Context: an optimization exercise on an open-source flow, tuned for small area and a short achievable clock period. The choices shown serve that exercise and are no tape-out recipe. RTL that was checked went through simulation tests only; none was proved equivalent to the original. Some runs may be left out. An edit can pass the tests and still lose a function that they never use. For runs 2 to 6, only the layout was checked, not whether the RTL still works.

**Run 1: layout detail**

Window x 183 to 223, y 183 to 223 um. Cells in gray, sequential cells in the stronger gray; small squares are vias.
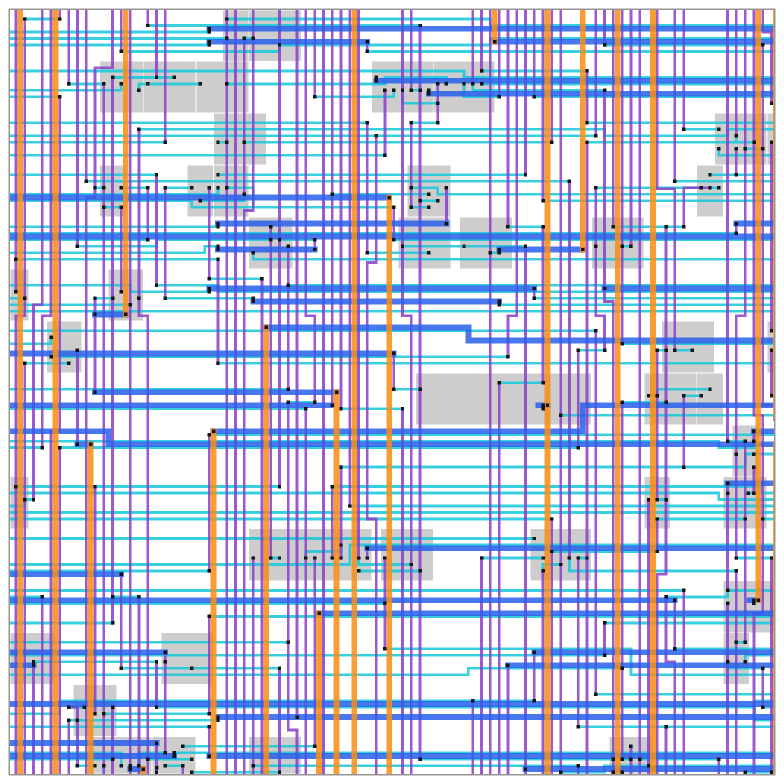
**Run 1: nets reached from selected ports**

(1 px per um)
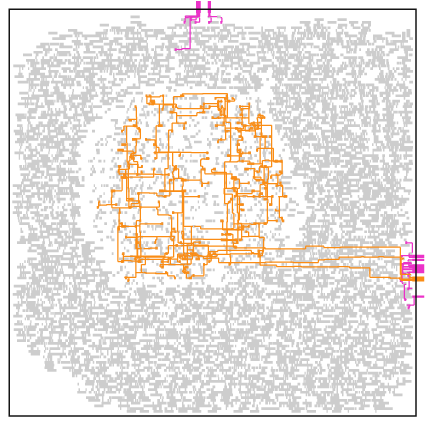
**Run 1: met2 routing**

(1.5 px per um)
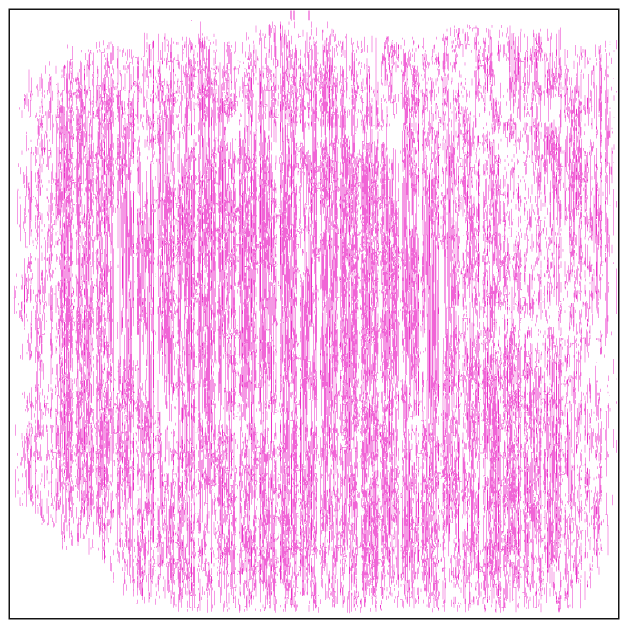
**Run 1: placed standard cells**

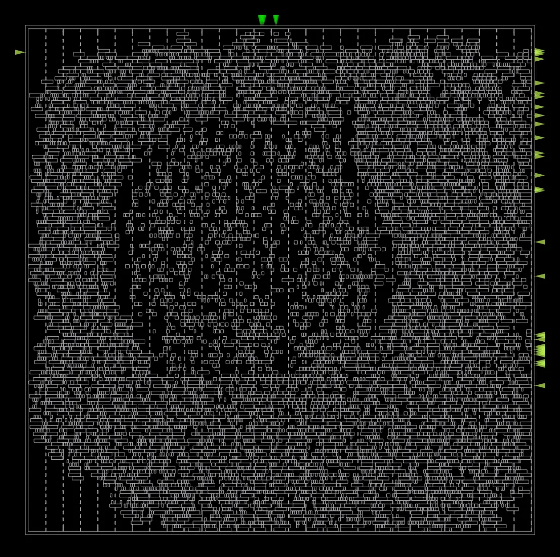
### flow/design.v
module counter #(
    parameter NUMBER_OF_TAPS = 64
) (
    input clk,
    input rst,
    input clk_enable,   
    output reg [$clog2(NUMBER_OF_TAPS)-1:0] current_count,   
    output phase_min
);
  localparam COUNTER_BITS = $clog2(NUMBER_OF_TAPS);
  localparam COUNTER_MIN = 0;
  localparam COUNTER_MAX = NUMBER_OF_TAPS - 1;
  always @(posedge clk, posedge rst) begin : count_process
    if (rst) begin
      current_count <= COUNTER_MIN;
    end else begin
      if (clk_enable) begin
        if (current_count == COUNTER_MAX) begin
          current_count <= COUNTER_MIN;
        end else begin
          current_count <= current_count + 1;
        end
      end
    end
  end
  assign phase_min = (clk_enable && (current_count == COUNTER_MIN));
endmodule
module coeff_rom #(
    parameter NUMBER_OF_TAPS = 64,
    parameter COEFF_BITS     = 16,
    parameter NUMBER_OF_FILTERS = 8
) (
    input  [$clog2(NUMBER_OF_FILTERS)-1:0]  filter_sel,
    output [COEFF_BITS*NUMBER_OF_TAPS-1:0]  coeffs_all
);
  reg [COEFF_BITS*NUMBER_OF_TAPS-1:0] rom[0:NUMBER_OF_FILTERS-1];
  initial $readmemb("filters_coeffs.mem", rom);
  assign coeffs_all = rom[filter_sel];
endmodule
module coeffs #(
    parameter NUMBER_OF_TAPS = 64,   
    parameter COEFF_BITS     = 16    
) (
    input [$clog2(NUMBER_OF_TAPS)-1:0] current_count,   
    input [COEFF_BITS*NUMBER_OF_TAPS-1:0] coeffs_in,         
    output signed [COEFF_BITS-1:0] coeff   
);
  localparam COUNTER_BITS = $clog2(NUMBER_OF_TAPS);
  wire signed [COEFF_BITS-1:0] r_coeffs[0:NUMBER_OF_TAPS-1];
  genvar r_coeffs_index;
  generate
    for (
        r_coeffs_index = 0;  
        r_coeffs_index < NUMBER_OF_TAPS;  
        r_coeffs_index = r_coeffs_index + 1
    ) begin : gen_r_coeffs
      assign r_coeffs[r_coeffs_index] = coeffs_in[(r_coeffs_index+1)*COEFF_BITS-1:r_coeffs_index*COEFF_BITS];
    end
  endgenerate
  assign coeff = r_coeffs[current_count];
endmodule
module delay_pipeline #(
    parameter FILTER_IN_BITS  = 16,
    parameter FILTER_OUT_BITS = 16,
    parameter NUMBER_OF_TAPS  = 64
) (
    input clk,
    input rst,
    input phase_min,
    input [$clog2(NUMBER_OF_TAPS)-1:0] current_count,
    input  signed [ FILTER_IN_BITS-1:0] filter_in,
    output signed [FILTER_OUT_BITS-1:0] delay_filter_in
);
  localparam COUNTER_BITS = $clog2(NUMBER_OF_TAPS);
  integer pipe_index;
  reg signed [FILTER_IN_BITS-1:0] delay_line[0:NUMBER_OF_TAPS-1];
  always @(posedge clk, posedge rst) begin : delay_process
    if (rst) begin
      for (pipe_index = 0; pipe_index < NUMBER_OF_TAPS; pipe_index = pipe_index + 1) begin
        delay_line[pipe_index] <= 0;
      end
    end else begin
      if (phase_min) begin
        delay_line[0] <= filter_in;
        for (pipe_index = 1; pipe_index < NUMBER_OF_TAPS; pipe_index = pipe_index + 1) begin
          delay_line[pipe_index] <= delay_line[pipe_index-1];
        end
      end
    end
  end
  assign delay_filter_in = delay_line[current_count];
endmodule
module compute #(
    parameter FILTER_IN_BITS = 16,
    parameter FILTER_OUT_BITS = 16,
    parameter NUMBER_OF_TAPS = 64,
    parameter COEFF_BITS = 16,
    parameter COEFF_FRAC_BITS = 16
) (
    input clk,
    input rst,
    input clk_enable,
    input signed [FILTER_IN_BITS-1:0] delay_filter_in,   
    input signed [COEFF_BITS-1:0] coeff,   
    input phase_min,   
    output reg signed [FILTER_OUT_BITS-1:0] filter_out   
);
  localparam PRODUCT_BITS = FILTER_IN_BITS + FILTER_OUT_BITS;
  wire signed [PRODUCT_BITS-1:0] product = delay_filter_in * coeff;
  wire signed [PRODUCT_BITS-1+2:0] sign_extended_product = $signed(
      {
        {2{product[PRODUCT_BITS-1]}},   
        product
      }
  );
  reg signed [PRODUCT_BITS-1+2:0] acc_out;
  wire signed [PRODUCT_BITS-1+2:0] next_value_to_add = acc_out;
  wire signed [PRODUCT_BITS-1+3:0] add_temp = sign_extended_product + next_value_to_add;
  wire signed [PRODUCT_BITS-1+2:0] acc_sum = add_temp[PRODUCT_BITS-1+2:0];   
  wire signed [PRODUCT_BITS-1+2:0] acc_in = phase_min ? sign_extended_product : acc_sum;
  reg signed [PRODUCT_BITS-1+2:0] acc_final;
  always @(posedge clk, posedge rst) begin : update_acc_out
    if (rst) acc_out <= 0;
    else if (clk_enable) acc_out <= acc_in;
  end
  always @(posedge clk, posedge rst) begin
    if (rst) acc_final <= 0;
    else if (phase_min) acc_final <= acc_out;
  end
  localparam ACC_FINAL_BITS = PRODUCT_BITS + 2;   
  localparam ACC_FINAL_SIGN_BIT = ACC_FINAL_BITS - 1;   
  localparam ACC_FINAL_CHECK_BIT_HIGH = ACC_FINAL_SIGN_BIT - 1;  
  localparam ACC_FINAL_CHECK_BIT_LOW = COEFF_FRAC_BITS + FILTER_OUT_BITS;  
  localparam ACC_FINAL_CHECK_BITS = ACC_FINAL_CHECK_BIT_HIGH - ACC_FINAL_CHECK_BIT_LOW + 1;  
  localparam ACC_FINAL_CONVERTED_HIGH_BIT = COEFF_FRAC_BITS + FILTER_OUT_BITS - 1;
  localparam ACC_FINAL_CONVERTED_LOW_BIT = COEFF_FRAC_BITS;
  wire acc_final_sign_bit = acc_final[ACC_FINAL_SIGN_BIT];
  wire is_positive_overflow = (  
  (acc_final_sign_bit == 0) &&  
  (acc_final[ACC_FINAL_CHECK_BIT_HIGH:ACC_FINAL_CHECK_BIT_LOW] != {ACC_FINAL_CHECK_BITS{1'b0}})  
  );
  wire is_negative_overflow = (  
  (acc_final_sign_bit == 1) &&  
  (acc_final[ACC_FINAL_CHECK_BIT_HIGH:ACC_FINAL_CHECK_BIT_LOW] != {ACC_FINAL_CHECK_BITS{1'b1}})  
  );
  wire [FILTER_OUT_BITS-1:0] positive_overflow_filter_out = {1'b0, {(FILTER_OUT_BITS - 1) {1'b1}}};
  wire [FILTER_OUT_BITS-1:0] negative_overflow_filter_out = {1'b1, {(FILTER_OUT_BITS - 1) {1'b0}}};
  wire [FILTER_OUT_BITS-1:0] rounded_filter_out = acc_final[ACC_FINAL_CONVERTED_HIGH_BIT:ACC_FINAL_CONVERTED_LOW_BIT];
  always_comb begin : rounding_and_overflow_handling
    if (is_positive_overflow) filter_out = positive_overflow_filter_out;
    else if (is_negative_overflow) filter_out = negative_overflow_filter_out;
    else filter_out = rounded_filter_out;
  end
endmodule
module fir_filter (
    input clk,
    input rst,
    input clk_enable,
    input [2:0] filter_sel,
    input  signed [15:0] filter_in,
    output signed [15:0] filter_out
);
  localparam FILTER_IN_BITS  = 16;
  localparam FILTER_OUT_BITS = 16;
  localparam NUMBER_OF_TAPS  = 64;
  localparam COEFF_BITS      = 16;
  localparam COEFF_FRAC_BITS = 16;
  localparam COUNTER_BITS    = $clog2(NUMBER_OF_TAPS);
  wire [COUNTER_BITS-1:0] current_count;
  wire phase_min;
  wire [COEFF_BITS*NUMBER_OF_TAPS-1:0] coeffs_all;
  wire signed [COEFF_BITS-1:0] coeff;
  wire signed [FILTER_IN_BITS-1:0] delay_filter_in;
  counter #(
      .NUMBER_OF_TAPS(NUMBER_OF_TAPS)
  ) u_counter (
      .clk(clk),
      .rst(rst),
      .clk_enable(clk_enable),
      .current_count(current_count),
      .phase_min(phase_min)
  );
  coeff_rom #(
      .NUMBER_OF_TAPS(NUMBER_OF_TAPS),
      .COEFF_BITS(COEFF_BITS)
  ) u_coeff_rom (
      .filter_sel(filter_sel),
      .coeffs_all(coeffs_all)
  );
  coeffs #(
      .NUMBER_OF_TAPS(NUMBER_OF_TAPS),
      .COEFF_BITS(COEFF_BITS)
  ) u_coeffs (
      .current_count(current_count),
      .coeffs_in(coeffs_all),
      .coeff(coeff)
  );
  delay_pipeline #(
      .FILTER_IN_BITS(FILTER_IN_BITS),
      .FILTER_OUT_BITS(FILTER_OUT_BITS),
      .NUMBER_OF_TAPS(NUMBER_OF_TAPS)
  ) u_delay_pipeline (
      .clk(clk),
      .rst(rst),
      .phase_min(phase_min),
      .current_count(current_count),
      .filter_in(filter_in),
      .delay_filter_in(delay_filter_in)
  );
  compute #(
      .FILTER_IN_BITS(FILTER_IN_BITS),
      .FILTER_OUT_BITS(FILTER_OUT_BITS),
      .NUMBER_OF_TAPS(NUMBER_OF_TAPS),
      .COEFF_BITS(COEFF_BITS),
      .COEFF_FRAC_BITS(COEFF_FRAC_BITS)
  ) u_compute (
      .clk(clk),
      .rst(rst),
      .clk_enable(clk_enable),
      .delay_filter_in(delay_filter_in),
      .coeff(coeff),
      .phase_min(phase_min),
      .filter_out(filter_out)
  );
endmodule
### flow/filters_coeffs.mem
1111111111110110111111111110000111111111110010111111111110111000111111111010100111111111101001111111111110110111111111111110000100000000001001100000000010000011000000001110101100000001010010100000000110000111000000011000011100000001001100100000000001111101111111110110111111111110001000011111110011000101111110111001100111111010111010111111101100000101111111000010001111111110011010110000000111011101000001100101010100001011100001010001000011111111000101100100001000011010110010010001111000011011000111111101110000011111110111000001111000011011000110101100100100010110010000100001000011111111000010111000010100000110010101010000000111011101111111100110101111111100001000111111101100000101111110101110101111111011100110011111110011000101111111100010000111111111011011110000000001111101000000010011001000000001100001110000000110000111000000010100101000000000111010110000000010000011000000000010011011111111111000011111111110110111111111111010011111111111101010011111111110111000111111111100101111111111111000011111111111110110
1111111111110110111111111110101111111111111110100000000000101100000000000111100000000000101111000000000011000010000000000101110011111111100100001111111010100101111111100001000111111110001101101111111100010010000000000010101100000000110010100000000001111000111111110111010111111110110001001111111110100100000000101010110100000111000011000000101001111101000010100100001100000100101011011111101001111110111011110010111111100111110000001110100001101111111100100111011000000010111110000001001111101000000111101000111000011110100011100001001111101000000000101111100011110010011101101110100001101111111001111100000011101111001011111111101001111110000001001010110100001010010000110000101001111101000001110000110000000010101011011111111110100100111111101100010011111111011101010000000001111000000000001100101000000000001010111111111100010010111111100011011011111110000100011111111010100101111111111001000000000000010111000000000011000010000000001011110000000000011110000000000000101100111111111111101011111111111010111111111111110110
1111111111110111111111111111110100000000001011100000000001011001000000000010100011111111100010001111111100000111111111110110101000000000101101100000000110111111000000010011101111111111011010011111111000011101111111101010101100000000000111110000000001101111111111111000000011111111110011110000001011010011000001010110111100000010010100101111100101010000111100101100101011111000011010000000100011110001000101011010011000001111011101101111100000111110111001001000010011101000100101010000001100010011000111000010100100011100001010010000001100010011111010001001010111100100100001001111100000111110000011110111011000010101101001100000100011110001111110000110100011110010110010101111100101010000000000100101001000000101011011110000001011010011111111111100111111111111100000000000000001101111000000000001111111111110101010111111111000011101111111110110100100000001001110110000000110111111000000001011011011111111011010101111111100000111111111111000100000000000001010000000000001011001000000000010111011111111111111011111111111110111
1111111111111000000000000000111100000000001110011111111111110111111111110111100011111111110010010000000011011101000000001100101011111111000010111111111001110100000000001001000000000010000001010000000000110001111111100101100111111111011010100000000001100001111111111001000000000000111010110000001110000000111111110111001011111000000011011111110011110001000010111011010100001010001110011111001111110111111011001101000000000111000100110001101010011000000000101101000111100011000000111111000100110101000110001010111100011000101011111111000100110101111000110000001100000010110100010001101010011000000001110001001111101100110100001111001111110111000010100011100100001011101101011111110011110001111110000000110111111111011100100000001110000000000000001110101111111111100100000000000001100001111111110110101011111110010110010000000000110001000000100000010100000000100100001111111001110100111111110000101100000000110010100000000011011101111111111100100111111111011110001111111111110111000000000011100100000000000011111111111111111000
1111111111111001000000000001110100000000000100011111111110100011000000000000110100000000101101011111111110001010111111110000101000000001001010110000000011010100111111100010010011111111110011010000000111110110111111111000000011111110111001110000000001001111111111111010010000000001101110000000000100010000111110100101100100000000110010000000101000010110111110011011111011110011100011000000111010101010000010100100000111101000101011101111110101100010000111001001010111110111001101011110010001010100000101000100001000010100010000101110010001010100111101110011010100011100100101011111110101100010111010001010111000001010010000010000111010101010111100111000110011111001101111100000101000010110000000001100100011111010010110010000000100010000000000011011100011111111101001000000000001001111111111101110011111111111100000000000000111110110111111111100110111111110001001000000000011010100000000010010101111111111000010101111111110001010000000001011010100000000000011011111111110100011000000000001000100000000000111011111111111111001
1111111111111011000000000010000111111111110110101111111111100101000000001000001011111111011011101111111111100111000000010001100011111110101010110000000000101100000000011000000011111110000011110000000010010011000000010001100011111110110000110000000000111011111111111011101100000001111100001111110110101110111111100101101000000111101001011111011111011010111111101011001100001110001101101110111101000101000000100010001000010010110101101110011001101110000010000101011000010011001110001110000011000110000011110000110100001111000011011110000011000110000100110011100000001000010101101110011001101110000100101101011000000010001000101110111101000101000011100011011011111110101100111111011111011010000001111010010111111110010110101111110110101110000000011111000011111111101110110000000000111011111111101100001100000001000110000000000010010011111111100000111100000001100000000000000000101100111111101010101100000001000110001111111111100111111111110110111000000000100000101111111111100101111111111101101000000000001000011111111111111011
1111111111111101000000000001100111111111110001010000000001010010111111111100000011111111111011010000000010011111111111101101000000000001011100101111111011100011000000000011000100000000111101011111111001000011000000011011100011111111000010100000000000100100111111111101011000000001100000101111110001011101000001010000001011111100001111001111111011111000000010000110110011110000100101010001001000100111111100100011001100000010011000110000110010011001111001101010110000011110001001101110011110111111000010010100010100001001010001011110011110111111000111100010011011100110101011000000110010011001000000100110001111110010001100110001001000100111111100001001010100001000011011001111111011111000111111000011110000000101000000101111110001011101000000011000001011111111110101100000000000100100111111110000101000000001101110001111111001000011000000001111010100000000001100011111111011100011000000010111001011111110110100000000000010011111111111111110110111111111110000000000000001010010111111111100010100000000000110011111111111111101
1111111111110110000000000001111111111111110011000000000001001000111111111010101000000000010110011111111110110111000000000001111100000000001001101111111101111110000000001110101011111110101101110000000110000110111111100111101100000001001100011111111110000011111111110110111100000001110111011111110011000111000001000110010011111010111011110000010011111000111111000010011000000001100101000000000111011100111110011010111100001011011111011110111100001100000101100011010011100101010010010001111000000111111000000011100100011111110001111110000111111001000110101011011111101001110011000001000011110100111101001000001100000110010100011111111000100100111111100110110000000011110110101111101100001000000001010001000111111011100111000000001100111001111111100010001100000000100100010000000001111101111111101100111100000001100001011111111001111010000000010100100111111111000101100000000010000010111111111101101011111111111000010000000001001001111111111010011100000000010101101111111110111000000000000011010011111111111000010000000000001010
### flow/run.sh
#!/bin/bash
# synth_recipe.tcl (not shown) runs the flow's synth.tcl, then flattens the netlist and writes it again
# the make line also repeats each setting of config.mk as NAME=value (left out here)
make -C /OpenROAD-flow-scripts/flow DESIGN_CONFIG=/design/flow/config.mk WORK_HOME=/design/flow/orfs CLKGATE_MAP_FILE= SYNTH_SCRIPT=/design/flow/synth_recipe.tcl finish
### flow/config.mk
export PLATFORM = sky130hd
export DESIGN_NAME = fir_filter
export DESIGN_NICKNAME = fir_filter
export VERILOG_FILES = /design/flow/design.v
export SDC_FILE = /design/flow/constraint.sdc
export NUM_CORES = 4
export LEC_CHECK = 0
export CAP_MARGIN = 20
export CORE_MARGIN = 2
export CORE_UTILIZATION = 40
export SETUP_SLACK_MARGIN = 0.2
export SLEW_MARGIN = 20
export SYNTH_MEMORY_MAX_BITS = 65536
### flow/constraint.sdc
create_clock -name core_clock -period 13.5 [get_ports {clk}]
set_input_delay 2.7000 -clock core_clock [delete_from_list [all_inputs] [get_ports {clk}]]
set_output_delay 2.7000 -clock core_clock [all_outputs]
set_load 0.01 [all_outputs]
==> qor.csv, run 1 <==
metric;value;unit
Inverters excl. clock;315;
Relative slew margins;12.7;%
Syn Area/Cell;8.05;um2
Post-synth EDFFs;0;
clk sink count;1082;
Worst R2R End;u_compute.acc_out[33]$_DFFE_PP0P_;
Slew Limit Fails;0;
post-CTS sizing;0;
Ys Warns;6;
most common cell after layout, fill and taps aside;nand2_1;
multi-input combinational area share;46.0;%
ys async rst share;100;%
flop2flop setup slack;1290;ps
top_reg_cell synth;dfrtp_1;
CTS Hold Bufs;0;
Die Wd;405;um
nature of the critical path startpoint;primary input;
crit end category;flop;
min-delay src;u_delay_pipeline.delay_line[6][11]$_DFFE_PP0P_;
fmax;0.0780;GHz
Tcrit/Tclk final;95.0;%
vias in the first global route;60300;
M1 wire length;130000;um
final setup vio count;0;
Yosys cell types;90;
largest net degree at the start of global routing;216;
H-tree Lvls;3;
area grow syn2layout;16.8;%
routed wl met3;34400;um
Total Neg Setup Slack;0;ps
Clock-cell share;5.34;%
Routability Congestion;1.10;
Signal buf overhead;7.43;%
Post-DP HPWL;215000;um
Final WS setup;678;ps
grt ovf;0;
min Tclk post-route;12820;ps
sequential cell area;0.0271;mm2
CTS tree;done;
Largest cell class;multi-input combinational cells;
pre-CTS setup slack;-405;ps
Max Cap Violations;0;
final hold violations;0;
cts bufs inserted;117;
CP bufs+invs;11;
Die H;405;um
Adder-Cell Fraction of Synth Area;10.9;%
non-filler cells, final;10500;
met2 WL;131000;um
share of layout cells above drive strength 1;12.6;%
Crit path max-delay family;compound AO/OA/AOI/OAI gates;
CLK BUF;164;
status;complete, no violations;
Final #Nets;8698;
Reg-to-Reg Start;u_counter.current_count[0]$_DFFE_PP0P_;
Compound-Gate Fraction of Synth Area;14.0;%
WP depth;49;
Max Used Layer;met5;
placed insts;10300;
FFs & Latches;1082;
Post-Route Skew;61.6;ps
Crit Path Category;primary input to flop;
-- 'layout detail' (at the start) --
| color | layer |
|---|---|
| orange | met4 |
| blue | met3 |
| cyan | met1 |
| purple | met2 |
sequential cells in the window: 0
most frequent: buf_4 (14), nand2_1 (4), o22ai_1 (4)
cells with their middle in the window: 41

-- 'nets reached from selected ports' (at the start) --
| color | port | direction | end cells | wire |
|---|---|---|---|---|
| magenta | filter_in | input | 16 | 387 um |
| orange | filter_sel | input | 251 | 5,380 um |
io pins: 38
port bufs: 37

-- 'met2 routing' (at the start) --
share of all routed wire: 42%
wire length on this layer: 131 mm
met2 Usage GRT: 54.5%
Routed WL: 316,000 um
vias: 63,600

-- 'placed standard cells' (at the start) --
# rows: 147
final core occ: 47.0%
Core ar.: 0.160 mm2
fraction of area in registers: 36.0%
Filler cells: 15,700

==> run 1: synth_stat cells (21+ instances only) <==
cell and number:
clkbuf_1 466, o2111ai_1 23, fa_1 261, xnor2_1 39, a22o_1 40, nand4_1 93, nand2_1 3403, a21oi_1 188
o22ai_1 78, a31oi_1 25, o211ai_1 28, o221ai_1 26, a22oi_1 444, nand3_1 87, ha_1 134, o21ai_0 198
nand2b_1 23, nor4_1 47, nor3_1 53, nor2b_1 21, a21o_1 23, buf_1 34, nor2_1 369, buf_2 21
dfrtp_1 1082, xor2_1 23, a221oi_1 73, or2_2 109, inv_1 312
==> run 1: through the flow <==
step	utilization [%]	hold slack (ps)
2_1_floorplan	-	445
3_3_place_gp	44.4	458
3_5_place_dp	44.4	466
4_1_cts	46.9	446
5_1_grt	46.9	488
6_report	47.0	452
==> run 1: metal layers <==
| metal | track usage [%] | vias to the layer above |
|---|---|---|
| met5 | 0 | - |
| met4 | 20.5 | 45 |
| met3 | 10.2 | 1003 |
| met2 | 54.5 | 3844 |
| met1 | 52.4 | 31600 |
| li1 | - | 27100 |
--- run 2 (changed files replaced; the others as in run 1) ---
removed: flow/filters_coeffs.mem
==> flow/design.v <==
module counter (
    input clk,
    input rst,
    input clk_enable,
    output phase,
    output reg [5:0] age,
    output reg [6:0] since,
    output reg [5:0] filled
);
  reg [5:0] tap_count;
  assign phase = clk_enable && (tap_count == 6'd0);
  always @(posedge clk, posedge rst) begin
    if (rst) begin
      tap_count <= 6'd0;
      since     <= 7'd127;
      filled    <= 6'd0;
    end else begin
      if (clk_enable) tap_count <= tap_count + 6'd1;
      if (phase) since <= 7'd1;
      else if (since != 7'd127) since <= since + 7'd1;
      if (phase && filled != 6'd63) filled <= filled + 6'd1;
    end
  end
  always @(posedge clk) begin
    age <= phase ? age : age - 6'd1;
  end
endmodule
module coeff_rom (
    input  [2:0] filter_sel,
    input  [4:0] tap,
    output reg signed [13:0] coeff
);
  always @(*) begin
    case ({filter_sel, tap})
      8'd0: coeff = -14'sd10;
      8'd1: coeff = -14'sd31;
      8'd2: coeff = -14'sd53;
      8'd3: coeff = -14'sd72;
      8'd4: coeff = -14'sd87;
      8'd5: coeff = -14'sd89;
      8'd6: coeff = -14'sd73;
      8'd7: coeff = -14'sd31;
      8'd8: coeff = 14'sd38;
      8'd9: coeff = 14'sd131;
      8'd10: coeff = 14'sd235;
      8'd11: coeff = 14'sd330;
      8'd12: coeff = 14'sd391;
      8'd13: coeff = 14'sd391;
      8'd14: coeff = 14'sd306;
      8'd15: coeff = 14'sd125;
      8'd16: coeff = -14'sd145;
      8'd17: coeff = -14'sd479;
      8'd18: coeff = -14'sd827;
      8'd19: coeff = -14'sd1127;
      8'd20: coeff = -14'sd1301;
      8'd21: coeff = -14'sd1275;
      8'd22: coeff = -14'sd989;
      8'd23: coeff = -14'sd405;
      8'd24: coeff = 14'sd477;
      8'd25: coeff = 14'sd1621;
      8'd26: coeff = 14'sd2949;
      8'd27: coeff = 14'sd4351;
      8'd28: coeff = 14'sd5698;
      8'd29: coeff = 14'sd6857;
      8'd30: coeff = 14'sd7707;
      8'd31: coeff = 14'sd8156;
      8'd32: coeff = -14'sd10;
      8'd33: coeff = -14'sd21;
      8'd34: coeff = -14'sd6;
      8'd35: coeff = 14'sd44;
      8'd36: coeff = 14'sd120;
      8'd37: coeff = 14'sd188;
      8'd38: coeff = 14'sd194;
      8'd39: coeff = 14'sd92;
      8'd40: coeff = -14'sd112;
      8'd41: coeff = -14'sd347;
      8'd42: coeff = -14'sd495;
      8'd43: coeff = -14'sd458;
      8'd44: coeff = -14'sd238;
      8'd45: coeff = 14'sd43;
      8'd46: coeff = 14'sd202;
      8'd47: coeff = 14'sd120;
      8'd48: coeff = -14'sd139;
      8'd49: coeff = -14'sd316;
      8'd50: coeff = -14'sd92;
      8'd51: coeff = 14'sd685;
      8'd52: coeff = 14'sd1804;
      8'd53: coeff = 14'sd2685;
      8'd54: coeff = 14'sd2627;
      8'd55: coeff = 14'sd1197;
      8'd56: coeff = -14'sd1410;
      8'd57: coeff = -14'sd4305;
      8'd58: coeff = -14'sd6208;
      8'd59: coeff = -14'sd6033;
      8'd60: coeff = -14'sd3466;
      8'd61: coeff = 14'sd760;
      8'd62: coeff = 14'sd5096;
      8'd63: coeff = 14'sd7822;
      8'd64: coeff = -14'sd9;
      8'd65: coeff = -14'sd3;
      8'd66: coeff = 14'sd46;
      8'd67: coeff = 14'sd89;
      8'd68: coeff = 14'sd40;
      8'd69: coeff = -14'sd120;
      8'd70: coeff = -14'sd249;
      8'd71: coeff = -14'sd150;
      8'd72: coeff = 14'sd182;
      8'd73: coeff = 14'sd447;
      8'd74: coeff = 14'sd315;
      8'd75: coeff = -14'sd151;
      8'd76: coeff = -14'sd483;
      8'd77: coeff = -14'sd341;
      8'd78: coeff = 14'sd31;
      8'd79: coeff = 14'sd111;
      8'd80: coeff = -14'sd128;
      8'd81: coeff = -14'sd49;
      8'd82: coeff = 14'sd723;
      8'd83: coeff = 14'sd1391;
      8'd84: coeff = 14'sd594;
      8'd85: coeff = -14'sd1712;
      8'd86: coeff = -14'sd3382;
      8'd87: coeff = -14'sd1944;
      8'd88: coeff = 14'sd2289;
      8'd89: coeff = 14'sd5542;
      8'd90: coeff = 14'sd3958;
      8'd91: coeff = -14'sd1986;
      8'd92: coeff = -14'sd7036;
      8'd93: coeff = -14'sd5995;
      8'd94: coeff = 14'sd787;
      8'd95: coeff = 14'sd7209;
      8'd96: coeff = -14'sd8;
      8'd97: coeff = 14'sd15;
      8'd98: coeff = 14'sd57;
      8'd99: coeff = -14'sd9;
      8'd100: coeff = -14'sd136;
      8'd101: coeff = -14'sd55;
      8'd102: coeff = 14'sd221;
      8'd103: coeff = 14'sd202;
      8'd104: coeff = -14'sd245;
      8'd105: coeff = -14'sd396;
      8'd106: coeff = 14'sd144;
      8'd107: coeff = 14'sd517;
      8'd108: coeff = 14'sd49;
      8'd109: coeff = -14'sd423;
      8'd110: coeff = -14'sd150;
      8'd111: coeff = 14'sd97;
      8'd112: coeff = -14'sd112;
      8'd113: coeff = 14'sd235;
      8'd114: coeff = 14'sd896;
      8'd115: coeff = -14'sd142;
      8'd116: coeff = -14'sd2035;
      8'd117: coeff = -14'sd783;
      8'd118: coeff = 14'sd2997;
      8'd119: coeff = 14'sd2617;
      8'd120: coeff = -14'sd3081;
      8'd121: coeff = -14'sd4912;
      8'd122: coeff = 14'sd1811;
      8'd123: coeff = 14'sd6808;
      8'd124: coeff = 14'sd721;
      8'd125: coeff = -14'sd7421;
      8'd126: coeff = -14'sd3787;
      8'd127: coeff = 14'sd6319;
      8'd128: coeff = -14'sd7;
      8'd129: coeff = 14'sd29;
      8'd130: coeff = 14'sd17;
      8'd131: coeff = -14'sd93;
      8'd132: coeff = 14'sd13;
      8'd133: coeff = 14'sd181;
      8'd134: coeff = -14'sd118;
      8'd135: coeff = -14'sd246;
      8'd136: coeff = 14'sd299;
      8'd137: coeff = 14'sd212;
      8'd138: coeff = -14'sd476;
      8'd139: coeff = -14'sd51;
      8'd140: coeff = 14'sd502;
      8'd141: coeff = -14'sd128;
      8'd142: coeff = -14'sd281;
      8'd143: coeff = 14'sd79;
      8'd144: coeff = -14'sd92;
      8'd145: coeff = 14'sd440;
      8'd146: coeff = 14'sd272;
      8'd147: coeff = -14'sd1447;
      8'd148: coeff = 14'sd200;
      8'd149: coeff = 14'sd2582;
      8'd150: coeff = -14'sd1602;
      8'd151: coeff = -14'sd3188;
      8'd152: coeff = 14'sd3754;
      8'd153: coeff = 14'sd2625;
      8'd154: coeff = -14'sd5970;
      8'd155: coeff = -14'sd670;
      8'd156: coeff = 14'sd7317;
      8'd157: coeff = -14'sd2251;
      8'd158: coeff = -14'sd7084;
      8'd159: coeff = 14'sd5186;
      8'd160: coeff = -14'sd5;
      8'd161: coeff = 14'sd33;
      8'd162: coeff = -14'sd38;
      8'd163: coeff = -14'sd27;
      8'd164: coeff = 14'sd130;
      8'd165: coeff = -14'sd146;
      8'd166: coeff = -14'sd25;
      8'd167: coeff = 14'sd280;
      8'd168: coeff = -14'sd341;
      8'd169: coeff = 14'sd44;
      8'd170: coeff = 14'sd384;
      8'd171: coeff = -14'sd497;
      8'd172: coeff = 14'sd147;
      8'd173: coeff = 14'sd280;
      8'd174: coeff = -14'sd317;
      8'd175: coeff = 14'sd59;
      8'd176: coeff = -14'sd69;
      8'd177: coeff = 14'sd496;
      8'd178: coeff = -14'sd594;
      8'd179: coeff = -14'sd422;
      8'd180: coeff = 14'sd1957;
      8'd181: coeff = -14'sd2086;
      8'd182: coeff = -14'sd333;
      8'd183: coeff = 14'sd3638;
      8'd184: coeff = -14'sd4283;
      8'd185: coeff = 14'sd546;
      8'd186: coeff = 14'sd4822;
      8'd187: coeff = -14'sd6546;
      8'd188: coeff = 14'sd2134;
      8'd189: coeff = 14'sd4920;
      8'd190: coeff = -14'sd7994;
      8'd191: coeff = 14'sd3853;
      8'd192: coeff = -14'sd3;
      8'd193: coeff = 14'sd25;
      8'd194: coeff = -14'sd59;
      8'd195: coeff = 14'sd82;
      8'd196: coeff = -14'sd64;
      8'd197: coeff = -14'sd19;
      8'd198: coeff = 14'sd159;
      8'd199: coeff = -14'sd304;
      8'd200: coeff = 14'sd370;
      8'd201: coeff = -14'sd285;
      8'd202: coeff = 14'sd49;
      8'd203: coeff = 14'sd245;
      8'd204: coeff = -14'sd445;
      8'd205: coeff = 14'sd440;
      8'd206: coeff = -14'sd246;
      8'd207: coeff = 14'sd36;
      8'd208: coeff = -14'sd42;
      8'd209: coeff = 14'sd386;
      8'd210: coeff = -14'sd931;
      8'd211: coeff = 14'sd1282;
      8'd212: coeff = -14'sd964;
      8'd213: coeff = -14'sd264;
      8'd214: coeff = 14'sd2156;
      8'd215: coeff = -14'sd3947;
      8'd216: coeff = 14'sd4647;
      8'd217: coeff = -14'sd3533;
      8'd218: coeff = 14'sd611;
      8'd219: coeff = 14'sd3225;
      8'd220: coeff = -14'sd6484;
      8'd221: coeff = 14'sd7718;
      8'd222: coeff = -14'sd6209;
      8'd223: coeff = 14'sd2373;
      8'd224: coeff = 14'sd10;
      8'd225: coeff = -14'sd31;
      8'd226: coeff = 14'sd52;
      8'd227: coeff = -14'sd72;
      8'd228: coeff = 14'sd86;
      8'd229: coeff = -14'sd89;
      8'd230: coeff = 14'sd73;
      8'd231: coeff = -14'sd31;
      8'd232: coeff = -14'sd38;
      8'd233: coeff = 14'sd130;
      8'd234: coeff = -14'sd234;
      8'd235: coeff = 14'sd329;
      8'd236: coeff = -14'sd390;
      8'd237: coeff = 14'sd389;
      8'd238: coeff = -14'sd305;
      8'd239: coeff = 14'sd125;
      8'd240: coeff = 14'sd145;
      8'd241: coeff = -14'sd477;
      8'd242: coeff = 14'sd825;
      8'd243: coeff = -14'sd1124;
      8'd244: coeff = 14'sd1297;
      8'd245: coeff = -14'sd1272;
      8'd246: coeff = 14'sd986;
      8'd247: coeff = -14'sd404;
      8'd248: coeff = -14'sd476;
      8'd249: coeff = 14'sd1617;
      8'd250: coeff = -14'sd2941;
      8'd251: coeff = 14'sd4340;
      8'd252: coeff = -14'sd5684;
      8'd253: coeff = 14'sd6839;
      8'd254: coeff = -14'sd7687;
      8'd255: coeff = 14'sd8135;
      default: coeff = 14'sd0;
    endcase
  end
endmodule
module coeffs (
    input clk,
    input [2:0] filter_sel,
    input [5:0] age,
    input [6:0] since,
    input [5:0] filled,
    output reg signed [13:0] coeff_q,
    output reg negate_q
);
  wire signed [13:0] rom_coeff;
  coeff_rom u_coeff_rom (
      .filter_sel(filter_sel),
      .tap(age[5] ? ~age[4:0] : age[4:0]),
      .coeff(rom_coeff)
  );
  wire use_slot = (age <= filled) && (filled != 6'd0) && (since <= 7'd64);
  always @(posedge clk) begin
    coeff_q  <= use_slot ? rom_coeff : 14'sd0;
    negate_q <= (filter_sel == 3'd7) && age[5];
  end
endmodule
module delay_pipeline (
    input clk,
    input phase,
    input [5:0] age,
    input signed [15:0] filter_in,
    output signed [15:0] sample_q
);
  reg signed [15:0] newest;
  reg signed [15:0] ring[0:63];
  integer i;
  wire signed [15:0] sample = (age[5:1] == 5'd0) ? newest : ring[0];
  assign sample_q = ring[63];
  always @(posedge clk) begin
    if (phase) newest <= filter_in;
    for (i = 0; i < 63; i = i + 1) ring[i] <= ring[i+1];
    ring[63] <= sample;
  end
endmodule
module compute (
    input clk,
    input rst,
    input phase,
    input [6:0] since,
    input [5:0] filled,
    input signed [15:0] sample_q,
    input signed [13:0] coeff_q,
    input negate_q,
    output reg signed [15:0] filter_out
);
  localparam W = 34;
  function automatic [2*W-1:0] csa(input [W-1:0] a, input [W-1:0] b, input [W-1:0] c);
    csa = {(a & b | a & c | b & c) << 1, a ^ b ^ c};
  endfunction
  wire [15:0] cx = {coeff_q[13], coeff_q, 1'b0};
  reg [W-1:0] rows[0:6];
  reg [W-1:0] negs;
  integer j;
  reg neg, one, two;
  reg [16:0] y;
  reg [17:0] r;
  always @(*) begin
    negs = {W{1'b0}};
    for (j = 0; j < 7; j = j + 1) begin
      neg = cx[2*j+2] ^ negate_q;
      one = cx[2*j+1] ^ cx[2*j];
      two = (cx[2*j+2] & ~cx[2*j+1] & ~cx[2*j]) | (~cx[2*j+2] & cx[2*j+1] & cx[2*j]);
      y = one ? {sample_q[15], sample_q} : two ? {sample_q, 1'b0} : 17'd0;
      r = {y[16], y} ^ {18{neg}};
      rows[j] = {{(W - 18) {1'b0}}, ~r[17], r[16:0]} << (2 * j);
      negs[2*j] = neg;
    end
  end
  localparam [W-1:0] CONST = -((34'd1 << 17) + (34'd1 << 19) + (34'd1 << 21) + (34'd1 << 23) +
                               (34'd1 << 25) + (34'd1 << 27) + (34'd1 << 29));
  reg [W-1:0] acc;
  reg signed [15:0] result;
  wire first = (since == 7'd2);
  wire [W-1:0] acc_in = first ? {W{1'b0}} : acc;
  wire [W-1:0] s1, c1, s2, c2, s3, c3, s4, c4, s5, c5, s6, c6, s7, c7;
  assign {c1, s1} = csa(rows[0], rows[1], rows[2]);
  assign {c2, s2} = csa(rows[3], rows[4], rows[5]);
  assign {c3, s3} = csa(rows[6], negs | CONST, acc_in);
  assign {c4, s4} = csa(s1, c1, s2);
  assign {c5, s5} = csa(c2, s3, c3);
  assign {c6, s6} = csa(s4, c4, s5);
  assign {c7, s7} = csa(s6, c6, c5);
  wire sat_pos = ~acc[33] & acc[32];
  wire sat_neg = acc[33] & ~acc[32];
  wire [15:0] acc_sat = sat_pos ? 16'h7fff : sat_neg ? 16'h8000 : acc[31:16];
  always @(posedge clk) begin
    acc <= s7 + c7;
  end
  always @(posedge clk, posedge rst) begin
    if (rst) begin
      result <= 16'sd0;
      filter_out <= 16'sd0;
    end else begin
      if (first) result <= (filled[5:1] != 5'd0) ? acc_sat : 16'd0;
      if (phase) filter_out <= result;
    end
  end
endmodule
module fir_filter (
    input clk,
    input rst,
    input clk_enable,
    input [2:0] filter_sel,
    input  signed [15:0] filter_in,
    output signed [15:0] filter_out
);
  wire phase;
  wire [5:0] age;
  wire [6:0] since;
  wire [5:0] filled;
  wire signed [15:0] sample_q;
  wire negate_q;
  wire signed [13:0] coeff_q;
  counter u_counter (
      .clk(clk),
      .rst(rst),
      .clk_enable(clk_enable),
      .phase(phase),
      .age(age),
      .since(since),
      .filled(filled)
  );
  delay_pipeline u_delay_pipeline (
      .clk(clk),
      .phase(phase),
      .age(age),
      .filter_in(filter_in),
      .sample_q(sample_q)
  );
  coeffs u_coeffs (
      .clk(clk),
      .filter_sel(filter_sel),
      .age(age),
      .since(since),
      .filled(filled),
      .coeff_q(coeff_q),
      .negate_q(negate_q)
  );
  compute u_compute (
      .clk(clk),
      .rst(rst),
      .phase(phase),
      .since(since),
      .filled(filled),
      .sample_q(sample_q),
      .coeff_q(coeff_q),
      .negate_q(negate_q),
      .filter_out(filter_out)
  );
endmodule
==> flow/config.mk <==
export PLATFORM = sky130hd
export DESIGN_NAME = fir_filter
export DESIGN_NICKNAME = fir_filter
export VERILOG_FILES = /design/flow/design.v
export SDC_FILE = /design/flow/constraint.sdc
export NUM_CORES = 4
export LEC_CHECK = 0
export ABC_AREA = 1
export CAP_MARGIN = 20
export CORE_MARGIN = 2
export CORE_UTILIZATION = 40
export SETUP_SLACK_MARGIN = 0.2
export SLEW_MARGIN = 20
export SYNTH_MEMORY_MAX_BITS = 65536
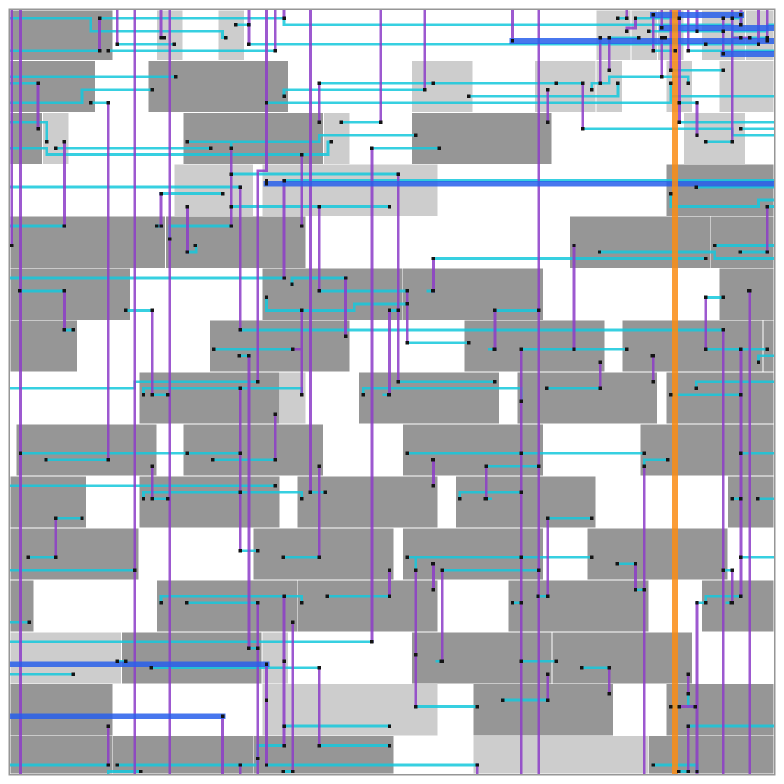
**Above:** run 2 (layout detail).
Window x 134 to 174, y 134 to 174 um. Cells in gray, sequential cells in the stronger gray; small squares are vias.
| color | layer |
|---|---|
| purple | met2 |
| orange | met4 |
| cyan | met1 |
| blue | met3 |
cells with their middle in the window: 65
netlist names of flops here include: u_delay_pipeline.ring (39), u_coeffs.coeff_q (5)
sequential cells in the window: 45
most frequent: dfxtp_1 (44), inv_1 (5), clkbuf_16 (4)

==> run 2 against run 1 <==
Effect of this change: synthesized area down 42%; clock skew up 4.7 ps; register-to-register slack improved by 6600 ps; highest routed layer is now met4.
==> qor.csv, run 2 <==
metric;value;unit;change
final hold violations;0;;unchanged
Inverters excl. clock;362;;+15%
io pins;38;;unchanged
cts bufs inserted;103;;-12%
met2 WL;37100;um;-72%
Signal buf overhead;1.24;%;-6.2 points
sequential cell area;0.0234;mm2;-13%
routed wl met3;5550;um;-84%
Largest cell class;sequential cells;;
share of layout cells above drive strength 1;7.04;%;-5.6 points
Total Neg Setup Slack;0;ps;unchanged
fmax;0.178;GHz;+130%
Crit Path Category;flop to flop;;
multi-input combinational area share;27.9;%;-18 points
nature of the critical path startpoint;flop;;
met2 Usage GRT;28.0;%;-27 points
GR Util met1;25.3;%;-27 points
GRT Resource Usage Total;18.5;%;
CLK BUF;147;;-10%
Syn Area/Cell;10.8;um2;+34%
Clock-cell share;8.32;%;+3.0 points
Crit path max-delay family;adder cells;;
final setup vio count;0;;unchanged
port bufs;37;;unchanged
final core occ;45.9;%;-1.1 points
Tcrit/Tclk final;41.7;%;-53 points
M1 wire length;40100;um;-69%
Post-DP HPWL;59600;um;-72%
Relative slew margins;31.9;%;+19 points
min Tclk post-route;5630;ps;-7190 ps
status;complete, no violations;;
H-tree Lvls;3;;unchanged
non-filler cells, final;4810;;-54%
vias;23000;;-64%
Ys Warns;7;;+1
Slew Limit Fails;0;;unchanged
final hold slack;267;ps;-185 ps
top_reg_cell synth;dfxtp_1;;
count leader, synth;dfxtp_1;;
Max Used Layer;met4;;
Final #Nets;3734;;-57%
Post-Route Skew;66.2;ps;+4.67 ps
most frequent cells after synthesis;dfxtp_1 (1,073), nand2_1 (609), inv_1 (349);;
vias in the first global route;23100;;-62%
Die H;308;um;-24%
pre-CTS setup slack;7930;ps;+8330 ps
GR Util met3;3.53;%;-6.7 points
CTS Hold Bufs;0;;unchanged
grt ovf;0;;unchanged
ys async rst share;4.45;%;-96 points
GR peak layer;met2;;
largest net degree at the start of global routing;84;;-61%
most common cell after layout, fill and taps aside;dfxtp_1;;
CP bufs+invs;6;;-5
crit end category;flop;;
Reg-to-Reg Start;u_coeffs.coeff_q[3]$_SDFF_PN0_;;
Die Wd;308;um;-24%
clk sink count;1146;;+5.9%
Yosys cell types;50;;-44%
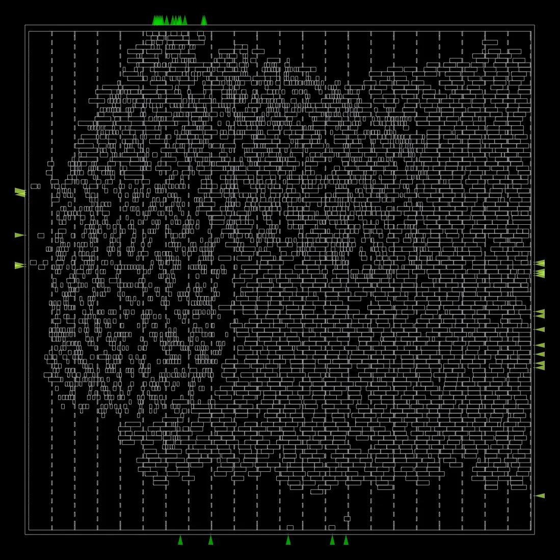
**Above:** run 2 (placed standard cells).
# rows: 111
Filler cells: 8,537
FFs & Latches: 1,146
fraction of area in registers: 55.6%

## run 2: changes by cell type after synthesis, sizes merged, moves of 73 or more
cell	change
a21oi	-92
a221oi	-73
a22oi	-444
clkbuf	-418
dfrtp	-1038
dfxtp	+1073
fa	-159
nand2	-2771
nand3	+143
nand4	-78
nor2	-230
o21ai	-75
or2	-108
xor2	+133
## run 2: final timing paths
path | endpoint | slack [ps] | depth (start not counted)
worst min register to register | u_delay_pipeline.ring[48][8]$_DFF_P_ | 270 | 0
worst max-delay path | u_compute.acc[33]$_DFF_P_ | 7870 | 24
min in group asynchronous | u_counter.tap_count[3]$_DFFE_PP0P_ | 2570 | 3
worst min-delay path | u_delay_pipeline.ring[48][8]$_DFF_P_ | 270 | 0
max in group asynchronous | u_compute.result[5]$_DFFE_PP0P_ | 10420 | 3
worst max register to register | u_compute.acc[33]$_DFF_P_ | 7870 | 24
## run 2: logic make-up after synthesis
kind of cell,Yosys count,share of synthesized area [%]
AOI/OAI and AO/OA,358,5.38
xor gates and xnor gates,176,4.18
DFF,1146,63.2
buffers and inverters,473,5.25
and+or+nand+nor,1038,11.8
muxes,17,0.513
adders and majority gates,226,9.69
==> run 3: a larger rewrite; changed files in full <==
==> flow/design.v <==
module counter (
    input clk,
    input rst,
    input clk_enable,
    output phase,
    output reg [5:0] age,
    output reg [6:0] since,
    output reg [5:0] filled
);
  reg [5:0] tap_count;
  assign phase = clk_enable && (tap_count == 6'd0);
  always @(posedge clk, posedge rst) begin
    if (rst) begin
      tap_count <= 6'd0;
      since     <= 7'd127;
      filled    <= 6'd0;
    end else begin
      if (clk_enable) tap_count <= tap_count + 6'd1;
      if (phase) since <= 7'd1;
      else if (since != 7'd127) since <= since + 7'd1;
      if (phase && filled != 6'd63) filled <= filled + 6'd1;
    end
  end
  always @(posedge clk) begin
    age <= phase ? age : age - 6'd1;
  end
endmodule
module coeff_rom (
    input  [2:0] filter_sel,
    input  [4:0] tap,
    output reg sign,
    output reg [12:0] magnitude
);
  always @(*) begin
    case ({filter_sel, tap})
      8'd0: {sign, magnitude} = {1'b1, 13'd10};
      8'd1: {sign, magnitude} = {1'b1, 13'd31};
      8'd2: {sign, magnitude} = {1'b1, 13'd53};
      8'd3: {sign, magnitude} = {1'b1, 13'd72};
      8'd4: {sign, magnitude} = {1'b1, 13'd87};
      8'd5: {sign, magnitude} = {1'b1, 13'd89};
      8'd6: {sign, magnitude} = {1'b1, 13'd73};
      8'd7: {sign, magnitude} = {1'b1, 13'd31};
      8'd8: {sign, magnitude} = {1'b0, 13'd38};
      8'd9: {sign, magnitude} = {1'b0, 13'd131};
      8'd10: {sign, magnitude} = {1'b0, 13'd235};
      8'd11: {sign, magnitude} = {1'b0, 13'd330};
      8'd12: {sign, magnitude} = {1'b0, 13'd391};
      8'd13: {sign, magnitude} = {1'b0, 13'd391};
      8'd14: {sign, magnitude} = {1'b0, 13'd306};
      8'd15: {sign, magnitude} = {1'b0, 13'd125};
      8'd16: {sign, magnitude} = {1'b1, 13'd145};
      8'd17: {sign, magnitude} = {1'b1, 13'd479};
      8'd18: {sign, magnitude} = {1'b1, 13'd827};
      8'd19: {sign, magnitude} = {1'b1, 13'd1127};
      8'd20: {sign, magnitude} = {1'b1, 13'd1301};
      8'd21: {sign, magnitude} = {1'b1, 13'd1275};
      8'd22: {sign, magnitude} = {1'b1, 13'd989};
      8'd23: {sign, magnitude} = {1'b1, 13'd405};
      8'd24: {sign, magnitude} = {1'b0, 13'd477};
      8'd25: {sign, magnitude} = {1'b0, 13'd1621};
      8'd26: {sign, magnitude} = {1'b0, 13'd2949};
      8'd27: {sign, magnitude} = {1'b0, 13'd4351};
      8'd28: {sign, magnitude} = {1'b0, 13'd5698};
      8'd29: {sign, magnitude} = {1'b0, 13'd6857};
      8'd30: {sign, magnitude} = {1'b0, 13'd7707};
      8'd31: {sign, magnitude} = {1'b0, 13'd8156};
      8'd32: {sign, magnitude} = {1'b1, 13'd10};
      8'd33: {sign, magnitude} = {1'b1, 13'd21};
      8'd34: {sign, magnitude} = {1'b1, 13'd6};
      8'd35: {sign, magnitude} = {1'b0, 13'd44};
      8'd36: {sign, magnitude} = {1'b0, 13'd120};
      8'd37: {sign, magnitude} = {1'b0, 13'd188};
      8'd38: {sign, magnitude} = {1'b0, 13'd194};
      8'd39: {sign, magnitude} = {1'b0, 13'd92};
      8'd40: {sign, magnitude} = {1'b1, 13'd112};
      8'd41: {sign, magnitude} = {1'b1, 13'd347};
      8'd42: {sign, magnitude} = {1'b1, 13'd495};
      8'd43: {sign, magnitude} = {1'b1, 13'd458};
      8'd44: {sign, magnitude} = {1'b1, 13'd238};
      8'd45: {sign, magnitude} = {1'b0, 13'd43};
      8'd46: {sign, magnitude} = {1'b0, 13'd202};
      8'd47: {sign, magnitude} = {1'b0, 13'd120};
      8'd48: {sign, magnitude} = {1'b1, 13'd139};
      8'd49: {sign, magnitude} = {1'b1, 13'd316};
      8'd50: {sign, magnitude} = {1'b1, 13'd92};
      8'd51: {sign, magnitude} = {1'b0, 13'd685};
      8'd52: {sign, magnitude} = {1'b0, 13'd1804};
      8'd53: {sign, magnitude} = {1'b0, 13'd2685};
      8'd54: {sign, magnitude} = {1'b0, 13'd2627};
      8'd55: {sign, magnitude} = {1'b0, 13'd1197};
      8'd56: {sign, magnitude} = {1'b1, 13'd1410};
      8'd57: {sign, magnitude} = {1'b1, 13'd4305};
      8'd58: {sign, magnitude} = {1'b1, 13'd6208};
      8'd59: {sign, magnitude} = {1'b1, 13'd6033};
      8'd60: {sign, magnitude} = {1'b1, 13'd3466};
      8'd61: {sign, magnitude} = {1'b0, 13'd760};
      8'd62: {sign, magnitude} = {1'b0, 13'd5096};
      8'd63: {sign, magnitude} = {1'b0, 13'd7822};
      8'd64: {sign, magnitude} = {1'b1, 13'd9};
      8'd65: {sign, magnitude} = {1'b1, 13'd3};
      8'd66: {sign, magnitude} = {1'b0, 13'd46};
      8'd67: {sign, magnitude} = {1'b0, 13'd89};
      8'd68: {sign, magnitude} = {1'b0, 13'd40};
      8'd69: {sign, magnitude} = {1'b1, 13'd120};
      8'd70: {sign, magnitude} = {1'b1, 13'd249};
      8'd71: {sign, magnitude} = {1'b1, 13'd150};
      8'd72: {sign, magnitude} = {1'b0, 13'd182};
      8'd73: {sign, magnitude} = {1'b0, 13'd447};
      8'd74: {sign, magnitude} = {1'b0, 13'd315};
      8'd75: {sign, magnitude} = {1'b1, 13'd151};
      8'd76: {sign, magnitude} = {1'b1, 13'd483};
      8'd77: {sign, magnitude} = {1'b1, 13'd341};
      8'd78: {sign, magnitude} = {1'b0, 13'd31};
      8'd79: {sign, magnitude} = {1'b0, 13'd111};
      8'd80: {sign, magnitude} = {1'b1, 13'd128};
      8'd81: {sign, magnitude} = {1'b1, 13'd49};
      8'd82: {sign, magnitude} = {1'b0, 13'd723};
      8'd83: {sign, magnitude} = {1'b0, 13'd1391};
      8'd84: {sign, magnitude} = {1'b0, 13'd594};
      8'd85: {sign, magnitude} = {1'b1, 13'd1712};
      8'd86: {sign, magnitude} = {1'b1, 13'd3382};
      8'd87: {sign, magnitude} = {1'b1, 13'd1944};
      8'd88: {sign, magnitude} = {1'b0, 13'd2289};
      8'd89: {sign, magnitude} = {1'b0, 13'd5542};
      8'd90: {sign, magnitude} = {1'b0, 13'd3958};
      8'd91: {sign, magnitude} = {1'b1, 13'd1986};
      8'd92: {sign, magnitude} = {1'b1, 13'd7036};
      8'd93: {sign, magnitude} = {1'b1, 13'd5995};
      8'd94: {sign, magnitude} = {1'b0, 13'd787};
      8'd95: {sign, magnitude} = {1'b0, 13'd7209};
      8'd96: {sign, magnitude} = {1'b1, 13'd8};
      8'd97: {sign, magnitude} = {1'b0, 13'd15};
      8'd98: {sign, magnitude} = {1'b0, 13'd57};
      8'd99: {sign, magnitude} = {1'b1, 13'd9};
      8'd100: {sign, magnitude} = {1'b1, 13'd136};
      8'd101: {sign, magnitude} = {1'b1, 13'd55};
      8'd102: {sign, magnitude} = {1'b0, 13'd221};
      8'd103: {sign, magnitude} = {1'b0, 13'd202};
      8'd104: {sign, magnitude} = {1'b1, 13'd245};
      8'd105: {sign, magnitude} = {1'b1, 13'd396};
      8'd106: {sign, magnitude} = {1'b0, 13'd144};
      8'd107: {sign, magnitude} = {1'b0, 13'd517};
      8'd108: {sign, magnitude} = {1'b0, 13'd49};
      8'd109: {sign, magnitude} = {1'b1, 13'd423};
      8'd110: {sign, magnitude} = {1'b1, 13'd150};
      8'd111: {sign, magnitude} = {1'b0, 13'd97};
      8'd112: {sign, magnitude} = {1'b1, 13'd112};
      8'd113: {sign, magnitude} = {1'b0, 13'd235};
      8'd114: {sign, magnitude} = {1'b0, 13'd896};
      8'd115: {sign, magnitude} = {1'b1, 13'd142};
      8'd116: {sign, magnitude} = {1'b1, 13'd2035};
      8'd117: {sign, magnitude} = {1'b1, 13'd783};
      8'd118: {sign, magnitude} = {1'b0, 13'd2997};
      8'd119: {sign, magnitude} = {1'b0, 13'd2617};
      8'd120: {sign, magnitude} = {1'b1, 13'd3081};
      8'd121: {sign, magnitude} = {1'b1, 13'd4912};
      8'd122: {sign, magnitude} = {1'b0, 13'd1811};
      8'd123: {sign, magnitude} = {1'b0, 13'd6808};
      8'd124: {sign, magnitude} = {1'b0, 13'd721};
      8'd125: {sign, magnitude} = {1'b1, 13'd7421};
      8'd126: {sign, magnitude} = {1'b1, 13'd3787};
      8'd127: {sign, magnitude} = {1'b0, 13'd6319};
      8'd128: {sign, magnitude} = {1'b1, 13'd7};
      8'd129: {sign, magnitude} = {1'b0, 13'd29};
      8'd130: {sign, magnitude} = {1'b0, 13'd17};
      8'd131: {sign, magnitude} = {1'b1, 13'd93};
      8'd132: {sign, magnitude} = {1'b0, 13'd13};
      8'd133: {sign, magnitude} = {1'b0, 13'd181};
      8'd134: {sign, magnitude} = {1'b1, 13'd118};
      8'd135: {sign, magnitude} = {1'b1, 13'd246};
      8'd136: {sign, magnitude} = {1'b0, 13'd299};
      8'd137: {sign, magnitude} = {1'b0, 13'd212};
      8'd138: {sign, magnitude} = {1'b1, 13'd476};
      8'd139: {sign, magnitude} = {1'b1, 13'd51};
      8'd140: {sign, magnitude} = {1'b0, 13'd502};
      8'd141: {sign, magnitude} = {1'b1, 13'd128};
      8'd142: {sign, magnitude} = {1'b1, 13'd281};
      8'd143: {sign, magnitude} = {1'b0, 13'd79};
      8'd144: {sign, magnitude} = {1'b1, 13'd92};
      8'd145: {sign, magnitude} = {1'b0, 13'd440};
      8'd146: {sign, magnitude} = {1'b0, 13'd272};
      8'd147: {sign, magnitude} = {1'b1, 13'd1447};
      8'd148: {sign, magnitude} = {1'b0, 13'd200};
      8'd149: {sign, magnitude} = {1'b0, 13'd2582};
      8'd150: {sign, magnitude} = {1'b1, 13'd1602};
      8'd151: {sign, magnitude} = {1'b1, 13'd3188};
      8'd152: {sign, magnitude} = {1'b0, 13'd3754};
      8'd153: {sign, magnitude} = {1'b0, 13'd2625};
      8'd154: {sign, magnitude} = {1'b1, 13'd5970};
      8'd155: {sign, magnitude} = {1'b1, 13'd670};
      8'd156: {sign, magnitude} = {1'b0, 13'd7317};
      8'd157: {sign, magnitude} = {1'b1, 13'd2251};
      8'd158: {sign, magnitude} = {1'b1, 13'd7084};
      8'd159: {sign, magnitude} = {1'b0, 13'd5186};
      8'd160: {sign, magnitude} = {1'b1, 13'd5};
      8'd161: {sign, magnitude} = {1'b0, 13'd33};
      8'd162: {sign, magnitude} = {1'b1, 13'd38};
      8'd163: {sign, magnitude} = {1'b1, 13'd27};
      8'd164: {sign, magnitude} = {1'b0, 13'd130};
      8'd165: {sign, magnitude} = {1'b1, 13'd146};
      8'd166: {sign, magnitude} = {1'b1, 13'd25};
      8'd167: {sign, magnitude} = {1'b0, 13'd280};
      8'd168: {sign, magnitude} = {1'b1, 13'd341};
      8'd169: {sign, magnitude} = {1'b0, 13'd44};
      8'd170: {sign, magnitude} = {1'b0, 13'd384};
      8'd171: {sign, magnitude} = {1'b1, 13'd497};
      8'd172: {sign, magnitude} = {1'b0, 13'd147};
      8'd173: {sign, magnitude} = {1'b0, 13'd280};
      8'd174: {sign, magnitude} = {1'b1, 13'd317};
      8'd175: {sign, magnitude} = {1'b0, 13'd59};
      8'd176: {sign, magnitude} = {1'b1, 13'd69};
      8'd177: {sign, magnitude} = {1'b0, 13'd496};
      8'd178: {sign, magnitude} = {1'b1, 13'd594};
      8'd179: {sign, magnitude} = {1'b1, 13'd422};
      8'd180: {sign, magnitude} = {1'b0, 13'd1957};
      8'd181: {sign, magnitude} = {1'b1, 13'd2086};
      8'd182: {sign, magnitude} = {1'b1, 13'd333};
      8'd183: {sign, magnitude} = {1'b0, 13'd3638};
      8'd184: {sign, magnitude} = {1'b1, 13'd4283};
      8'd185: {sign, magnitude} = {1'b0, 13'd546};
      8'd186: {sign, magnitude} = {1'b0, 13'd4822};
      8'd187: {sign, magnitude} = {1'b1, 13'd6546};
      8'd188: {sign, magnitude} = {1'b0, 13'd2134};
      8'd189: {sign, magnitude} = {1'b0, 13'd4920};
      8'd190: {sign, magnitude} = {1'b1, 13'd7994};
      8'd191: {sign, magnitude} = {1'b0, 13'd3853};
      8'd192: {sign, magnitude} = {1'b1, 13'd3};
      8'd193: {sign, magnitude} = {1'b0, 13'd25};
      8'd194: {sign, magnitude} = {1'b1, 13'd59};
      8'd195: {sign, magnitude} = {1'b0, 13'd82};
      8'd196: {sign, magnitude} = {1'b1, 13'd64};
      8'd197: {sign, magnitude} = {1'b1, 13'd19};
      8'd198: {sign, magnitude} = {1'b0, 13'd159};
      8'd199: {sign, magnitude} = {1'b1, 13'd304};
      8'd200: {sign, magnitude} = {1'b0, 13'd370};
      8'd201: {sign, magnitude} = {1'b1, 13'd285};
      8'd202: {sign, magnitude} = {1'b0, 13'd49};
      8'd203: {sign, magnitude} = {1'b0, 13'd245};
      8'd204: {sign, magnitude} = {1'b1, 13'd445};
      8'd205: {sign, magnitude} = {1'b0, 13'd440};
      8'd206: {sign, magnitude} = {1'b1, 13'd246};
      8'd207: {sign, magnitude} = {1'b0, 13'd36};
      8'd208: {sign, magnitude} = {1'b1, 13'd42};
      8'd209: {sign, magnitude} = {1'b0, 13'd386};
      8'd210: {sign, magnitude} = {1'b1, 13'd931};
      8'd211: {sign, magnitude} = {1'b0, 13'd1282};
      8'd212: {sign, magnitude} = {1'b1, 13'd964};
      8'd213: {sign, magnitude} = {1'b1, 13'd264};
      8'd214: {sign, magnitude} = {1'b0, 13'd2156};
      8'd215: {sign, magnitude} = {1'b1, 13'd3947};
      8'd216: {sign, magnitude} = {1'b0, 13'd4647};
      8'd217: {sign, magnitude} = {1'b1, 13'd3533};
      8'd218: {sign, magnitude} = {1'b0, 13'd611};
      8'd219: {sign, magnitude} = {1'b0, 13'd3225};
      8'd220: {sign, magnitude} = {1'b1, 13'd6484};
      8'd221: {sign, magnitude} = {1'b0, 13'd7718};
      8'd222: {sign, magnitude} = {1'b1, 13'd6209};
      8'd223: {sign, magnitude} = {1'b0, 13'd2373};
      8'd224: {sign, magnitude} = {1'b0, 13'd10};
      8'd225: {sign, magnitude} = {1'b1, 13'd31};
      8'd226: {sign, magnitude} = {1'b0, 13'd52};
      8'd227: {sign, magnitude} = {1'b1, 13'd72};
      8'd228: {sign, magnitude} = {1'b0, 13'd86};
      8'd229: {sign, magnitude} = {1'b1, 13'd89};
      8'd230: {sign, magnitude} = {1'b0, 13'd73};
      8'd231: {sign, magnitude} = {1'b1, 13'd31};
      8'd232: {sign, magnitude} = {1'b1, 13'd38};
      8'd233: {sign, magnitude} = {1'b0, 13'd130};
      8'd234: {sign, magnitude} = {1'b1, 13'd234};
      8'd235: {sign, magnitude} = {1'b0, 13'd329};
      8'd236: {sign, magnitude} = {1'b1, 13'd390};
      8'd237: {sign, magnitude} = {1'b0, 13'd389};
      8'd238: {sign, magnitude} = {1'b1, 13'd305};
      8'd239: {sign, magnitude} = {1'b0, 13'd125};
      8'd240: {sign, magnitude} = {1'b0, 13'd145};
      8'd241: {sign, magnitude} = {1'b1, 13'd477};
      8'd242: {sign, magnitude} = {1'b0, 13'd825};
      8'd243: {sign, magnitude} = {1'b1, 13'd1124};
      8'd244: {sign, magnitude} = {1'b0, 13'd1297};
      8'd245: {sign, magnitude} = {1'b1, 13'd1272};
      8'd246: {sign, magnitude} = {1'b0, 13'd986};
      8'd247: {sign, magnitude} = {1'b1, 13'd404};
      8'd248: {sign, magnitude} = {1'b1, 13'd476};
      8'd249: {sign, magnitude} = {1'b0, 13'd1617};
      8'd250: {sign, magnitude} = {1'b1, 13'd2941};
      8'd251: {sign, magnitude} = {1'b0, 13'd4340};
      8'd252: {sign, magnitude} = {1'b1, 13'd5684};
      8'd253: {sign, magnitude} = {1'b0, 13'd6839};
      8'd254: {sign, magnitude} = {1'b1, 13'd7687};
      8'd255: {sign, magnitude} = {1'b0, 13'd8135};
      default: {sign, magnitude} = 14'd0;
    endcase
  end
endmodule
module coeffs (
    input clk,
    input [2:0] filter_sel,
    input [5:0] age,
    input [6:0] since,
    input [5:0] filled,
    output reg [12:0] magnitude_q,
    output reg negative_q
);
  reg [2:0] sel_q;
  wire rom_sign;
  wire [12:0] rom_magnitude;
  coeff_rom u_coeff_rom (
      .filter_sel(sel_q),
      .tap(age[5] ? ~age[4:0] : age[4:0]),
      .sign(rom_sign),
      .magnitude(rom_magnitude)
  );
  wire use_slot = (age <= filled) && (filled != 6'd0) && (since <= 7'd64);
  always @(posedge clk) begin
    sel_q <= filter_sel;
    magnitude_q <= use_slot ? rom_magnitude : 13'd0;
    negative_q <= rom_sign ^ ((sel_q == 3'd7) && age[5]);
  end
endmodule
module delay_pipeline (
    input clk,
    input phase,
    input [5:0] age,
    input signed [15:0] filter_in,
    output signed [15:0] sample_q
);
  reg signed [15:0] newest;
  reg signed [15:0] ring[0:63];
  integer i;
  wire signed [15:0] sample = (age[5:1] == 5'd0) ? newest : ring[0];
  assign sample_q = ring[63];
  always @(posedge clk) begin
    if (phase) newest <= filter_in;
    for (i = 0; i < 63; i = i + 1) ring[i] <= ring[i+1];
    ring[63] <= sample;
  end
endmodule
module compute (
    input clk,
    input rst,
    input phase,
    input [6:0] since,
    input [5:0] filled,
    input signed [15:0] sample_q,
    input [12:0] magnitude_q,
    input negative_q,
    output reg signed [15:0] filter_out
);
  localparam W = 34;
  function automatic [2*W-1:0] csa(input [W-1:0] a, input [W-1:0] b, input [W-1:0] c);
    csa = {(a & b | a & c | b & c) << 1, a ^ b ^ c};
  endfunction
  wire [14:0] mx = {1'b0, magnitude_q, 1'b0};
  reg [W-1:0] rows[0:6];
  reg [W-1:0] negs;
  integer j;
  reg neg, one, two;
  reg [16:0] y;
  reg [17:0] r;
  always @(*) begin
    negs = {W{1'b0}};
    for (j = 0; j < 7; j = j + 1) begin
      neg = mx[2*j+2] ^ negative_q;
      one = mx[2*j+1] ^ mx[2*j];
      two = (mx[2*j+2] & ~mx[2*j+1] & ~mx[2*j]) | (~mx[2*j+2] & mx[2*j+1] & mx[2*j]);
      y = one ? {sample_q[15], sample_q} : two ? {sample_q, 1'b0} : 17'd0;
      r = {y[16], y} ^ {18{neg}};
      rows[j] = {{(W - 18) {1'b0}}, ~r[17], r[16:0]} << (2 * j);
      negs[2*j] = neg;
    end
  end
  localparam [W-1:0] CONST = -((34'd1 << 17) + (34'd1 << 19) + (34'd1 << 21) + (34'd1 << 23) +
                               (34'd1 << 25) + (34'd1 << 27) + (34'd1 << 29));
  reg [W-1:0] acc_s, acc_c;
  reg signed [15:0] result;
  wire first = (since == 7'd2);
  wire [W-1:0] s_in = first ? {W{1'b0}} : acc_s;
  wire [W-1:0] c_in = first ? {W{1'b0}} : acc_c;
  wire [W-1:0] s1, c1, s2, c2, s3, c3, s4, c4, s5, c5, s6, c6, s7, c7, s8, c8;
  assign {c1, s1} = csa(rows[0], rows[1], rows[2]);
  assign {c2, s2} = csa(rows[3], rows[4], rows[5]);
  assign {c3, s3} = csa(rows[6], negs | CONST, s_in);
  assign {c4, s4} = csa(s1, c1, s2);
  assign {c5, s5} = csa(c2, s3, c3);
  assign {c6, s6} = csa(s4, c4, s5);
  assign {c7, s7} = csa(s6, c6, c5);
  assign {c8, s8} = csa(s7, c7, c_in);
  wire [W-1:0] acc = acc_s + acc_c;
  wire sat_pos = ~acc[33] & acc[32];
  wire sat_neg = acc[33] & ~acc[32];
  wire [15:0] acc_sat = sat_pos ? 16'h7fff : sat_neg ? 16'h8000 : acc[31:16];
  always @(posedge clk) begin
    acc_s <= s8;
    acc_c <= c8;
  end
  always @(posedge clk, posedge rst) begin
    if (rst) begin
      result <= 16'sd0;
      filter_out <= 16'sd0;
    end else begin
      if (first) result <= (filled[5:1] != 5'd0) ? acc_sat : 16'd0;
      if (phase) filter_out <= result;
    end
  end
endmodule
module fir_filter (
    input clk,
    input rst,
    input clk_enable,
    input [2:0] filter_sel,
    input  signed [15:0] filter_in,
    output signed [15:0] filter_out
);
  wire phase;
  wire [5:0] age;
  wire [6:0] since;
  wire [5:0] filled;
  wire signed [15:0] sample_q;
  wire negative_q;
  wire [12:0] magnitude_q;
  counter u_counter (
      .clk(clk),
      .rst(rst),
      .clk_enable(clk_enable),
      .phase(phase),
      .age(age),
      .since(since),
      .filled(filled)
  );
  delay_pipeline u_delay_pipeline (
      .clk(clk),
      .phase(phase),
      .age(age),
      .filter_in(filter_in),
      .sample_q(sample_q)
  );
  coeffs u_coeffs (
      .clk(clk),
      .filter_sel(filter_sel),
      .age(age),
      .since(since),
      .filled(filled),
      .magnitude_q(magnitude_q),
      .negative_q(negative_q)
  );
  compute u_compute (
      .clk(clk),
      .rst(rst),
      .phase(phase),
      .since(since),
      .filled(filled),
      .sample_q(sample_q),
      .magnitude_q(magnitude_q),
      .negative_q(negative_q),
      .filter_out(filter_out)
  );
endmodule
==> flow/config.mk <==
export PLATFORM = sky130hd
export DESIGN_NAME = fir_filter
export DESIGN_NICKNAME = fir_filter
export VERILOG_FILES = /design/flow/design.v
export SDC_FILE = /design/flow/constraint.sdc
export NUM_CORES = 4
export LEC_CHECK = 0
export ABC_AREA = 1
export CAP_MARGIN = 20
export CORE_MARGIN = 2
export CORE_UTILIZATION = 60
export CTS_BUF_LIST = sky130_fd_sc_hd__clkbuf_8
export CTS_CLUSTER_SIZE = 30
export SETUP_SLACK_MARGIN = 0.2
export SLEW_MARGIN = 20
export SYNTH_MEMORY_MAX_BITS = 65536
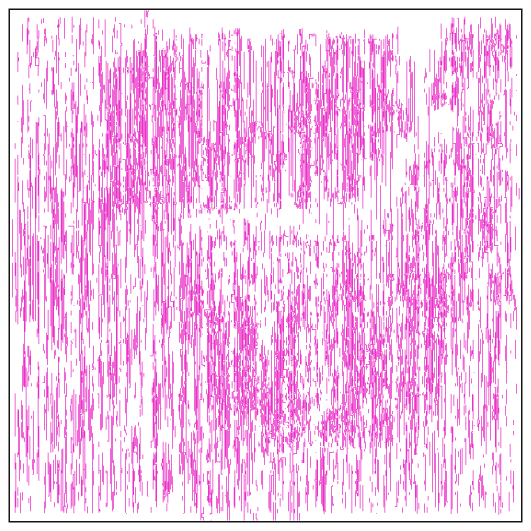
**Above:** run 3 (met2 routing).
(2 px per um)
share of all routed wire: 47%
longest straight run: 81.8 um
main direction: vertical
met2 Usage GRT: 50.0%
Routed WL: 98,600 um
vias: 24,000

==> run 3 against run 2 <==
Effect of this change: still clean on timing, DRC and antenna; synthesized area rose by 2.4%; register-to-register slack improved by 750 ps; utilization increased by 22 points; global-route usage is 12 points higher; critical path depth shrank 11; critical path type unchanged; critical endpoint is now u_compute.acc_s[13]$_DFF_P_; highest routed layer is now met5.
==> qor.csv, run 3 <==
metric;value;unit;change
status;complete, no violations;;
Post-Synth Simple-Gate Area;10.4;%;-1.4 points
clk sink count;1179;;+2.9%
Crit path max-delay family;adder cells;;
die area;0.0653;mm2;
post-CTS sizing;0;;
Total Neg Setup Slack;0;ps;unchanged
xor/xnor share of the synthesized area;3.86;%;-0.31 points
port bufs;37;;unchanged
GRT Resource Usage Total;30.6;%;+12 points
final hold slack;282;ps;+14.3 ps
mapped cell area;0.0380;mm2;
top_reg_cell synth;dfxtp_1;;
global-route wire length before repair;152000;um;
ys async rst share;4.33;%;-0.12 points
M1 wire length;41900;um;+4.5%
met2 WL;46500;um;+25%
vias in the first global route;25400;;+10%
io pins;38;;unchanged
Final #Nets;3868;;+3.6%
largest family of logic cells by synthesized area;adder cells;;
Die H;256;um;-17%
most common cell after layout, fill and taps aside;dfxtp_1;;
GR Util met3;7.42;%;+3.9 points
Max Used Layer;met5;;
CP bufs+invs;4;;-2
H-tree Lvls;4;;+1
Ys Warns;7;;unchanged
Post-Route Skew;80.4;ps;+14.1 ps
mux contribution to synthesized area;0.475;%;-0.038 points
grt ovf;0;;unchanged
CTS Hold Bufs;0;;unchanged
Reg-to-Reg Start;u_coeffs.magnitude_q[1]$_SDFF_PN0_;;
crit end category;flop;;
Tcrit/Tclk final;36.2;%;-5.5 points
Die Wd;256;um;-17%
Slew Limit Fails;0;;unchanged
Routability Congestion;0.947;;
min Tclk post-route;4880;ps;-749 ps
Relative slew margins;35.8;%;+3.9 points
Root Buffer;clkbuf_8;;
share of layout cells above drive strength 1;8.40;%;+1.4 points
Adder-Cell Fraction of Synth Area;11.1;%;+1.4 points
Compound-Gate Fraction of Synth Area;5.53;%;+0.14 points
Post-DP HPWL;66100;um;+11%
GR Util met1;40.1;%;+15 points
cts bufs inserted;160;;+55%
GR peak layer;met2;;
Filler cells;4295;;-50%
Pre-antenna DRT Iters;8;;
Yosys cell types;45;;-10%
largest net degree at the start of global routing;58;;-31%
DRC;0;;
routed wl met3;7450;um;+34%
most frequent cells after synthesis;dfxtp_1 (1,106), nand2_1 (661), inv_1 (386);;
via density per instance;5.27;;
# rows;92;;-17%
final hold violations;0;;unchanged
final core occ;67.7;%;+22 points
Syn Area/Cell;11.0;um2;+1.6%
count leader, synth;dfxtp_1;;
Crit Path Category;flop to flop;;
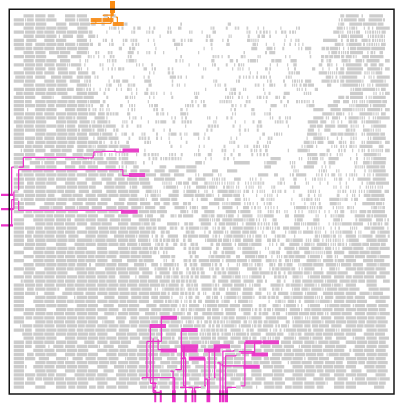
**Above:** run 3 (nets reached from selected ports).
(1.5 px per um)

==> run 3: final cells by class <==
| class | count | area (um2) | area share, % |
|---|---|---|---|
| tap | 846 | 1060 | 2.49 |
| inverter | 395 | 1480 | 3.49 |
| clock inverter | 87 | 608 | 1.43 |
| antenna | 2 | 5.00 | 0.0118 |
| sequential | 1179 | 24100 | 56.6 |
| clock buffer | 203 | 2790 | 6.56 |
| multi-input combinational | 1786 | 12000 | 28.1 |
| timing repair buffer | 64 | 573 | 1.35 |
==> run 3: final timing paths <==
path	end	slack (ps)	cells after the start
min in group asynchronous	u_counter.tap_count[1]$_DFFE_PP0P_	2370	2
worst min-delay path	u_delay_pipeline.ring[23][2]$_DFF_P_	280	0
worst max register to register	u_compute.acc_s[13]$_DFF_P_	8620	13
worst max-delay path	u_compute.acc_s[13]$_DFF_P_	8620	13
worst min register to register	u_delay_pipeline.ring[23][2]$_DFF_P_	280	0
max in group asynchronous	u_counter.filled[1]$_DFFE_PP0P_	10620	2
==> run 3: through the flow <==
stage / std cells / setup WS [ps]
final: 4562 / 8620
after detailed placement: 4270 / 8010
after global routing: 4561 / 8490
after CTS: 4560 / 8730
after global placement: 4270 / 8120
after floorplan: 3461 / 9280
==> run 4: changes to the inputs <==
--- a/flow/config.mk
+++ b/flow/config.mk
@@ -8,9 +8,7 @@
 export ABC_AREA = 1
 export CAP_MARGIN = 20
 export CORE_MARGIN = 2
-export CORE_UTILIZATION = 60
-export CTS_BUF_LIST = sky130_fd_sc_hd__clkbuf_8
-export CTS_CLUSTER_SIZE = 30
+export CORE_UTILIZATION = 40
 export SETUP_SLACK_MARGIN = 0.2
 export SLEW_MARGIN = 20
 export SYNTH_MEMORY_MAX_BITS = 65536
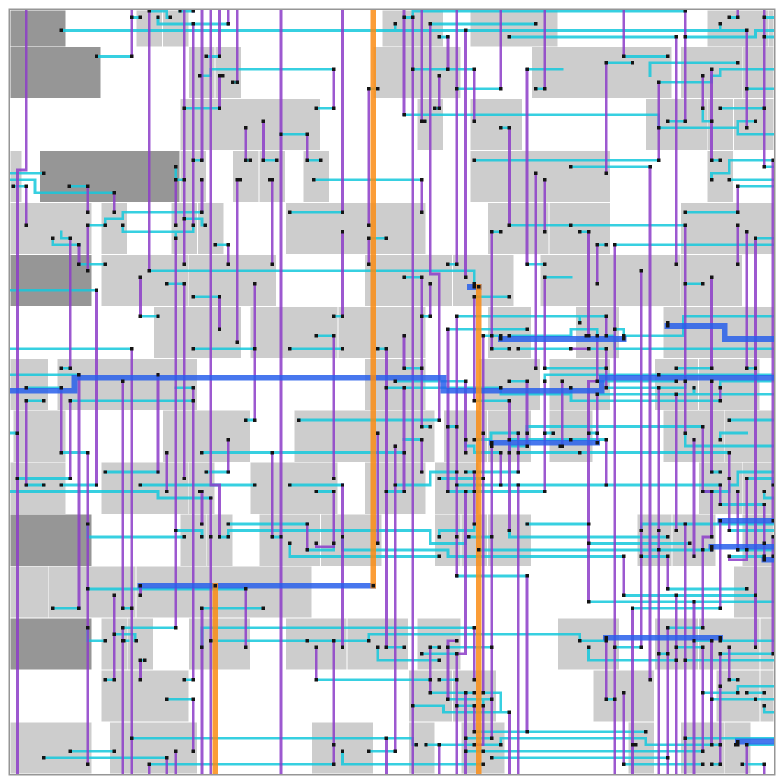
**Above:** run 4 (layout detail).
Window x 136 to 176, y 136 to 176 um. Cells in gray, sequential cells in the stronger gray; small squares are vias.
| color | layer |
|---|---|
| purple | met2 |
| orange | met4 |
| cyan | met1 |
| blue | met3 |
most frequent: xor2_1 (23), o22ai_1 (17), ha_1 (16)
cells with their middle in the window: 103
sequential cells in the window: 5
netlist names of flops here include: u_compute.acc_s (3), u_compute.acc_c (2)

==> run 4 against run 3 <==
Effect of this change: hold slack better by 8.5 ps; non-clock buffer count stayed put; wire length is 14% lower; sequential share of layout area is 1.2 points lower; largest cell class unchanged; synthesized cell count stayed put; fmax is 2.0% higher; setup slack better by 95 ps; global-route usage is 13 points lower.
==> qor.csv, run 4 <==
metric;value;unit;change
sequence of cells on the critical path;xnor2_2, nand2_1, o22ai_1, xor2_1, fa_1, inv_1, fa_1, fa_1, inv_1, fa_1, inv_1, fa_1, inv_1;;
Ys Warns;7;;unchanged
Crit Path Category;flop to flop;;
vias;22800;;-5.3%
Slew Limit Fails;0;;unchanged
WP depth;13;;unchanged
final hold violations;0;;unchanged
Relative slew margins;18.0;%;-18 points
Seq/Total Area, Yosys;63.5;%;
worst reg2reg path depth;13;;unchanged
largest family of logic cells by synthesized area;adder cells;;
Die Wd;312;um;+22%
global-route wire length before repair;133000;um;-13%
initial antenna violation count;1;;
Adder-Cell Fraction of Synth Area;11.1;%;unchanged
most common cell after layout, fill and taps aside;dfxtp_1;;
number of synthesized register bits;1179;;
dominant cell type by count on the critical path;fa_1;;
Syn Area/Cell;11.0;um2;unchanged
Data required, critical path;14030;ps;
Post-CTS Setup Bufs;0;;
Routability Congestion;0.986;;+4.1%
Least-Margin Pin Slew;1230;ps;
CP max-delay cell;xnor2_2;;
placed insts;4678;;+9.6%
fmax;0.209;GHz;
Hold Path End;u_delay_pipeline.ring[4][0]$_DFF_P_;;
DRC;0;;unchanged
crit end category;flop;;
area grow syn2layout;14.5;%;
CTS tree;done;;
CTS Hold Bufs;0;;unchanged
CP bufs+invs;4;;unchanged
crit path to;u_compute.acc_s[13]$_DFF_P_;;
worst setup path startpoint;u_coeffs.magnitude_q[1]$_SDFF_PN0_;;
largest net degree at the start of global routing;58;;unchanged
via density per instance;4.67;;-11%
die area;0.0974;mm2;+49%
Max Cap Violations;0;;
Arrival @ worst endpoint;5320;ps;
grt ovf;0;;unchanged
Synthesized Nets;3743;;
pre-CTS setup slack;8580;ps;+572 ps
vias in the first global route;22600;;-11%
CTS clock-pin slew for the worst setup and hold paths;60;ps;
ys async rst share;4.33;%;unchanged
min-delay src;u_delay_pipeline.ring[5][0]$_DFF_P_;;
biggest regs;u_delay_pipeline.ring: 1024 flops, u_compute.acc_s: 34 flops, u_compute.acc_c: 31 flops;;
cts bufs inserted;106;;-34%
Crit path max-delay family;adder cells;;
port bufs;37;;unchanged
io pins;38;;unchanged
# diodes;0;;-2
starting density of the core;40.5;%;
Yosys top cell by area;dfxtp_1;;
Post-DP HPWL;58000;um;-12%
DR WL/cell;17.4;um;
Root Buffer;clkbuf_16;;
HP Class;flop to flop;;
Most flops, register;u_delay_pipeline.ring;;
Post-synth EDFFs;22;;
Total Neg Setup Slack;0;ps;unchanged
Final WS setup;8710;ps;+94.6 ps
count leader, synth;dfxtp_1;;
WHS Path Cells;0;;unchanged
Final ANT Viol Nets;0;;
Worst R2R End;u_compute.acc_s[13]$_DFF_P_;;
mux contribution to synthesized area;0.475;%;unchanged
H-tree Lvls;3;;-1
Mapped Cells;3461;;
CP Max Fanout;18;;
clk sink count;1179;;unchanged
Tcrit/Tclk final;35.5;%;-0.70 points
mapped cell area;0.0380;mm2;unchanged
min Tclk post-route;4790;ps;-94.6 ps
flop2flop setup slack;8710;ps;+90 ps
Final #Nets;3814;;-1.4%
Pre-antenna DRT Iters;7;;-1
RSZ-0062 raised after global routing;no;;
final setup vio count;0;;
Compound-Gate Fraction of Synth Area;5.53;%;unchanged
Reg-to-Reg Start;u_coeffs.magnitude_q[1]$_SDFF_PN0_;;
top_reg_cell synth;dfxtp_1;;
Yosys cell types;45;;unchanged
post-CTS sizing;0;;unchanged
GRT Resource Usage Total;17.5;%;-13 points
number of DRC markers in iteration 0;1810;;
xor/xnor share of the synthesized area;3.86;%;unchanged
Core ar.;0.0936;mm2;
Die H;312;um;+22%
share of layout cells above drive strength 1;7.04;%;-1.4 points
most frequent cells after synthesis;dfxtp_1 (1,106), nand2_1 (661), inv_1 (386);;
Area contributors post-synth;dfxtp_1 (58%), fa_1 (6.8%), nand2_1 (6.5%);;
Max Root-Sink Buffers;3;;
nature of the critical path startpoint;flop;;
most frequent cells in the layout;dfxtp_1 (1,106), nand2_1 (661), inv_1 (385);;
number of flip-flops under the largest register name;1024;;
Routed WL;84800;um;-14%
status;complete, no violations;;
Post-Synth Simple-Gate Area;10.4;%;unchanged
# rows;112;;+22%
non-filler cells, final;4875;;+6.9%
top-area cell type share of the netlist area;58.3;%;
Max stage delay on crit path;720;ps;
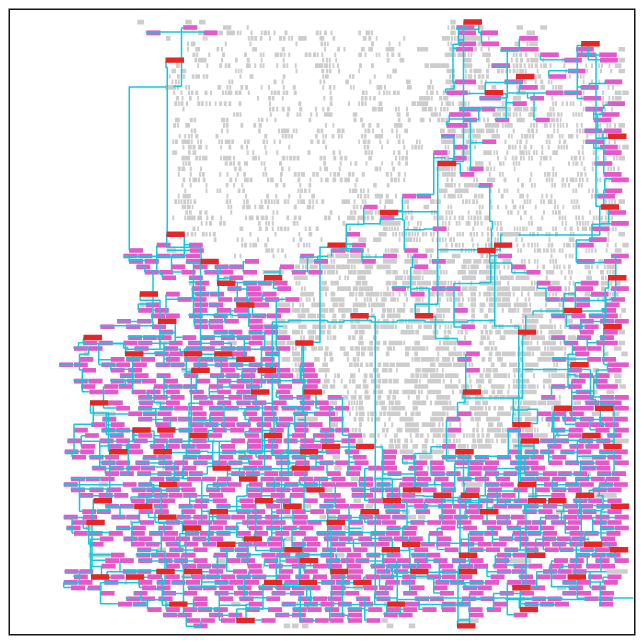
**Above:** run 4 (clock distribution).
(2 px per um)
[magenta] flip-flops | count: 1,179
[cyan] clock wires | length: 12,100 um
[red] cells driving clock nets | count: 106
routed clock nets: 107
Post-Route Skew: 62.3 ps
clock latency (worst-skew pair): 680 ps

-- run 4: cell counts after synthesis --
No cell type changed its count.
-- run 4: worst register-to-register path, delay by kind of cell, from the launching register on --
kind | cells | cell delay [ps]
adder cells (fa/ha/maj) | 5 | 2280
AO/OA/AOI/OAI | 1 | 300
buffers and inverters | 4 | 210
AND/OR/NAND/NOR | 1 | 560
XOR/XNOR | 2 | 950
flip-flops | 1 | 370
-- run 4: per-layer routing --
metal  GRT usage [%]  part of all wire, %  vias to the layer above
li1                -                    -                    11000
met1            24.8                   47                    10900
met2            26.5                   43                      655
met3            2.99                  6.3                      190
met4            7.33                  4.0                        0
met5               0                    0                        -
-- run 4: stage by stage --
step	utilization, %	hold slack, ps	cell area, um2
after floorplan	-	310	38000
final	46.4	290	43500
after global routing	46.4	309	43500
after detailed placement	42.4	312	39700
after global placement	42.4	310	39700
after CTS	46.4	283	43500
-- run 4: area by class of cell --
class / count / area (um2)
Clock buffer: 151 / 3120
Clock inverter: 46 / 682
Fill cell: 8718 / 50100
Inverter: 395 / 1480
Multi-Input combinational cell: 1786 / 12000
Sequential cell: 1179 / 24100
Tap cell: 1254 / 1570
Timing Repair Buffer: 64 / 573
==> run 5: changes to the inputs <==
--- a/flow/design.v
+++ b/flow/design.v
@@ -299,8 +299,9 @@
     input [5:0] age,
     input [6:0] since,
     input [5:0] filled,
-    output reg [12:0] magnitude_q,
-    output reg negative_q
+    output reg [6:0] neg_q,
+    output reg [6:0] one_q,
+    output reg [6:0] two_q
 );
   reg [2:0] sel_q;
   wire rom_sign;
@@ -312,10 +313,16 @@
       .magnitude(rom_magnitude)
   );
   wire use_slot = (age <= filled) && (filled != 6'd0) && (since <= 7'd64);
+  wire negative = rom_sign ^ ((sel_q == 3'd7) && age[5]);
+  wire [14:0] mx = {1'b0, use_slot ? rom_magnitude : 13'd0, 1'b0};
+  integer j;
   always @(posedge clk) begin
     sel_q <= filter_sel;
-    magnitude_q <= use_slot ? rom_magnitude : 13'd0;
-    negative_q <= rom_sign ^ ((sel_q == 3'd7) && age[5]);
+    for (j = 0; j < 7; j = j + 1) begin
+      neg_q[j] <= mx[2*j+2] ^ negative;
+      one_q[j] <= mx[2*j+1] ^ mx[2*j];
+      two_q[j] <= (mx[2*j+2] & ~mx[2*j+1] & ~mx[2*j]) | (~mx[2*j+2] & mx[2*j+1] & mx[2*j]);
+    end
   end
 endmodule
 module delay_pipeline (
@@ -343,49 +350,44 @@
     input [6:0] since,
     input [5:0] filled,
     input signed [15:0] sample_q,
-    input [12:0] magnitude_q,
-    input negative_q,
+    input [6:0] neg_q,
+    input [6:0] one_q,
+    input [6:0] two_q,
     output reg signed [15:0] filter_out
 );
   localparam W = 34;
   function automatic [2*W-1:0] csa(input [W-1:0] a, input [W-1:0] b, input [W-1:0] c);
     csa = {(a & b | a & c | b & c) << 1, a ^ b ^ c};
   endfunction
-  wire [14:0] mx = {1'b0, magnitude_q, 1'b0};
   reg [W-1:0] rows[0:6];
-  reg [W-1:0] negs;
   integer j;
-  reg neg, one, two;
   reg [16:0] y;
   reg [17:0] r;
   always @(*) begin
-    negs = {W{1'b0}};
     for (j = 0; j < 7; j = j + 1) begin
-      neg = mx[2*j+2] ^ negative_q;
-      one = mx[2*j+1] ^ mx[2*j];
-      two = (mx[2*j+2] & ~mx[2*j+1] & ~mx[2*j]) | (~mx[2*j+2] & mx[2*j+1] & mx[2*j]);
-      y = one ? {sample_q[15], sample_q} : two ? {sample_q, 1'b0} : 17'd0;
-      r = {y[16], y} ^ {18{neg}};
+      y = one_q[j] ? {sample_q[15], sample_q} : two_q[j] ? {sample_q, 1'b0} : 17'd0;
+      r = {y[16], y} ^ {18{neg_q[j]}};
       rows[j] = {{(W - 18) {1'b0}}, ~r[17], r[16:0]} << (2 * j);
-      negs[2*j] = neg;
     end
   end
   localparam [W-1:0] CONST = -((34'd1 << 17) + (34'd1 << 19) + (34'd1 << 21) + (34'd1 << 23) +
                                (34'd1 << 25) + (34'd1 << 27) + (34'd1 << 29));
+  wire [W-1:0] negs = {{(W - 13) {1'b0}}, neg_q[6], 1'b0, neg_q[5], 1'b0, neg_q[4], 1'b0,
+                       neg_q[3], 1'b0, neg_q[2], 1'b0, neg_q[1], 1'b0, neg_q[0]};
   reg [W-1:0] acc_s, acc_c;
+  reg first;   
   reg signed [15:0] result;
-  wire first = (since == 7'd2);
   wire [W-1:0] s_in = first ? {W{1'b0}} : acc_s;
   wire [W-1:0] c_in = first ? {W{1'b0}} : acc_c;
   wire [W-1:0] s1, c1, s2, c2, s3, c3, s4, c4, s5, c5, s6, c6, s7, c7, s8, c8;
-  assign {c1, s1} = csa(rows[0], rows[1], rows[2]);
-  assign {c2, s2} = csa(rows[3], rows[4], rows[5]);
-  assign {c3, s3} = csa(rows[6], negs | CONST, s_in);
-  assign {c4, s4} = csa(s1, c1, s2);
-  assign {c5, s5} = csa(c2, s3, c3);
-  assign {c6, s6} = csa(s4, c4, s5);
-  assign {c7, s7} = csa(s6, c6, c5);
-  assign {c8, s8} = csa(s7, c7, c_in);
+  assign {c1, s1} = csa(s_in, c_in, negs | CONST);
+  assign {c2, s2} = csa(rows[0], rows[1], rows[2]);
+  assign {c3, s3} = csa(rows[3], rows[4], rows[5]);
+  assign {c4, s4} = csa(rows[6], s1, c1);
+  assign {c5, s5} = csa(s2, c2, s3);
+  assign {c6, s6} = csa(c3, s4, c4);
+  assign {c7, s7} = csa(s5, c5, s6);
+  assign {c8, s8} = csa(s7, c7, c6);
   wire [W-1:0] acc = acc_s + acc_c;
   wire sat_pos = ~acc[33] & acc[32];
   wire sat_neg = acc[33] & ~acc[32];
@@ -393,6 +395,7 @@
   always @(posedge clk) begin
     acc_s <= s8;
     acc_c <= c8;
+    first <= (since == 7'd1);
   end
   always @(posedge clk, posedge rst) begin
     if (rst) begin
@@ -417,8 +420,7 @@
   wire [6:0] since;
   wire [5:0] filled;
   wire signed [15:0] sample_q;
-  wire negative_q;
-  wire [12:0] magnitude_q;
+  wire [6:0] neg_q, one_q, two_q;
   counter u_counter (
       .clk(clk),
       .rst(rst),
@@ -441,8 +443,9 @@
       .age(age),
       .since(since),
       .filled(filled),
-      .magnitude_q(magnitude_q),
-      .negative_q(negative_q)
+      .neg_q(neg_q),
+      .one_q(one_q),
+      .two_q(two_q)
   );
   compute u_compute (
       .clk(clk),
@@ -451,8 +454,9 @@
       .since(since),
       .filled(filled),
       .sample_q(sample_q),
-      .magnitude_q(magnitude_q),
-      .negative_q(negative_q),
+      .neg_q(neg_q),
+      .one_q(one_q),
+      .two_q(two_q),
       .filter_out(filter_out)
   );
 endmodule
--- a/flow/config.mk
+++ b/flow/config.mk
@@ -8,7 +8,8 @@
 export ABC_AREA = 1
 export CAP_MARGIN = 20
 export CORE_MARGIN = 2
-export CORE_UTILIZATION = 40
+export CORE_UTILIZATION = 65
+export CTS_BUF_LIST = sky130_fd_sc_hd__clkbuf_4
 export SETUP_SLACK_MARGIN = 0.2
 export SLEW_MARGIN = 20
 export SYNTH_MEMORY_MAX_BITS = 65536
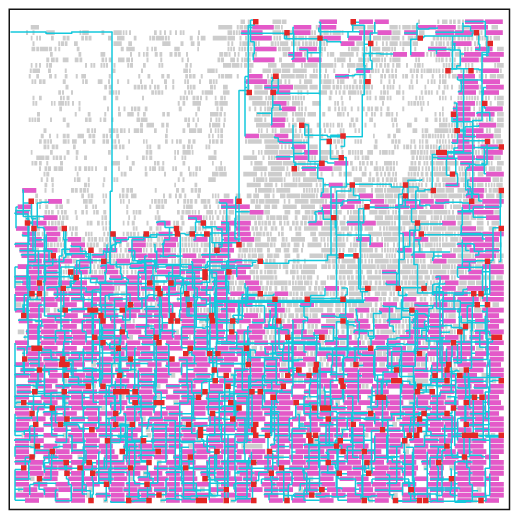
**Above:** run 5 (clock distribution).
(2 px per um)
Post-Route Skew: 115 ps
clock latency (worst-skew pair): 1090 ps

==> run 5 against run 4 <==
Effect of this change: via count is 22% higher; wire length is 35% higher; synthesized area is 3.1% higher; register-to-register slack worse by 140 ps; global-route usage is 20 points higher; fmax is 2.9% lower; critical path type unchanged; critical endpoint is now u_compute.acc_s[8]$_DFF_P_; largest cell class unchanged.
==> qor.csv, run 5 <==
metric;value;unit;change
Most flops, register;u_delay_pipeline.ring;;
grt ovf;0;;unchanged
area grow syn2layout;11.2;%;
mux contribution to synthesized area;0.461;%;-0.014 points
crit end category;flop;;
CTS clock-pin slew for the worst setup and hold paths;80;ps;+20 ps
Routability Congestion;0.987;;+0.12%
Compound-Gate Fraction of Synth Area;5.11;%;-0.41 points
Slew Limit Fails;0;;unchanged
Yosys top cell by area;dfxtp_1;;
vias in the first global route;29900;;+32%
Worst R2R End;u_compute.acc_s[8]$_DFF_P_;;
dominant cell type by count on the critical path;fa_1;;
Max Root-Sink Buffers;4;;+1
vias;27800;;+22%
number of flip-flops under the largest register name;1024;;unchanged
GRT Resource Usage Total;37.2;%;+20 points
Max Cap Violations;0;;unchanged
Routed WL;114000;um;+35%
CP max-delay cell;xor2_1;;
CTS tree;done;;
Final ANT Viol Nets;0;;unchanged
CP Max Fanout;9;;-9
final core occ;73.4;%;+27 points
Pre-antenna DRT Iters;12;;+5
via density per instance;5.70;;+22%
number of synthesized register bits;1188;;+0.76%
sequential cell area;0.0243;mm2;+0.75%
WHS Path Cells;0;;unchanged
Mapped Cells;3681;;+6.4%
sequence of cells on the critical path;inv_1, o21ai_0, o21ai_0, xor2_1, fa_1, inv_1, fa_1, inv_1, fa_1, fa_1;;
Adder-Cell Fraction of Synth Area;11.0;%;-0.084 points
post-CTS sizing;0;;unchanged
Synthesized Nets;3972;;+6.1%
worst setup path startpoint;u_delay_pipeline.ring[63][7]$_DFF_P_;;
most common cell after layout, fill and taps aside;dfxtp_1;;
port bufs;37;;unchanged
placed insts;4396;;-6.0%
Hold Path End;u_delay_pipeline.ring[6][4]$_DFF_P_;;
Yosys cell types;52;;+16%
Crit path max-delay family;adder cells;;
fmax;0.203;GHz;-2.9%
final setup vio count;0;;unchanged
final hold slack;227;ps;-62.7 ps
status;complete, no violations;;
Arrival @ worst endpoint;5830;ps;+510 ps
global-route wire length before repair;173000;um;+30%
fin area;0.0435;mm2;about the same
starting density of the core;66.0;%;+25 points
Final WS setup;8570;ps;-142 ps
CP bufs+invs;3;;-1
Relative slew margins;17.5;%;-0.54 points
Data required, critical path;14410;ps;+380 ps
DRC;0;;unchanged
Root Buffer;clkbuf_4;;
Seq/Total Area, Yosys;62.0;%;-1.4 points
Post-DP HPWL;69300;um;+19%
cts bufs inserted;285;;+170%
crit path to;u_compute.acc_s[8]$_DFF_P_;;
Post-Synth Simple-Gate Area;12.6;%;+2.1 points
HP Class;flop to flop;;
Crit Path Category;flop to flop;;
non-filler cells, final;4875;;unchanged
Reg-to-Reg Start;u_delay_pipeline.ring[63][7]$_DFF_P_;;
biggest regs;u_delay_pipeline.ring: 1024 flops, u_compute.acc_s: 34 flops, u_compute.acc_c: 32 flops;;
final hold violations;0;;unchanged
CTS Hold Bufs;0;;unchanged
area occupied by multi-input gates;0.0128;mm2;+6.9%
Total Neg Setup Slack;0;ps;unchanged
Die Wd;249;um;-20%
number of DRC markers in iteration 0;3148;;+74%
clk sink count;1188;;+0.76%
Final #Nets;4202;;+10%
top-area cell type share of the netlist area;57.1;%;-1.3 points
Post-Place Cell Area;0.0401;mm2;+0.97%
largest net degree at the start of global routing;75;;+29%
Ys Warns;7;;unchanged
io pins;38;;unchanged
mapped cell area;0.0391;mm2;+3.1%
Post-synth EDFFs;22;;unchanged
flop2flop setup slack;8570;ps;-140 ps
die area;0.0622;mm2;-36%
top_reg_cell synth;dfxtp_1;;
Area contributors post-synth;dfxtp_1 (57%), fa_1 (6.5%), nand2_1 (6.1%);;
Max stage delay on crit path;840;ps;+120 ps
most frequent cells after synthesis;dfxtp_1 (1,115), nand2_1 (638), inv_1 (403);;
most frequent cells in the layout;dfxtp_1 (1,115), nand2_1 (637), clkbuf_4 (414);;
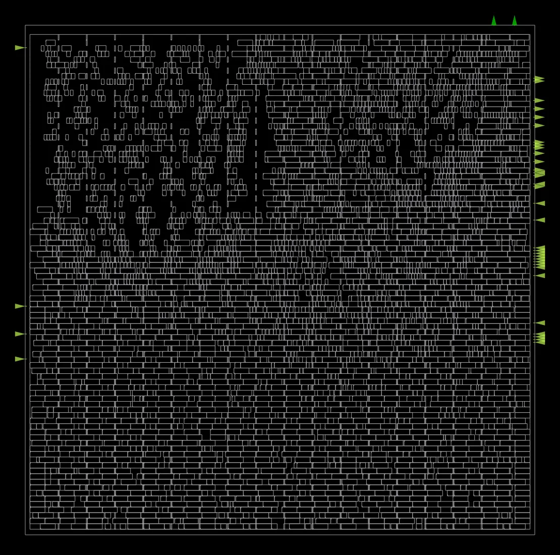
**Above:** run 5 (placed standard cells).
FFs & Latches: 1,188
Filler cells: 3,768

-- run 5: logic make-up after synthesis --
| group | after synthesis |
|---|---|
| compound gates | 387 |
| xor+xnor | 153 |
| fa+ha+maj | 269 |
| buf+inv | 524 |
| flops | 1188 |
| mux | 16 |
| simple gates | 1144 |
-- run 5: cell type report --
class | count | share of cell area [%]
diodes | 8 | 0.0460
well taps | 773 | 2.22
clock buffers | 414 | 7.14
flip-flops and latches | 1188 | 55.8
clock inverters | 56 | 0.699
repair buffers | 55 | 1.16
inverters | 412 | 3.56
multi-input cells | 1969 | 29.4
-- run 5: worst register-to-register path, delay by kind of cell, from the launching register on --
kind	cells	cell delay [ps]
flops	1	820
xor+xnor	1	840
compound gates	2	440
fa+ha+maj	4	2010
buf+inv	3	660
-- run 5: per-layer routing --
metal	up-vias	track usage [%]	routed length, um
li1	12200	-	-
met1	13000	39.9	39700
met2	1859	60.3	53700
met3	745	13.3	11300
met4	12	27.8	9170
met5	-	1.47	198
==> run 6: changes to the inputs <==
==> flow/flow/run.sh (new file) <==
#!/bin/bash
# Own layout flow: the standard layout (standard.sh: ORFS synthesis and
# place-and-route, same config and constraints), with these changes:
#  - ABC maps the logic with flow/abc.script in place of ORFS's script
#    (registers and their names are untouched: ABC sees only the
#    combinational logic),
#  - the port buffers that ORFS inserts are sky130_fd_sc_hd__buf_4,
#  - clock tree synthesis uses clkbuf_8 for the leaf (sink cluster) buffers and
#    clkbuf_16 above them.
# ORFS's scripts are copied into this folder and only the ABC scripts replaced.
# Every tool's output is in orfs/logs/ (one log per step) and flow_make.log.
set -euo pipefail
W="$(pwd)"
rm -rf "$W/scripts_own"
cp -r "$FLOW_HOME/scripts" "$W/scripts_own"
cp "$W/flow/abc.script" "$W/scripts_own/abc_area.script"
cp "$W/flow/abc.script" "$W/scripts_own/abc_speed.script"
export SCRIPTS_DIR="$W/scripts_own"
export BUFFER_PORTS_ARGS="-buffer_cell sky130_fd_sc_hd__buf_4"
export CTS_ARGS="-sink_clustering_enable -repair_clock_nets -root_buf sky130_fd_sc_hd__clkbuf_16 -tree_buf sky130_fd_sc_hd__clkbuf_16 -sink_clustering_buffer sky130_fd_sc_hd__clkbuf_8"
bash "$W/standard.sh" > "$W/flow_make.log" 2>&1
==> flow/flow/abc.script (new file) <==
strash
dc2
dch -f
map
topo
stime -c
buffer -c
upsize -c
dnsize -c
==> flow/standard.sh (new file) <==
#!/bin/bash
# synth_recipe.tcl (not shown) runs the flow's synth.tcl, then flattens the netlist and writes it again
# the make line also repeats each setting of config.mk as NAME=value (left out here)
make -C /OpenROAD-flow-scripts/flow DESIGN_CONFIG=/design/flow/config.mk WORK_HOME=/design/flow/orfs CLKGATE_MAP_FILE= SYNTH_SCRIPT=/design/flow/synth_recipe.tcl "${@:-finish}"
--- a/flow/config.mk
+++ b/flow/config.mk
@@ -8,8 +8,7 @@
 export ABC_AREA = 1
 export CAP_MARGIN = 20
 export CORE_MARGIN = 2
-export CORE_UTILIZATION = 65
-export CTS_BUF_LIST = sky130_fd_sc_hd__clkbuf_4
+export CORE_UTILIZATION = 60
 export SETUP_SLACK_MARGIN = 0.2
 export SLEW_MARGIN = 20
 export SYNTH_MEMORY_MAX_BITS = 65536
removed: flow/run.sh
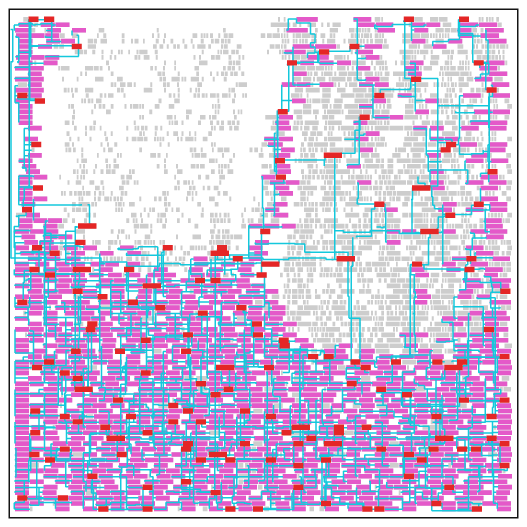
**Above:** run 6 (clock distribution).
(2 px per um)
[cyan] clock wires | length: 13,000 um
[red] cells driving clock nets | count: 163
[magenta] flip-flops | count: 1,188
flops lie: all over the die
clock latency (worst-skew pair): 690 ps
Post-Route Skew: 37.9 ps

==> run 6 against run 5 <==
Effect of this change: design area shrank 3.4%; global-route usage down 9.1 points; sequential share of layout area up 2.0 points; utilization decreased by 5.2 points; hold slack improved by 75 ps; non-clock buffer count increased by 3; setup slack improved by 200 ps; critical path type is now primary input to flop; critical endpoint is now u_counter.filled[5]$_DFFE_PP0P_.
==> qor.csv, run 6 <==
metric;value;unit;change
WHS Path Cells;0;;unchanged
post-CTS sizing;0;;unchanged
Arrival @ worst endpoint;5320;ps;-510 ps
top_reg_cell synth;dfxtp_1;;
Compound-Gate Fraction of Synth Area;8.47;%;+3.4 points
io pins;38;;unchanged
GRT Resource Usage Total;28.1;%;-9.1 points
fmax;0.212;GHz;+4.3%
final hold violations;0;;unchanged
CTS Hold Bufs;0;;unchanged
final setup vio count;0;;unchanged
via density per instance;5.29;;-7.2%
Max stage delay on crit path;520;ps;-320 ps
sequential cell area;0.0243;mm2;about the same
worst setup path startpoint;clk_enable;;
Mapped Cells;3165;;-14%
Crit Path Category;primary input to flop;;
status;complete, no violations;;
Largest cell class;sequential cells;;
Final #Nets;3567;;-15%
die area;0.0643;mm2;+3.4%
HP Class;flop to flop;;
non-filler cells, final;4244;;-13%
port bufs;37;;unchanged
Die Wd;254;um;+1.7%
CP max-delay cell;a31oi_1;;
number of DRC markers in iteration 0;2239;;-29%
top-area cell type share of the netlist area;59.7;%;+2.7 points
mapped cell area;0.0374;mm2;-4.5%
Relative slew margins;22.6;%;+5.1 points
number of synthesized register bits;1188;;unchanged
Max Root-Sink Buffers;3;;-1
Root Buffer;clkbuf_16;;
Post-DP HPWL;57100;um;-18%
Post-Place Cell Area;0.0385;mm2;-4.0%
flop2flop setup slack;8840;ps;+270 ps
most frequent cells after synthesis;dfxtp_1 (1,115), inv_1 (348), a21oi_1 (262);;
Area contributors post-synth;dfxtp_1 (60%), fa_1 (6.8%), ha_1 (4.8%);;
Slew Limit Fails;0;;unchanged
Adder-Cell Fraction of Synth Area;11.6;%;+0.52 points
CLK BUF;256;;-38%
Synthesized Nets;3456;;-13%
crit end category;flop;;
mux contribution to synthesized area;0.509;%;+0.048 points
Multi-In Gates;1505;;-24%
Filler cells;4208;;+12%
Routability Congestion;0.988;;about the same
CTS tree;done;;
Final ANT Viol Nets;0;;unchanged
Non-clock buffers;58;;+5.5%
Seq/Total Area, Yosys;64.9;%;+2.9 points
placed insts;3948;;-10%
Tap Count;837;;+8.3%
# diodes;1;;-7
clk sink count;1188;;unchanged
area occupied by multi-input gates;0.0113;mm2;-11%
Post-synth EDFFs;22;;unchanged
Clock-cell share;8.48;%;+0.63 points
Data required, critical path;14090;ps;-320 ps
multi-input combinational area share;27.0;%;-2.4 points
DRC;0;;unchanged
global-route wire length before repair;135000;um;-22%
Pre-antenna DRT Iters;6;;-6
largest net degree at the start of global routing;70;;-6.7%
Yosys cell types;58;;+12%
Most flops, register;u_delay_pipeline.ring;;
FFs & Latches;1188;;unchanged
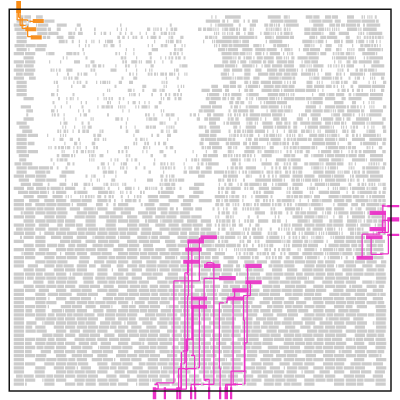
**Above:** run 6 (nets reached from selected ports).
(1.5 px per um)

[run 6: critical path, delay by kind of cell]
| kind | cells | cell delay [ps] |
|---|---|---|
| simple gates | 5 | 710 |
| buf+inv | 4 | 1210 |
| compound gates | 1 | 520 |
| xor+xnor | 1 | 160 |
[run 6: layer usage]
metal  share of wire [%]  up-vias  global-route usage (%)
li1                    -    10500                       -
met1                  40    10800                    34.5
met4                 4.8        0                    14.3
met2                  48      971                    46.2
met5                   0        -                       0
met3                 7.5      258                    6.94
[run 6: how the worst max path moves through the flow]
stage	end	slack (ps)	cells past startpoint
floorplan	u_counter.filled[5]$_DFFE_PP0P_	9490	9
global placement	u_counter.filled[5]$_DFFE_PP0P_	8230	11
detailed placement	u_counter.filled[5]$_DFFE_PP0P_	8160	11
CTS	u_counter.filled[5]$_DFFE_PP0P_	8860	11
global route	u_counter.filled[5]$_DFFE_PP0P_	8500	11
finish	u_counter.filled[5]$_DFFE_PP0P_	8780	11
[run 6: metrics by stage]
step	setup slack, ps	hold slack (ps)
finish	8780	302
global route	8500	310
CTS	8860	303
detailed placement	8160	312
global placement	8230	310
floorplan	9490	310
## Run 7: large edit since run 6, in outline
flow/design.v: 462 -> 665 lines; modules unchanged: 1
  counter: edited, 27 -> 32 lines
  coeffs: edited, 32 -> 40 lines
  delay_pipeline: edited, 18 -> 18 lines
  compute: edited, 64 -> 231 lines
  csa_fa: new, 9 lines
  csa_ha: new, 8 lines
  fir_filter: edited, 53 -> 59 lines
==> module counter as of run 7 <==
module counter (
    input clk,
    input rst,
    input clk_enable,
    output phase,
    output reg [5:0] age,
    output reg [6:0] since,
    output reg [5:0] filled
);
  reg [5:0] tap_count;
  reg tap_zero;
  assign phase = clk_enable && tap_zero;
  always @(posedge clk, posedge rst) begin
    if (rst) begin
      tap_count <= 6'd0;
      tap_zero  <= 1'b1;
      since     <= 7'd127;
      filled    <= 6'd0;
    end else begin
      if (clk_enable) begin
        tap_count <= tap_count + 6'd1;
        tap_zero  <= (tap_count == 6'd63);
      end
      if (phase) since <= 7'd1;
      else if (since != 7'd127) since <= since + 7'd1;
      if (phase && filled != 6'd63) filled <= filled + 6'd1;
    end
  end
  always @(posedge clk) begin
    age <= age + {6{~phase}};
  end
endmodule
==> module csa_ha as of run 7 <==
module csa_ha (
    input a,
    input b,
    output s,
    output co
);
  assign {co, s} = {1'b0, a} + {1'b0, b};
endmodule
==> module csa_fa as of run 7 <==
module csa_fa (
    input a,
    input b,
    input c,
    output s,
    output co
);
  assign {co, s} = {1'b0, a} + {1'b0, b} + {1'b0, c};
endmodule
==> module fir_filter as of run 7 <==
module fir_filter (
    input clk,
    input rst,
    input clk_enable,
    input [2:0] filter_sel,
    input  signed [15:0] filter_in,
    output signed [15:0] filter_out
);
  wire phase;
  wire [5:0] age;
  wire [6:0] since;
  wire [5:0] filled;
  wire signed [15:0] sample_q;
  wire [6:0] neg_q, one_q, two_q;
  wire win_q;
  wire [2:0] sel_q;
  counter u_counter (
      .clk(clk),
      .rst(rst),
      .clk_enable(clk_enable),
      .phase(phase),
      .age(age),
      .since(since),
      .filled(filled)
  );
  delay_pipeline u_delay_pipeline (
      .clk(clk),
      .phase(phase),
      .age(age),
      .filter_in(filter_in),
      .sample_q(sample_q)
  );
  coeffs u_coeffs (
      .clk(clk),
      .filter_sel(filter_sel),
      .age(age),
      .since(since),
      .filled(filled),
      .neg_q(neg_q),
      .one_q(one_q),
      .two_q(two_q),
      .win_q(win_q),
      .sel_q(sel_q)
  );
  compute u_compute (
      .clk(clk),
      .rst(rst),
      .phase(phase),
      .since(since),
      .filled(filled),
      .sel_q(sel_q),
      .sample_q(sample_q),
      .neg_q(neg_q),
      .one_q(one_q),
      .two_q(two_q),
      .win_q(win_q),
      .filter_out(filter_out)
  );
endmodule
==> module coeffs as of run 7 <==
module coeffs (
    input clk,
    input [2:0] filter_sel,
    input [5:0] age,
    input [6:0] since,
    input [5:0] filled,
    output reg [6:0] neg_q,
    output reg [6:0] one_q,
    output reg [6:0] two_q,
    output reg win_q,
    output reg [2:0] sel_q
);
  wire rom_sign;
  wire [12:0] rom_magnitude;
  coeff_rom u_coeff_rom (
      .filter_sel(sel_q),
      .tap(age[5] ? ~age[4:0] : age[4:0]),
      .sign(rom_sign),
      .magnitude(rom_magnitude)
  );
  reg [12:0] magnitude_q;
  reg negative_q, use_q, win1;
  always @(posedge clk) begin
    sel_q <= filter_sel;
    magnitude_q <= rom_magnitude;
    negative_q <= rom_sign ^ ((sel_q == 3'd7) && age[5]);
    use_q <= (age <= filled) && (filled != 6'd0) && (since <= 7'd64);
    win1 <= (since <= 7'd64);
  end
  wire [14:0] mx = {1'b0, use_q ? magnitude_q : 13'd0, 1'b0};
  integer j;
  always @(posedge clk) begin
    win_q <= win1;
    for (j = 0; j < 7; j = j + 1) begin
      neg_q[j] <= (mx[2*j+2] ^ negative_q) & win1;
      one_q[j] <= mx[2*j+1] ^ mx[2*j];
      two_q[j] <= (mx[2*j+2] & ~mx[2*j+1] & ~mx[2*j]) | (~mx[2*j+2] & mx[2*j+1] & mx[2*j]);
    end
  end
endmodule
==> module delay_pipeline as of run 7 <==
module delay_pipeline (
    input clk,
    input phase,
    input [5:0] age,
    input signed [15:0] filter_in,
    output signed [15:0] sample_q
);
  reg signed [15:0] newest;
  reg signed [15:0] ring[0:63];
  integer i;
  wire signed [15:0] sample = (age[5:1] == 5'd0) ? newest : ring[0];
  assign sample_q = ring[62];
  always @(posedge clk) begin
    if (phase) newest <= filter_in;
    for (i = 0; i < 63; i = i + 1) ring[i] <= ring[i+1];
    ring[63] <= sample;
  end
endmodule
==> flow/flow/run.sh (replaced) <==
#!/bin/bash
# Own layout flow: the standard layout (standard.sh: ORFS synthesis and
# place-and-route with the standard flow's config and constraints), with these changes:
#  - synthesis: synth_recipe.tcl with Yosys's quick ABC pass inside 'synth'
#    skipped (-noabc), so the adders reach extract_fa as written; registers and
#    their names are the same as the standard synthesis's,
#  - ABC maps the logic with flow/abc.script in place of ORFS's script,
#  - the port buffers that ORFS inserts are sky130_fd_sc_hd__buf_4,
#  - clock tree synthesis: clusters of up to 26 sinks within 70 um, clkbuf_16
#    buffers, no dummy loads.
# ORFS's scripts are copied into this folder and only the ABC scripts replaced.
# Every tool's output is in orfs/logs/ (one log per step) and flow_make.log.
set -euo pipefail
W="$(pwd)"
rm -rf "$W/scripts_own"
cp -r "$FLOW_HOME/scripts" "$W/scripts_own"
cp "$W/flow/abc.script" "$W/scripts_own/abc_area.script"
cp "$W/flow/abc.script" "$W/scripts_own/abc_speed.script"
sed 's/yosys synth -nofsm -noshare {\*}\$args/yosys synth -nofsm -noshare -noabc {*}$args/' \
  "$W/synth_recipe.tcl" > "$W/own_synth.tcl"
grep -q -- '-noabc' "$W/own_synth.tcl"
sed "s#synth_recipe\.tcl#own_synth.tcl#g" "$W/standard.sh" > "$W/own_standard.sh"
grep -q own_synth.tcl "$W/own_standard.sh"
export SCRIPTS_DIR="$W/scripts_own"
export BUFFER_PORTS_ARGS="-buffer_cell sky130_fd_sc_hd__buf_4"
export CTS_ARGS="-sink_clustering_enable -repair_clock_nets -dont_use_dummy_load -sink_clustering_size 26 -sink_clustering_max_diameter 70 -buf_list sky130_fd_sc_hd__clkbuf_16"
bash "$W/own_standard.sh" > "$W/flow_make.log" 2>&1
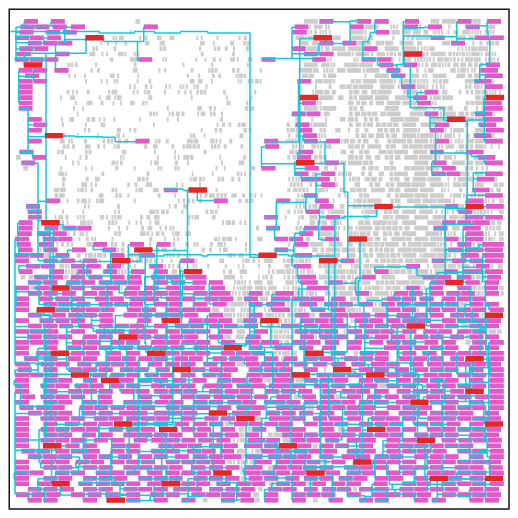
**Above:** run 7 (clock distribution).
(2 px per um)
Post-Route Skew: 135 ps

==> run 7 against run 6 <==
Effect of this change: still clean; synthesized area decreased by 3.5%; utilization decreased by 3.1 points; non-clock buffer count increased by 6; largest cell class unchanged.
==> qor.csv, run 7 <==
metric;value;unit;change
CTS Hold Bufs;0;;unchanged
HP Class;flop to flop;;
GR Util met3;4.17;%;-2.8 points
via density per instance;5.56;;+5.1%
top_reg_cell synth;dfxtp_1;;
Final ANT Viol Nets;0;;unchanged
Mapped Cells;2882;;-8.9%
met2 WL;42700;um;+2.0%
Filler cells;4195;;-0.31%
multi-input combinational area share;26.2;%;-0.78 points
CLK BUF;57;;-78%
WP depth;25;;+14
CTS tree;done;;
number of synthesized register bits;1208;;+1.7%
Max Root-Sink Buffers;3;;unchanged
final setup vio count;0;;unchanged
clock latency (worst-skew pair);660;ps;-30 ps
FFs & Latches;1208;;+1.7%
number of DRC markers in iteration 0;2051;;-8.4%
port bufs;37;;unchanged
Area contributors post-synth;dfxtp_1 (63%), fa_1 (7.3%), xor2_1 (3.1%);;
status;complete, no violations;;
# diodes;0;;-1
Signal buf overhead;1.24;%;
GR peak layer;met2;;
DRC;0;;unchanged
Clock-cell share;3.70;%;-4.8 points
Crit path max-delay family;compound AO/OA/AOI/OAI gates;;
Data required, critical path;13930;ps;-160 ps
fmax;0.219;GHz;+3.7%
CP bufs+invs;0;;-4
Final WS setup;8940;ps;+168 ps
top-area cell type share of the netlist area;63.3;%;+3.6 points
Synthesized Nets;3111;;-10%
fraction of area in registers;63.8;%;
Arrival @ worst endpoint;4980;ps;-340 ps
Slew Limit Fails;0;;unchanged
Multi-In Gates;1318;;-12%
area occupied by multi-input gates;0.0101;mm2;-11%
Routability Congestion;0.986;;-0.15%
Crit Path Category;flop to flop;;
pre-CTS setup slack;8400;ps;+240 ps
die area;0.0621;mm2;-3.4%
clk sink count;1208;;+1.7%
Seq/Total Area, Yosys;68.3;%;+3.3 points
global-route wire length before repair;133000;um;-1.5%
Post-Place Cell Area;0.0372;mm2;-3.4%
Die Wd;249;um;-1.7%
Tap Count;773;;-7.6%
Post-DP HPWL;58500;um;+2.4%
Syn Area/Cell;12.5;um2;
Largest cell class;sequential cells;;
Max Used Layer;met5;;
most frequent cells after synthesis;dfxtp_1 (1,140), nor2_1 (264), inv_1 (256);;
Pre-antenna DRT Iters;8;;+2
sequential cell area;0.0246;mm2;+1.4%
GR Util met1;36.0;%;+1.5 points
M1 wire length;35100;um;about the same
Most flops, register;u_delay_pipeline.ring;;
crit end category;flop;;
final hold slack;273;ps;-29.0 ps
post-CTS sizing;0;;unchanged
GRT Resource Usage Total;28.4;%;+0.33 points
largest net degree at the start of global routing;85;;+21%
final hold violations;0;;unchanged
Max stage delay on crit path;600;ps;+80 ps
mapped cell area;0.0361;mm2;-3.5%
met2 Usage GRT;48.8;%;+2.6 points
Non-clock buffers;64;;+10%
io pins;38;;unchanged
Post-synth EDFFs;16;;-27%
WHS Path Cells;0;;unchanged
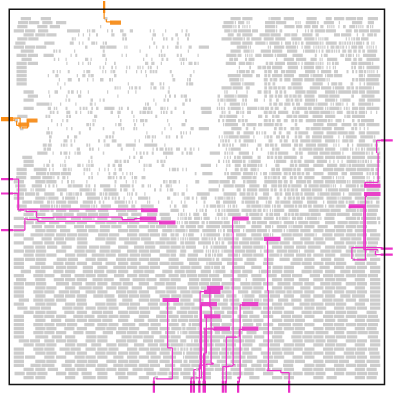
**Above:** run 7 (nets reached from selected ports).
(1.5 px per um)
| color | port | direction | end cells | wire |
|---|---|---|---|---|
| orange | filter_sel | input | 3 | 42.5 um |
| magenta | filter_in | input | 16 | 1,210 um |

run 7: logic make-up after synthesis:
family          share of synthesized area (%)
simple gates                             5.42
compound gates                           8.48
xor+xnor                                 3.64
buf+inv                                  3.75
fa+ha+maj                                9.93
flops                                    68.3
mux                                     0.500
run 7: per-stage QoR:
stage	cells	utilization (%)
floorplan	2882	-
global placement	3625	62.7
detailed placement	3625	62.7
CTS	3682	65.1
global route	3682	65.1
finish	3682	65.1
run 7: final timing paths:
kind	start	to	slack, ps
hold reg to reg	u_delay_pipeline.ring[57][3]$_DFF_P_	u_delay_pipeline.ring[56][3]$_DFF_P_	270
hold / removal	u_delay_pipeline.ring[57][3]$_DFF_P_	u_delay_pipeline.ring[56][3]$_DFF_P_	270
setup / recovery	u_compute.acc_c[1]$_DFF_P_	u_compute.result[15]$_DFFE_PP0P_	8940
min in group asynchronous	rst	u_counter.filled[1]$_DFFE_PP0P_	2230
setup reg to reg	u_compute.acc_c[1]$_DFF_P_	u_compute.result[15]$_DFFE_PP0P_	8940
max in group asynchronous	rst	u_compute.result[1]$_DFFE_PP0P_	10640

==> notes/layouts.md <==
Pictures saved along the way, in no particular order.

Placed standard cells.
picture 1
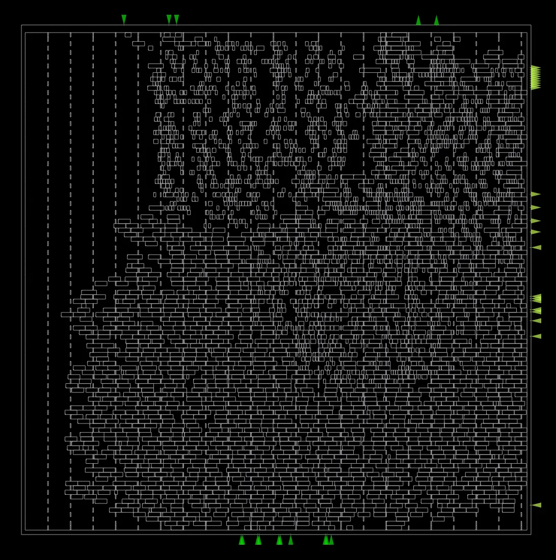
picture 2
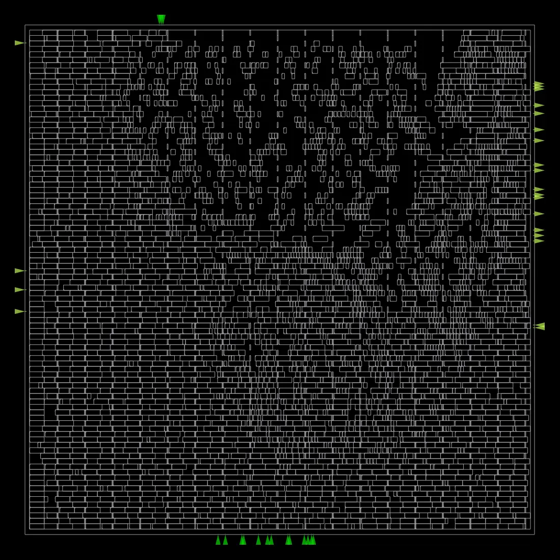
picture 3
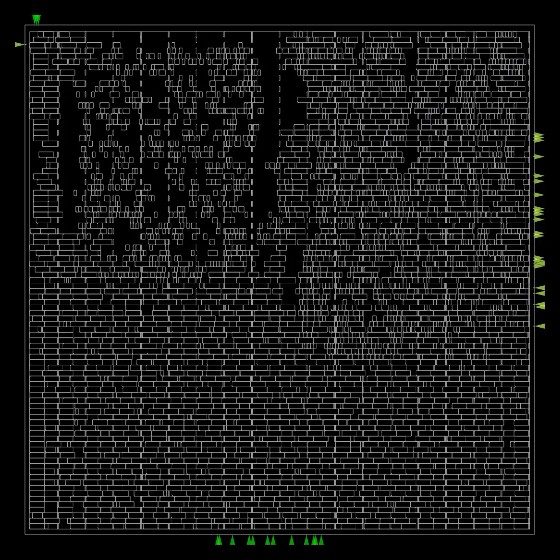
Picture 3 comes from run 6.
Picture 2 comes from run 3.
Picture 1 comes from run 4.


==> layout pictures side by side <==
Clock distribution.
image #1
(2 px per um)
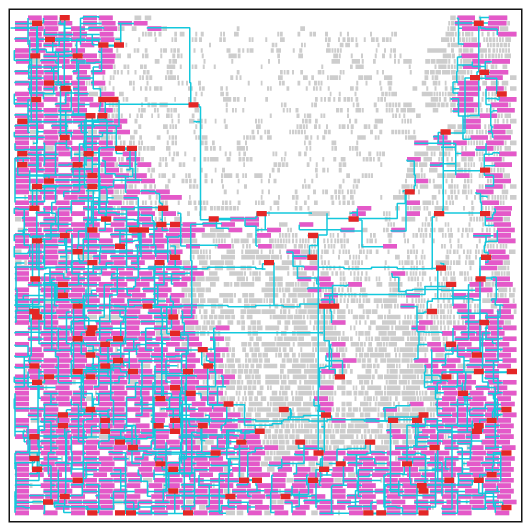
image #2
(2 px per um)
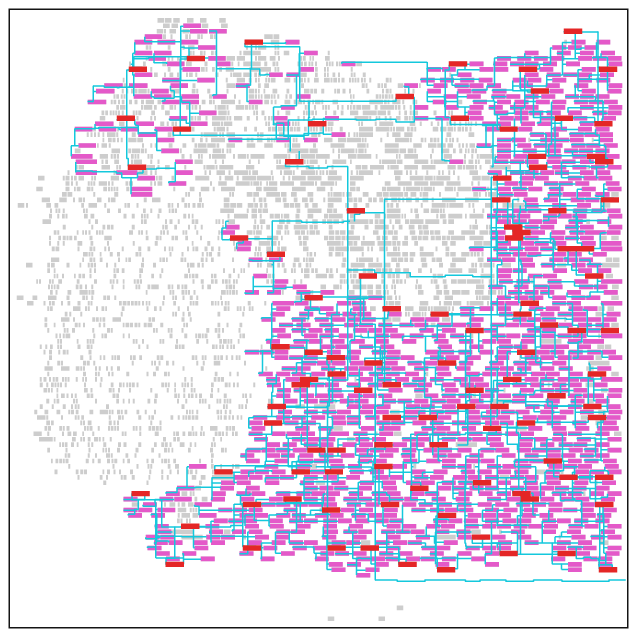
image #3
(1.5 px per um)
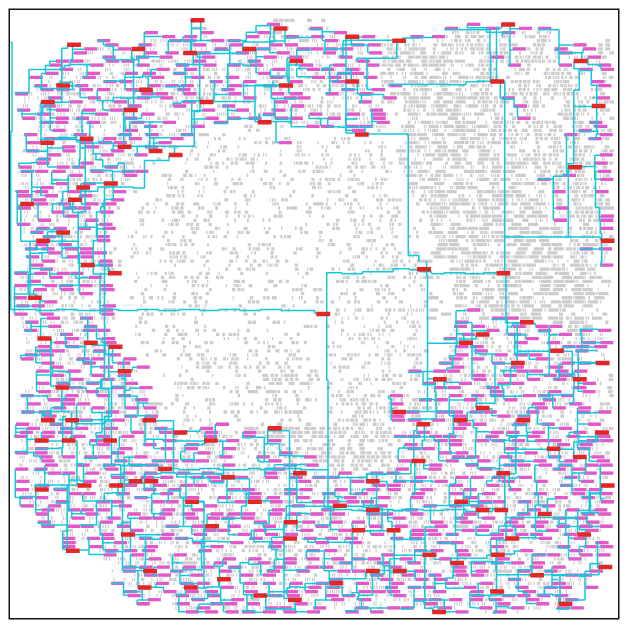
Image #2 is run 2.
Image #3 is run 1.
Image #1 is run 3.

[re-timing with driven ports]
How much do the figures lean on ideal ports? The routed layouts below were timed once more, with nothing changed but the port constraints. Step 1: set_driving_cell puts a clkbuf_16 on clk and a buf_2 on each other input, an assumption about the parent block. Step 2 adds t to the input delays and takes it off the output delays; t is the mean of the earliest and latest rising clock arrival at the registers after step 1. Input paths then give back, and output paths get back, about the clock's delay inside the block. Three values: no drivers, after step 1, after step 2; two values: the first two.
| run | t, ns | setup WS [ns] | hold WS [ns] | worst register clock-pin slew, ns | cell pins on the clock port's net |
|---|---|---|---|---|---|
| run 1 | 0.861 | 0.678 / 0.714 / -0.146 | 0.452 / 0.452 / 0.452 | 0.07 / 0.07 | 1 |
| run 2 | 0.712 | 7.870 / 7.870 / 7.870 | 0.267 / 0.267 / 0.267 | 0.07 / 0.07 | 1 |
| run 3 | 0.861 | 8.619 / 8.619 / 7.920 | 0.282 / 0.282 / 0.282 | 0.09 / 0.09 | 1 |
| run 4 | 0.724 | 8.713 / 8.713 / 8.573 | 0.290 / 0.290 / 0.290 | 0.07 / 0.07 | 1 |
| run 5 | 1.106 | 8.572 / 8.572 / 7.813 | 0.227 / 0.227 / 0.227 | 0.10 / 0.10 | 1 |
| run 6 | 0.726 | 8.775 / 8.806 / 8.081 | 0.302 / 0.302 / 0.302 | 0.08 / 0.08 | 1 |
| run 7 | 0.661 | 8.943 / 8.943 / 8.429 | 0.273 / 0.273 / 0.273 | 0.10 / 0.10 | 1 |
With both steps, setup timing fails in run 1, where it was met with ideal ports. The setup slack of run 1, which loses most, moves by +0.036 ns with the drivers and by -0.824 ns with both steps.
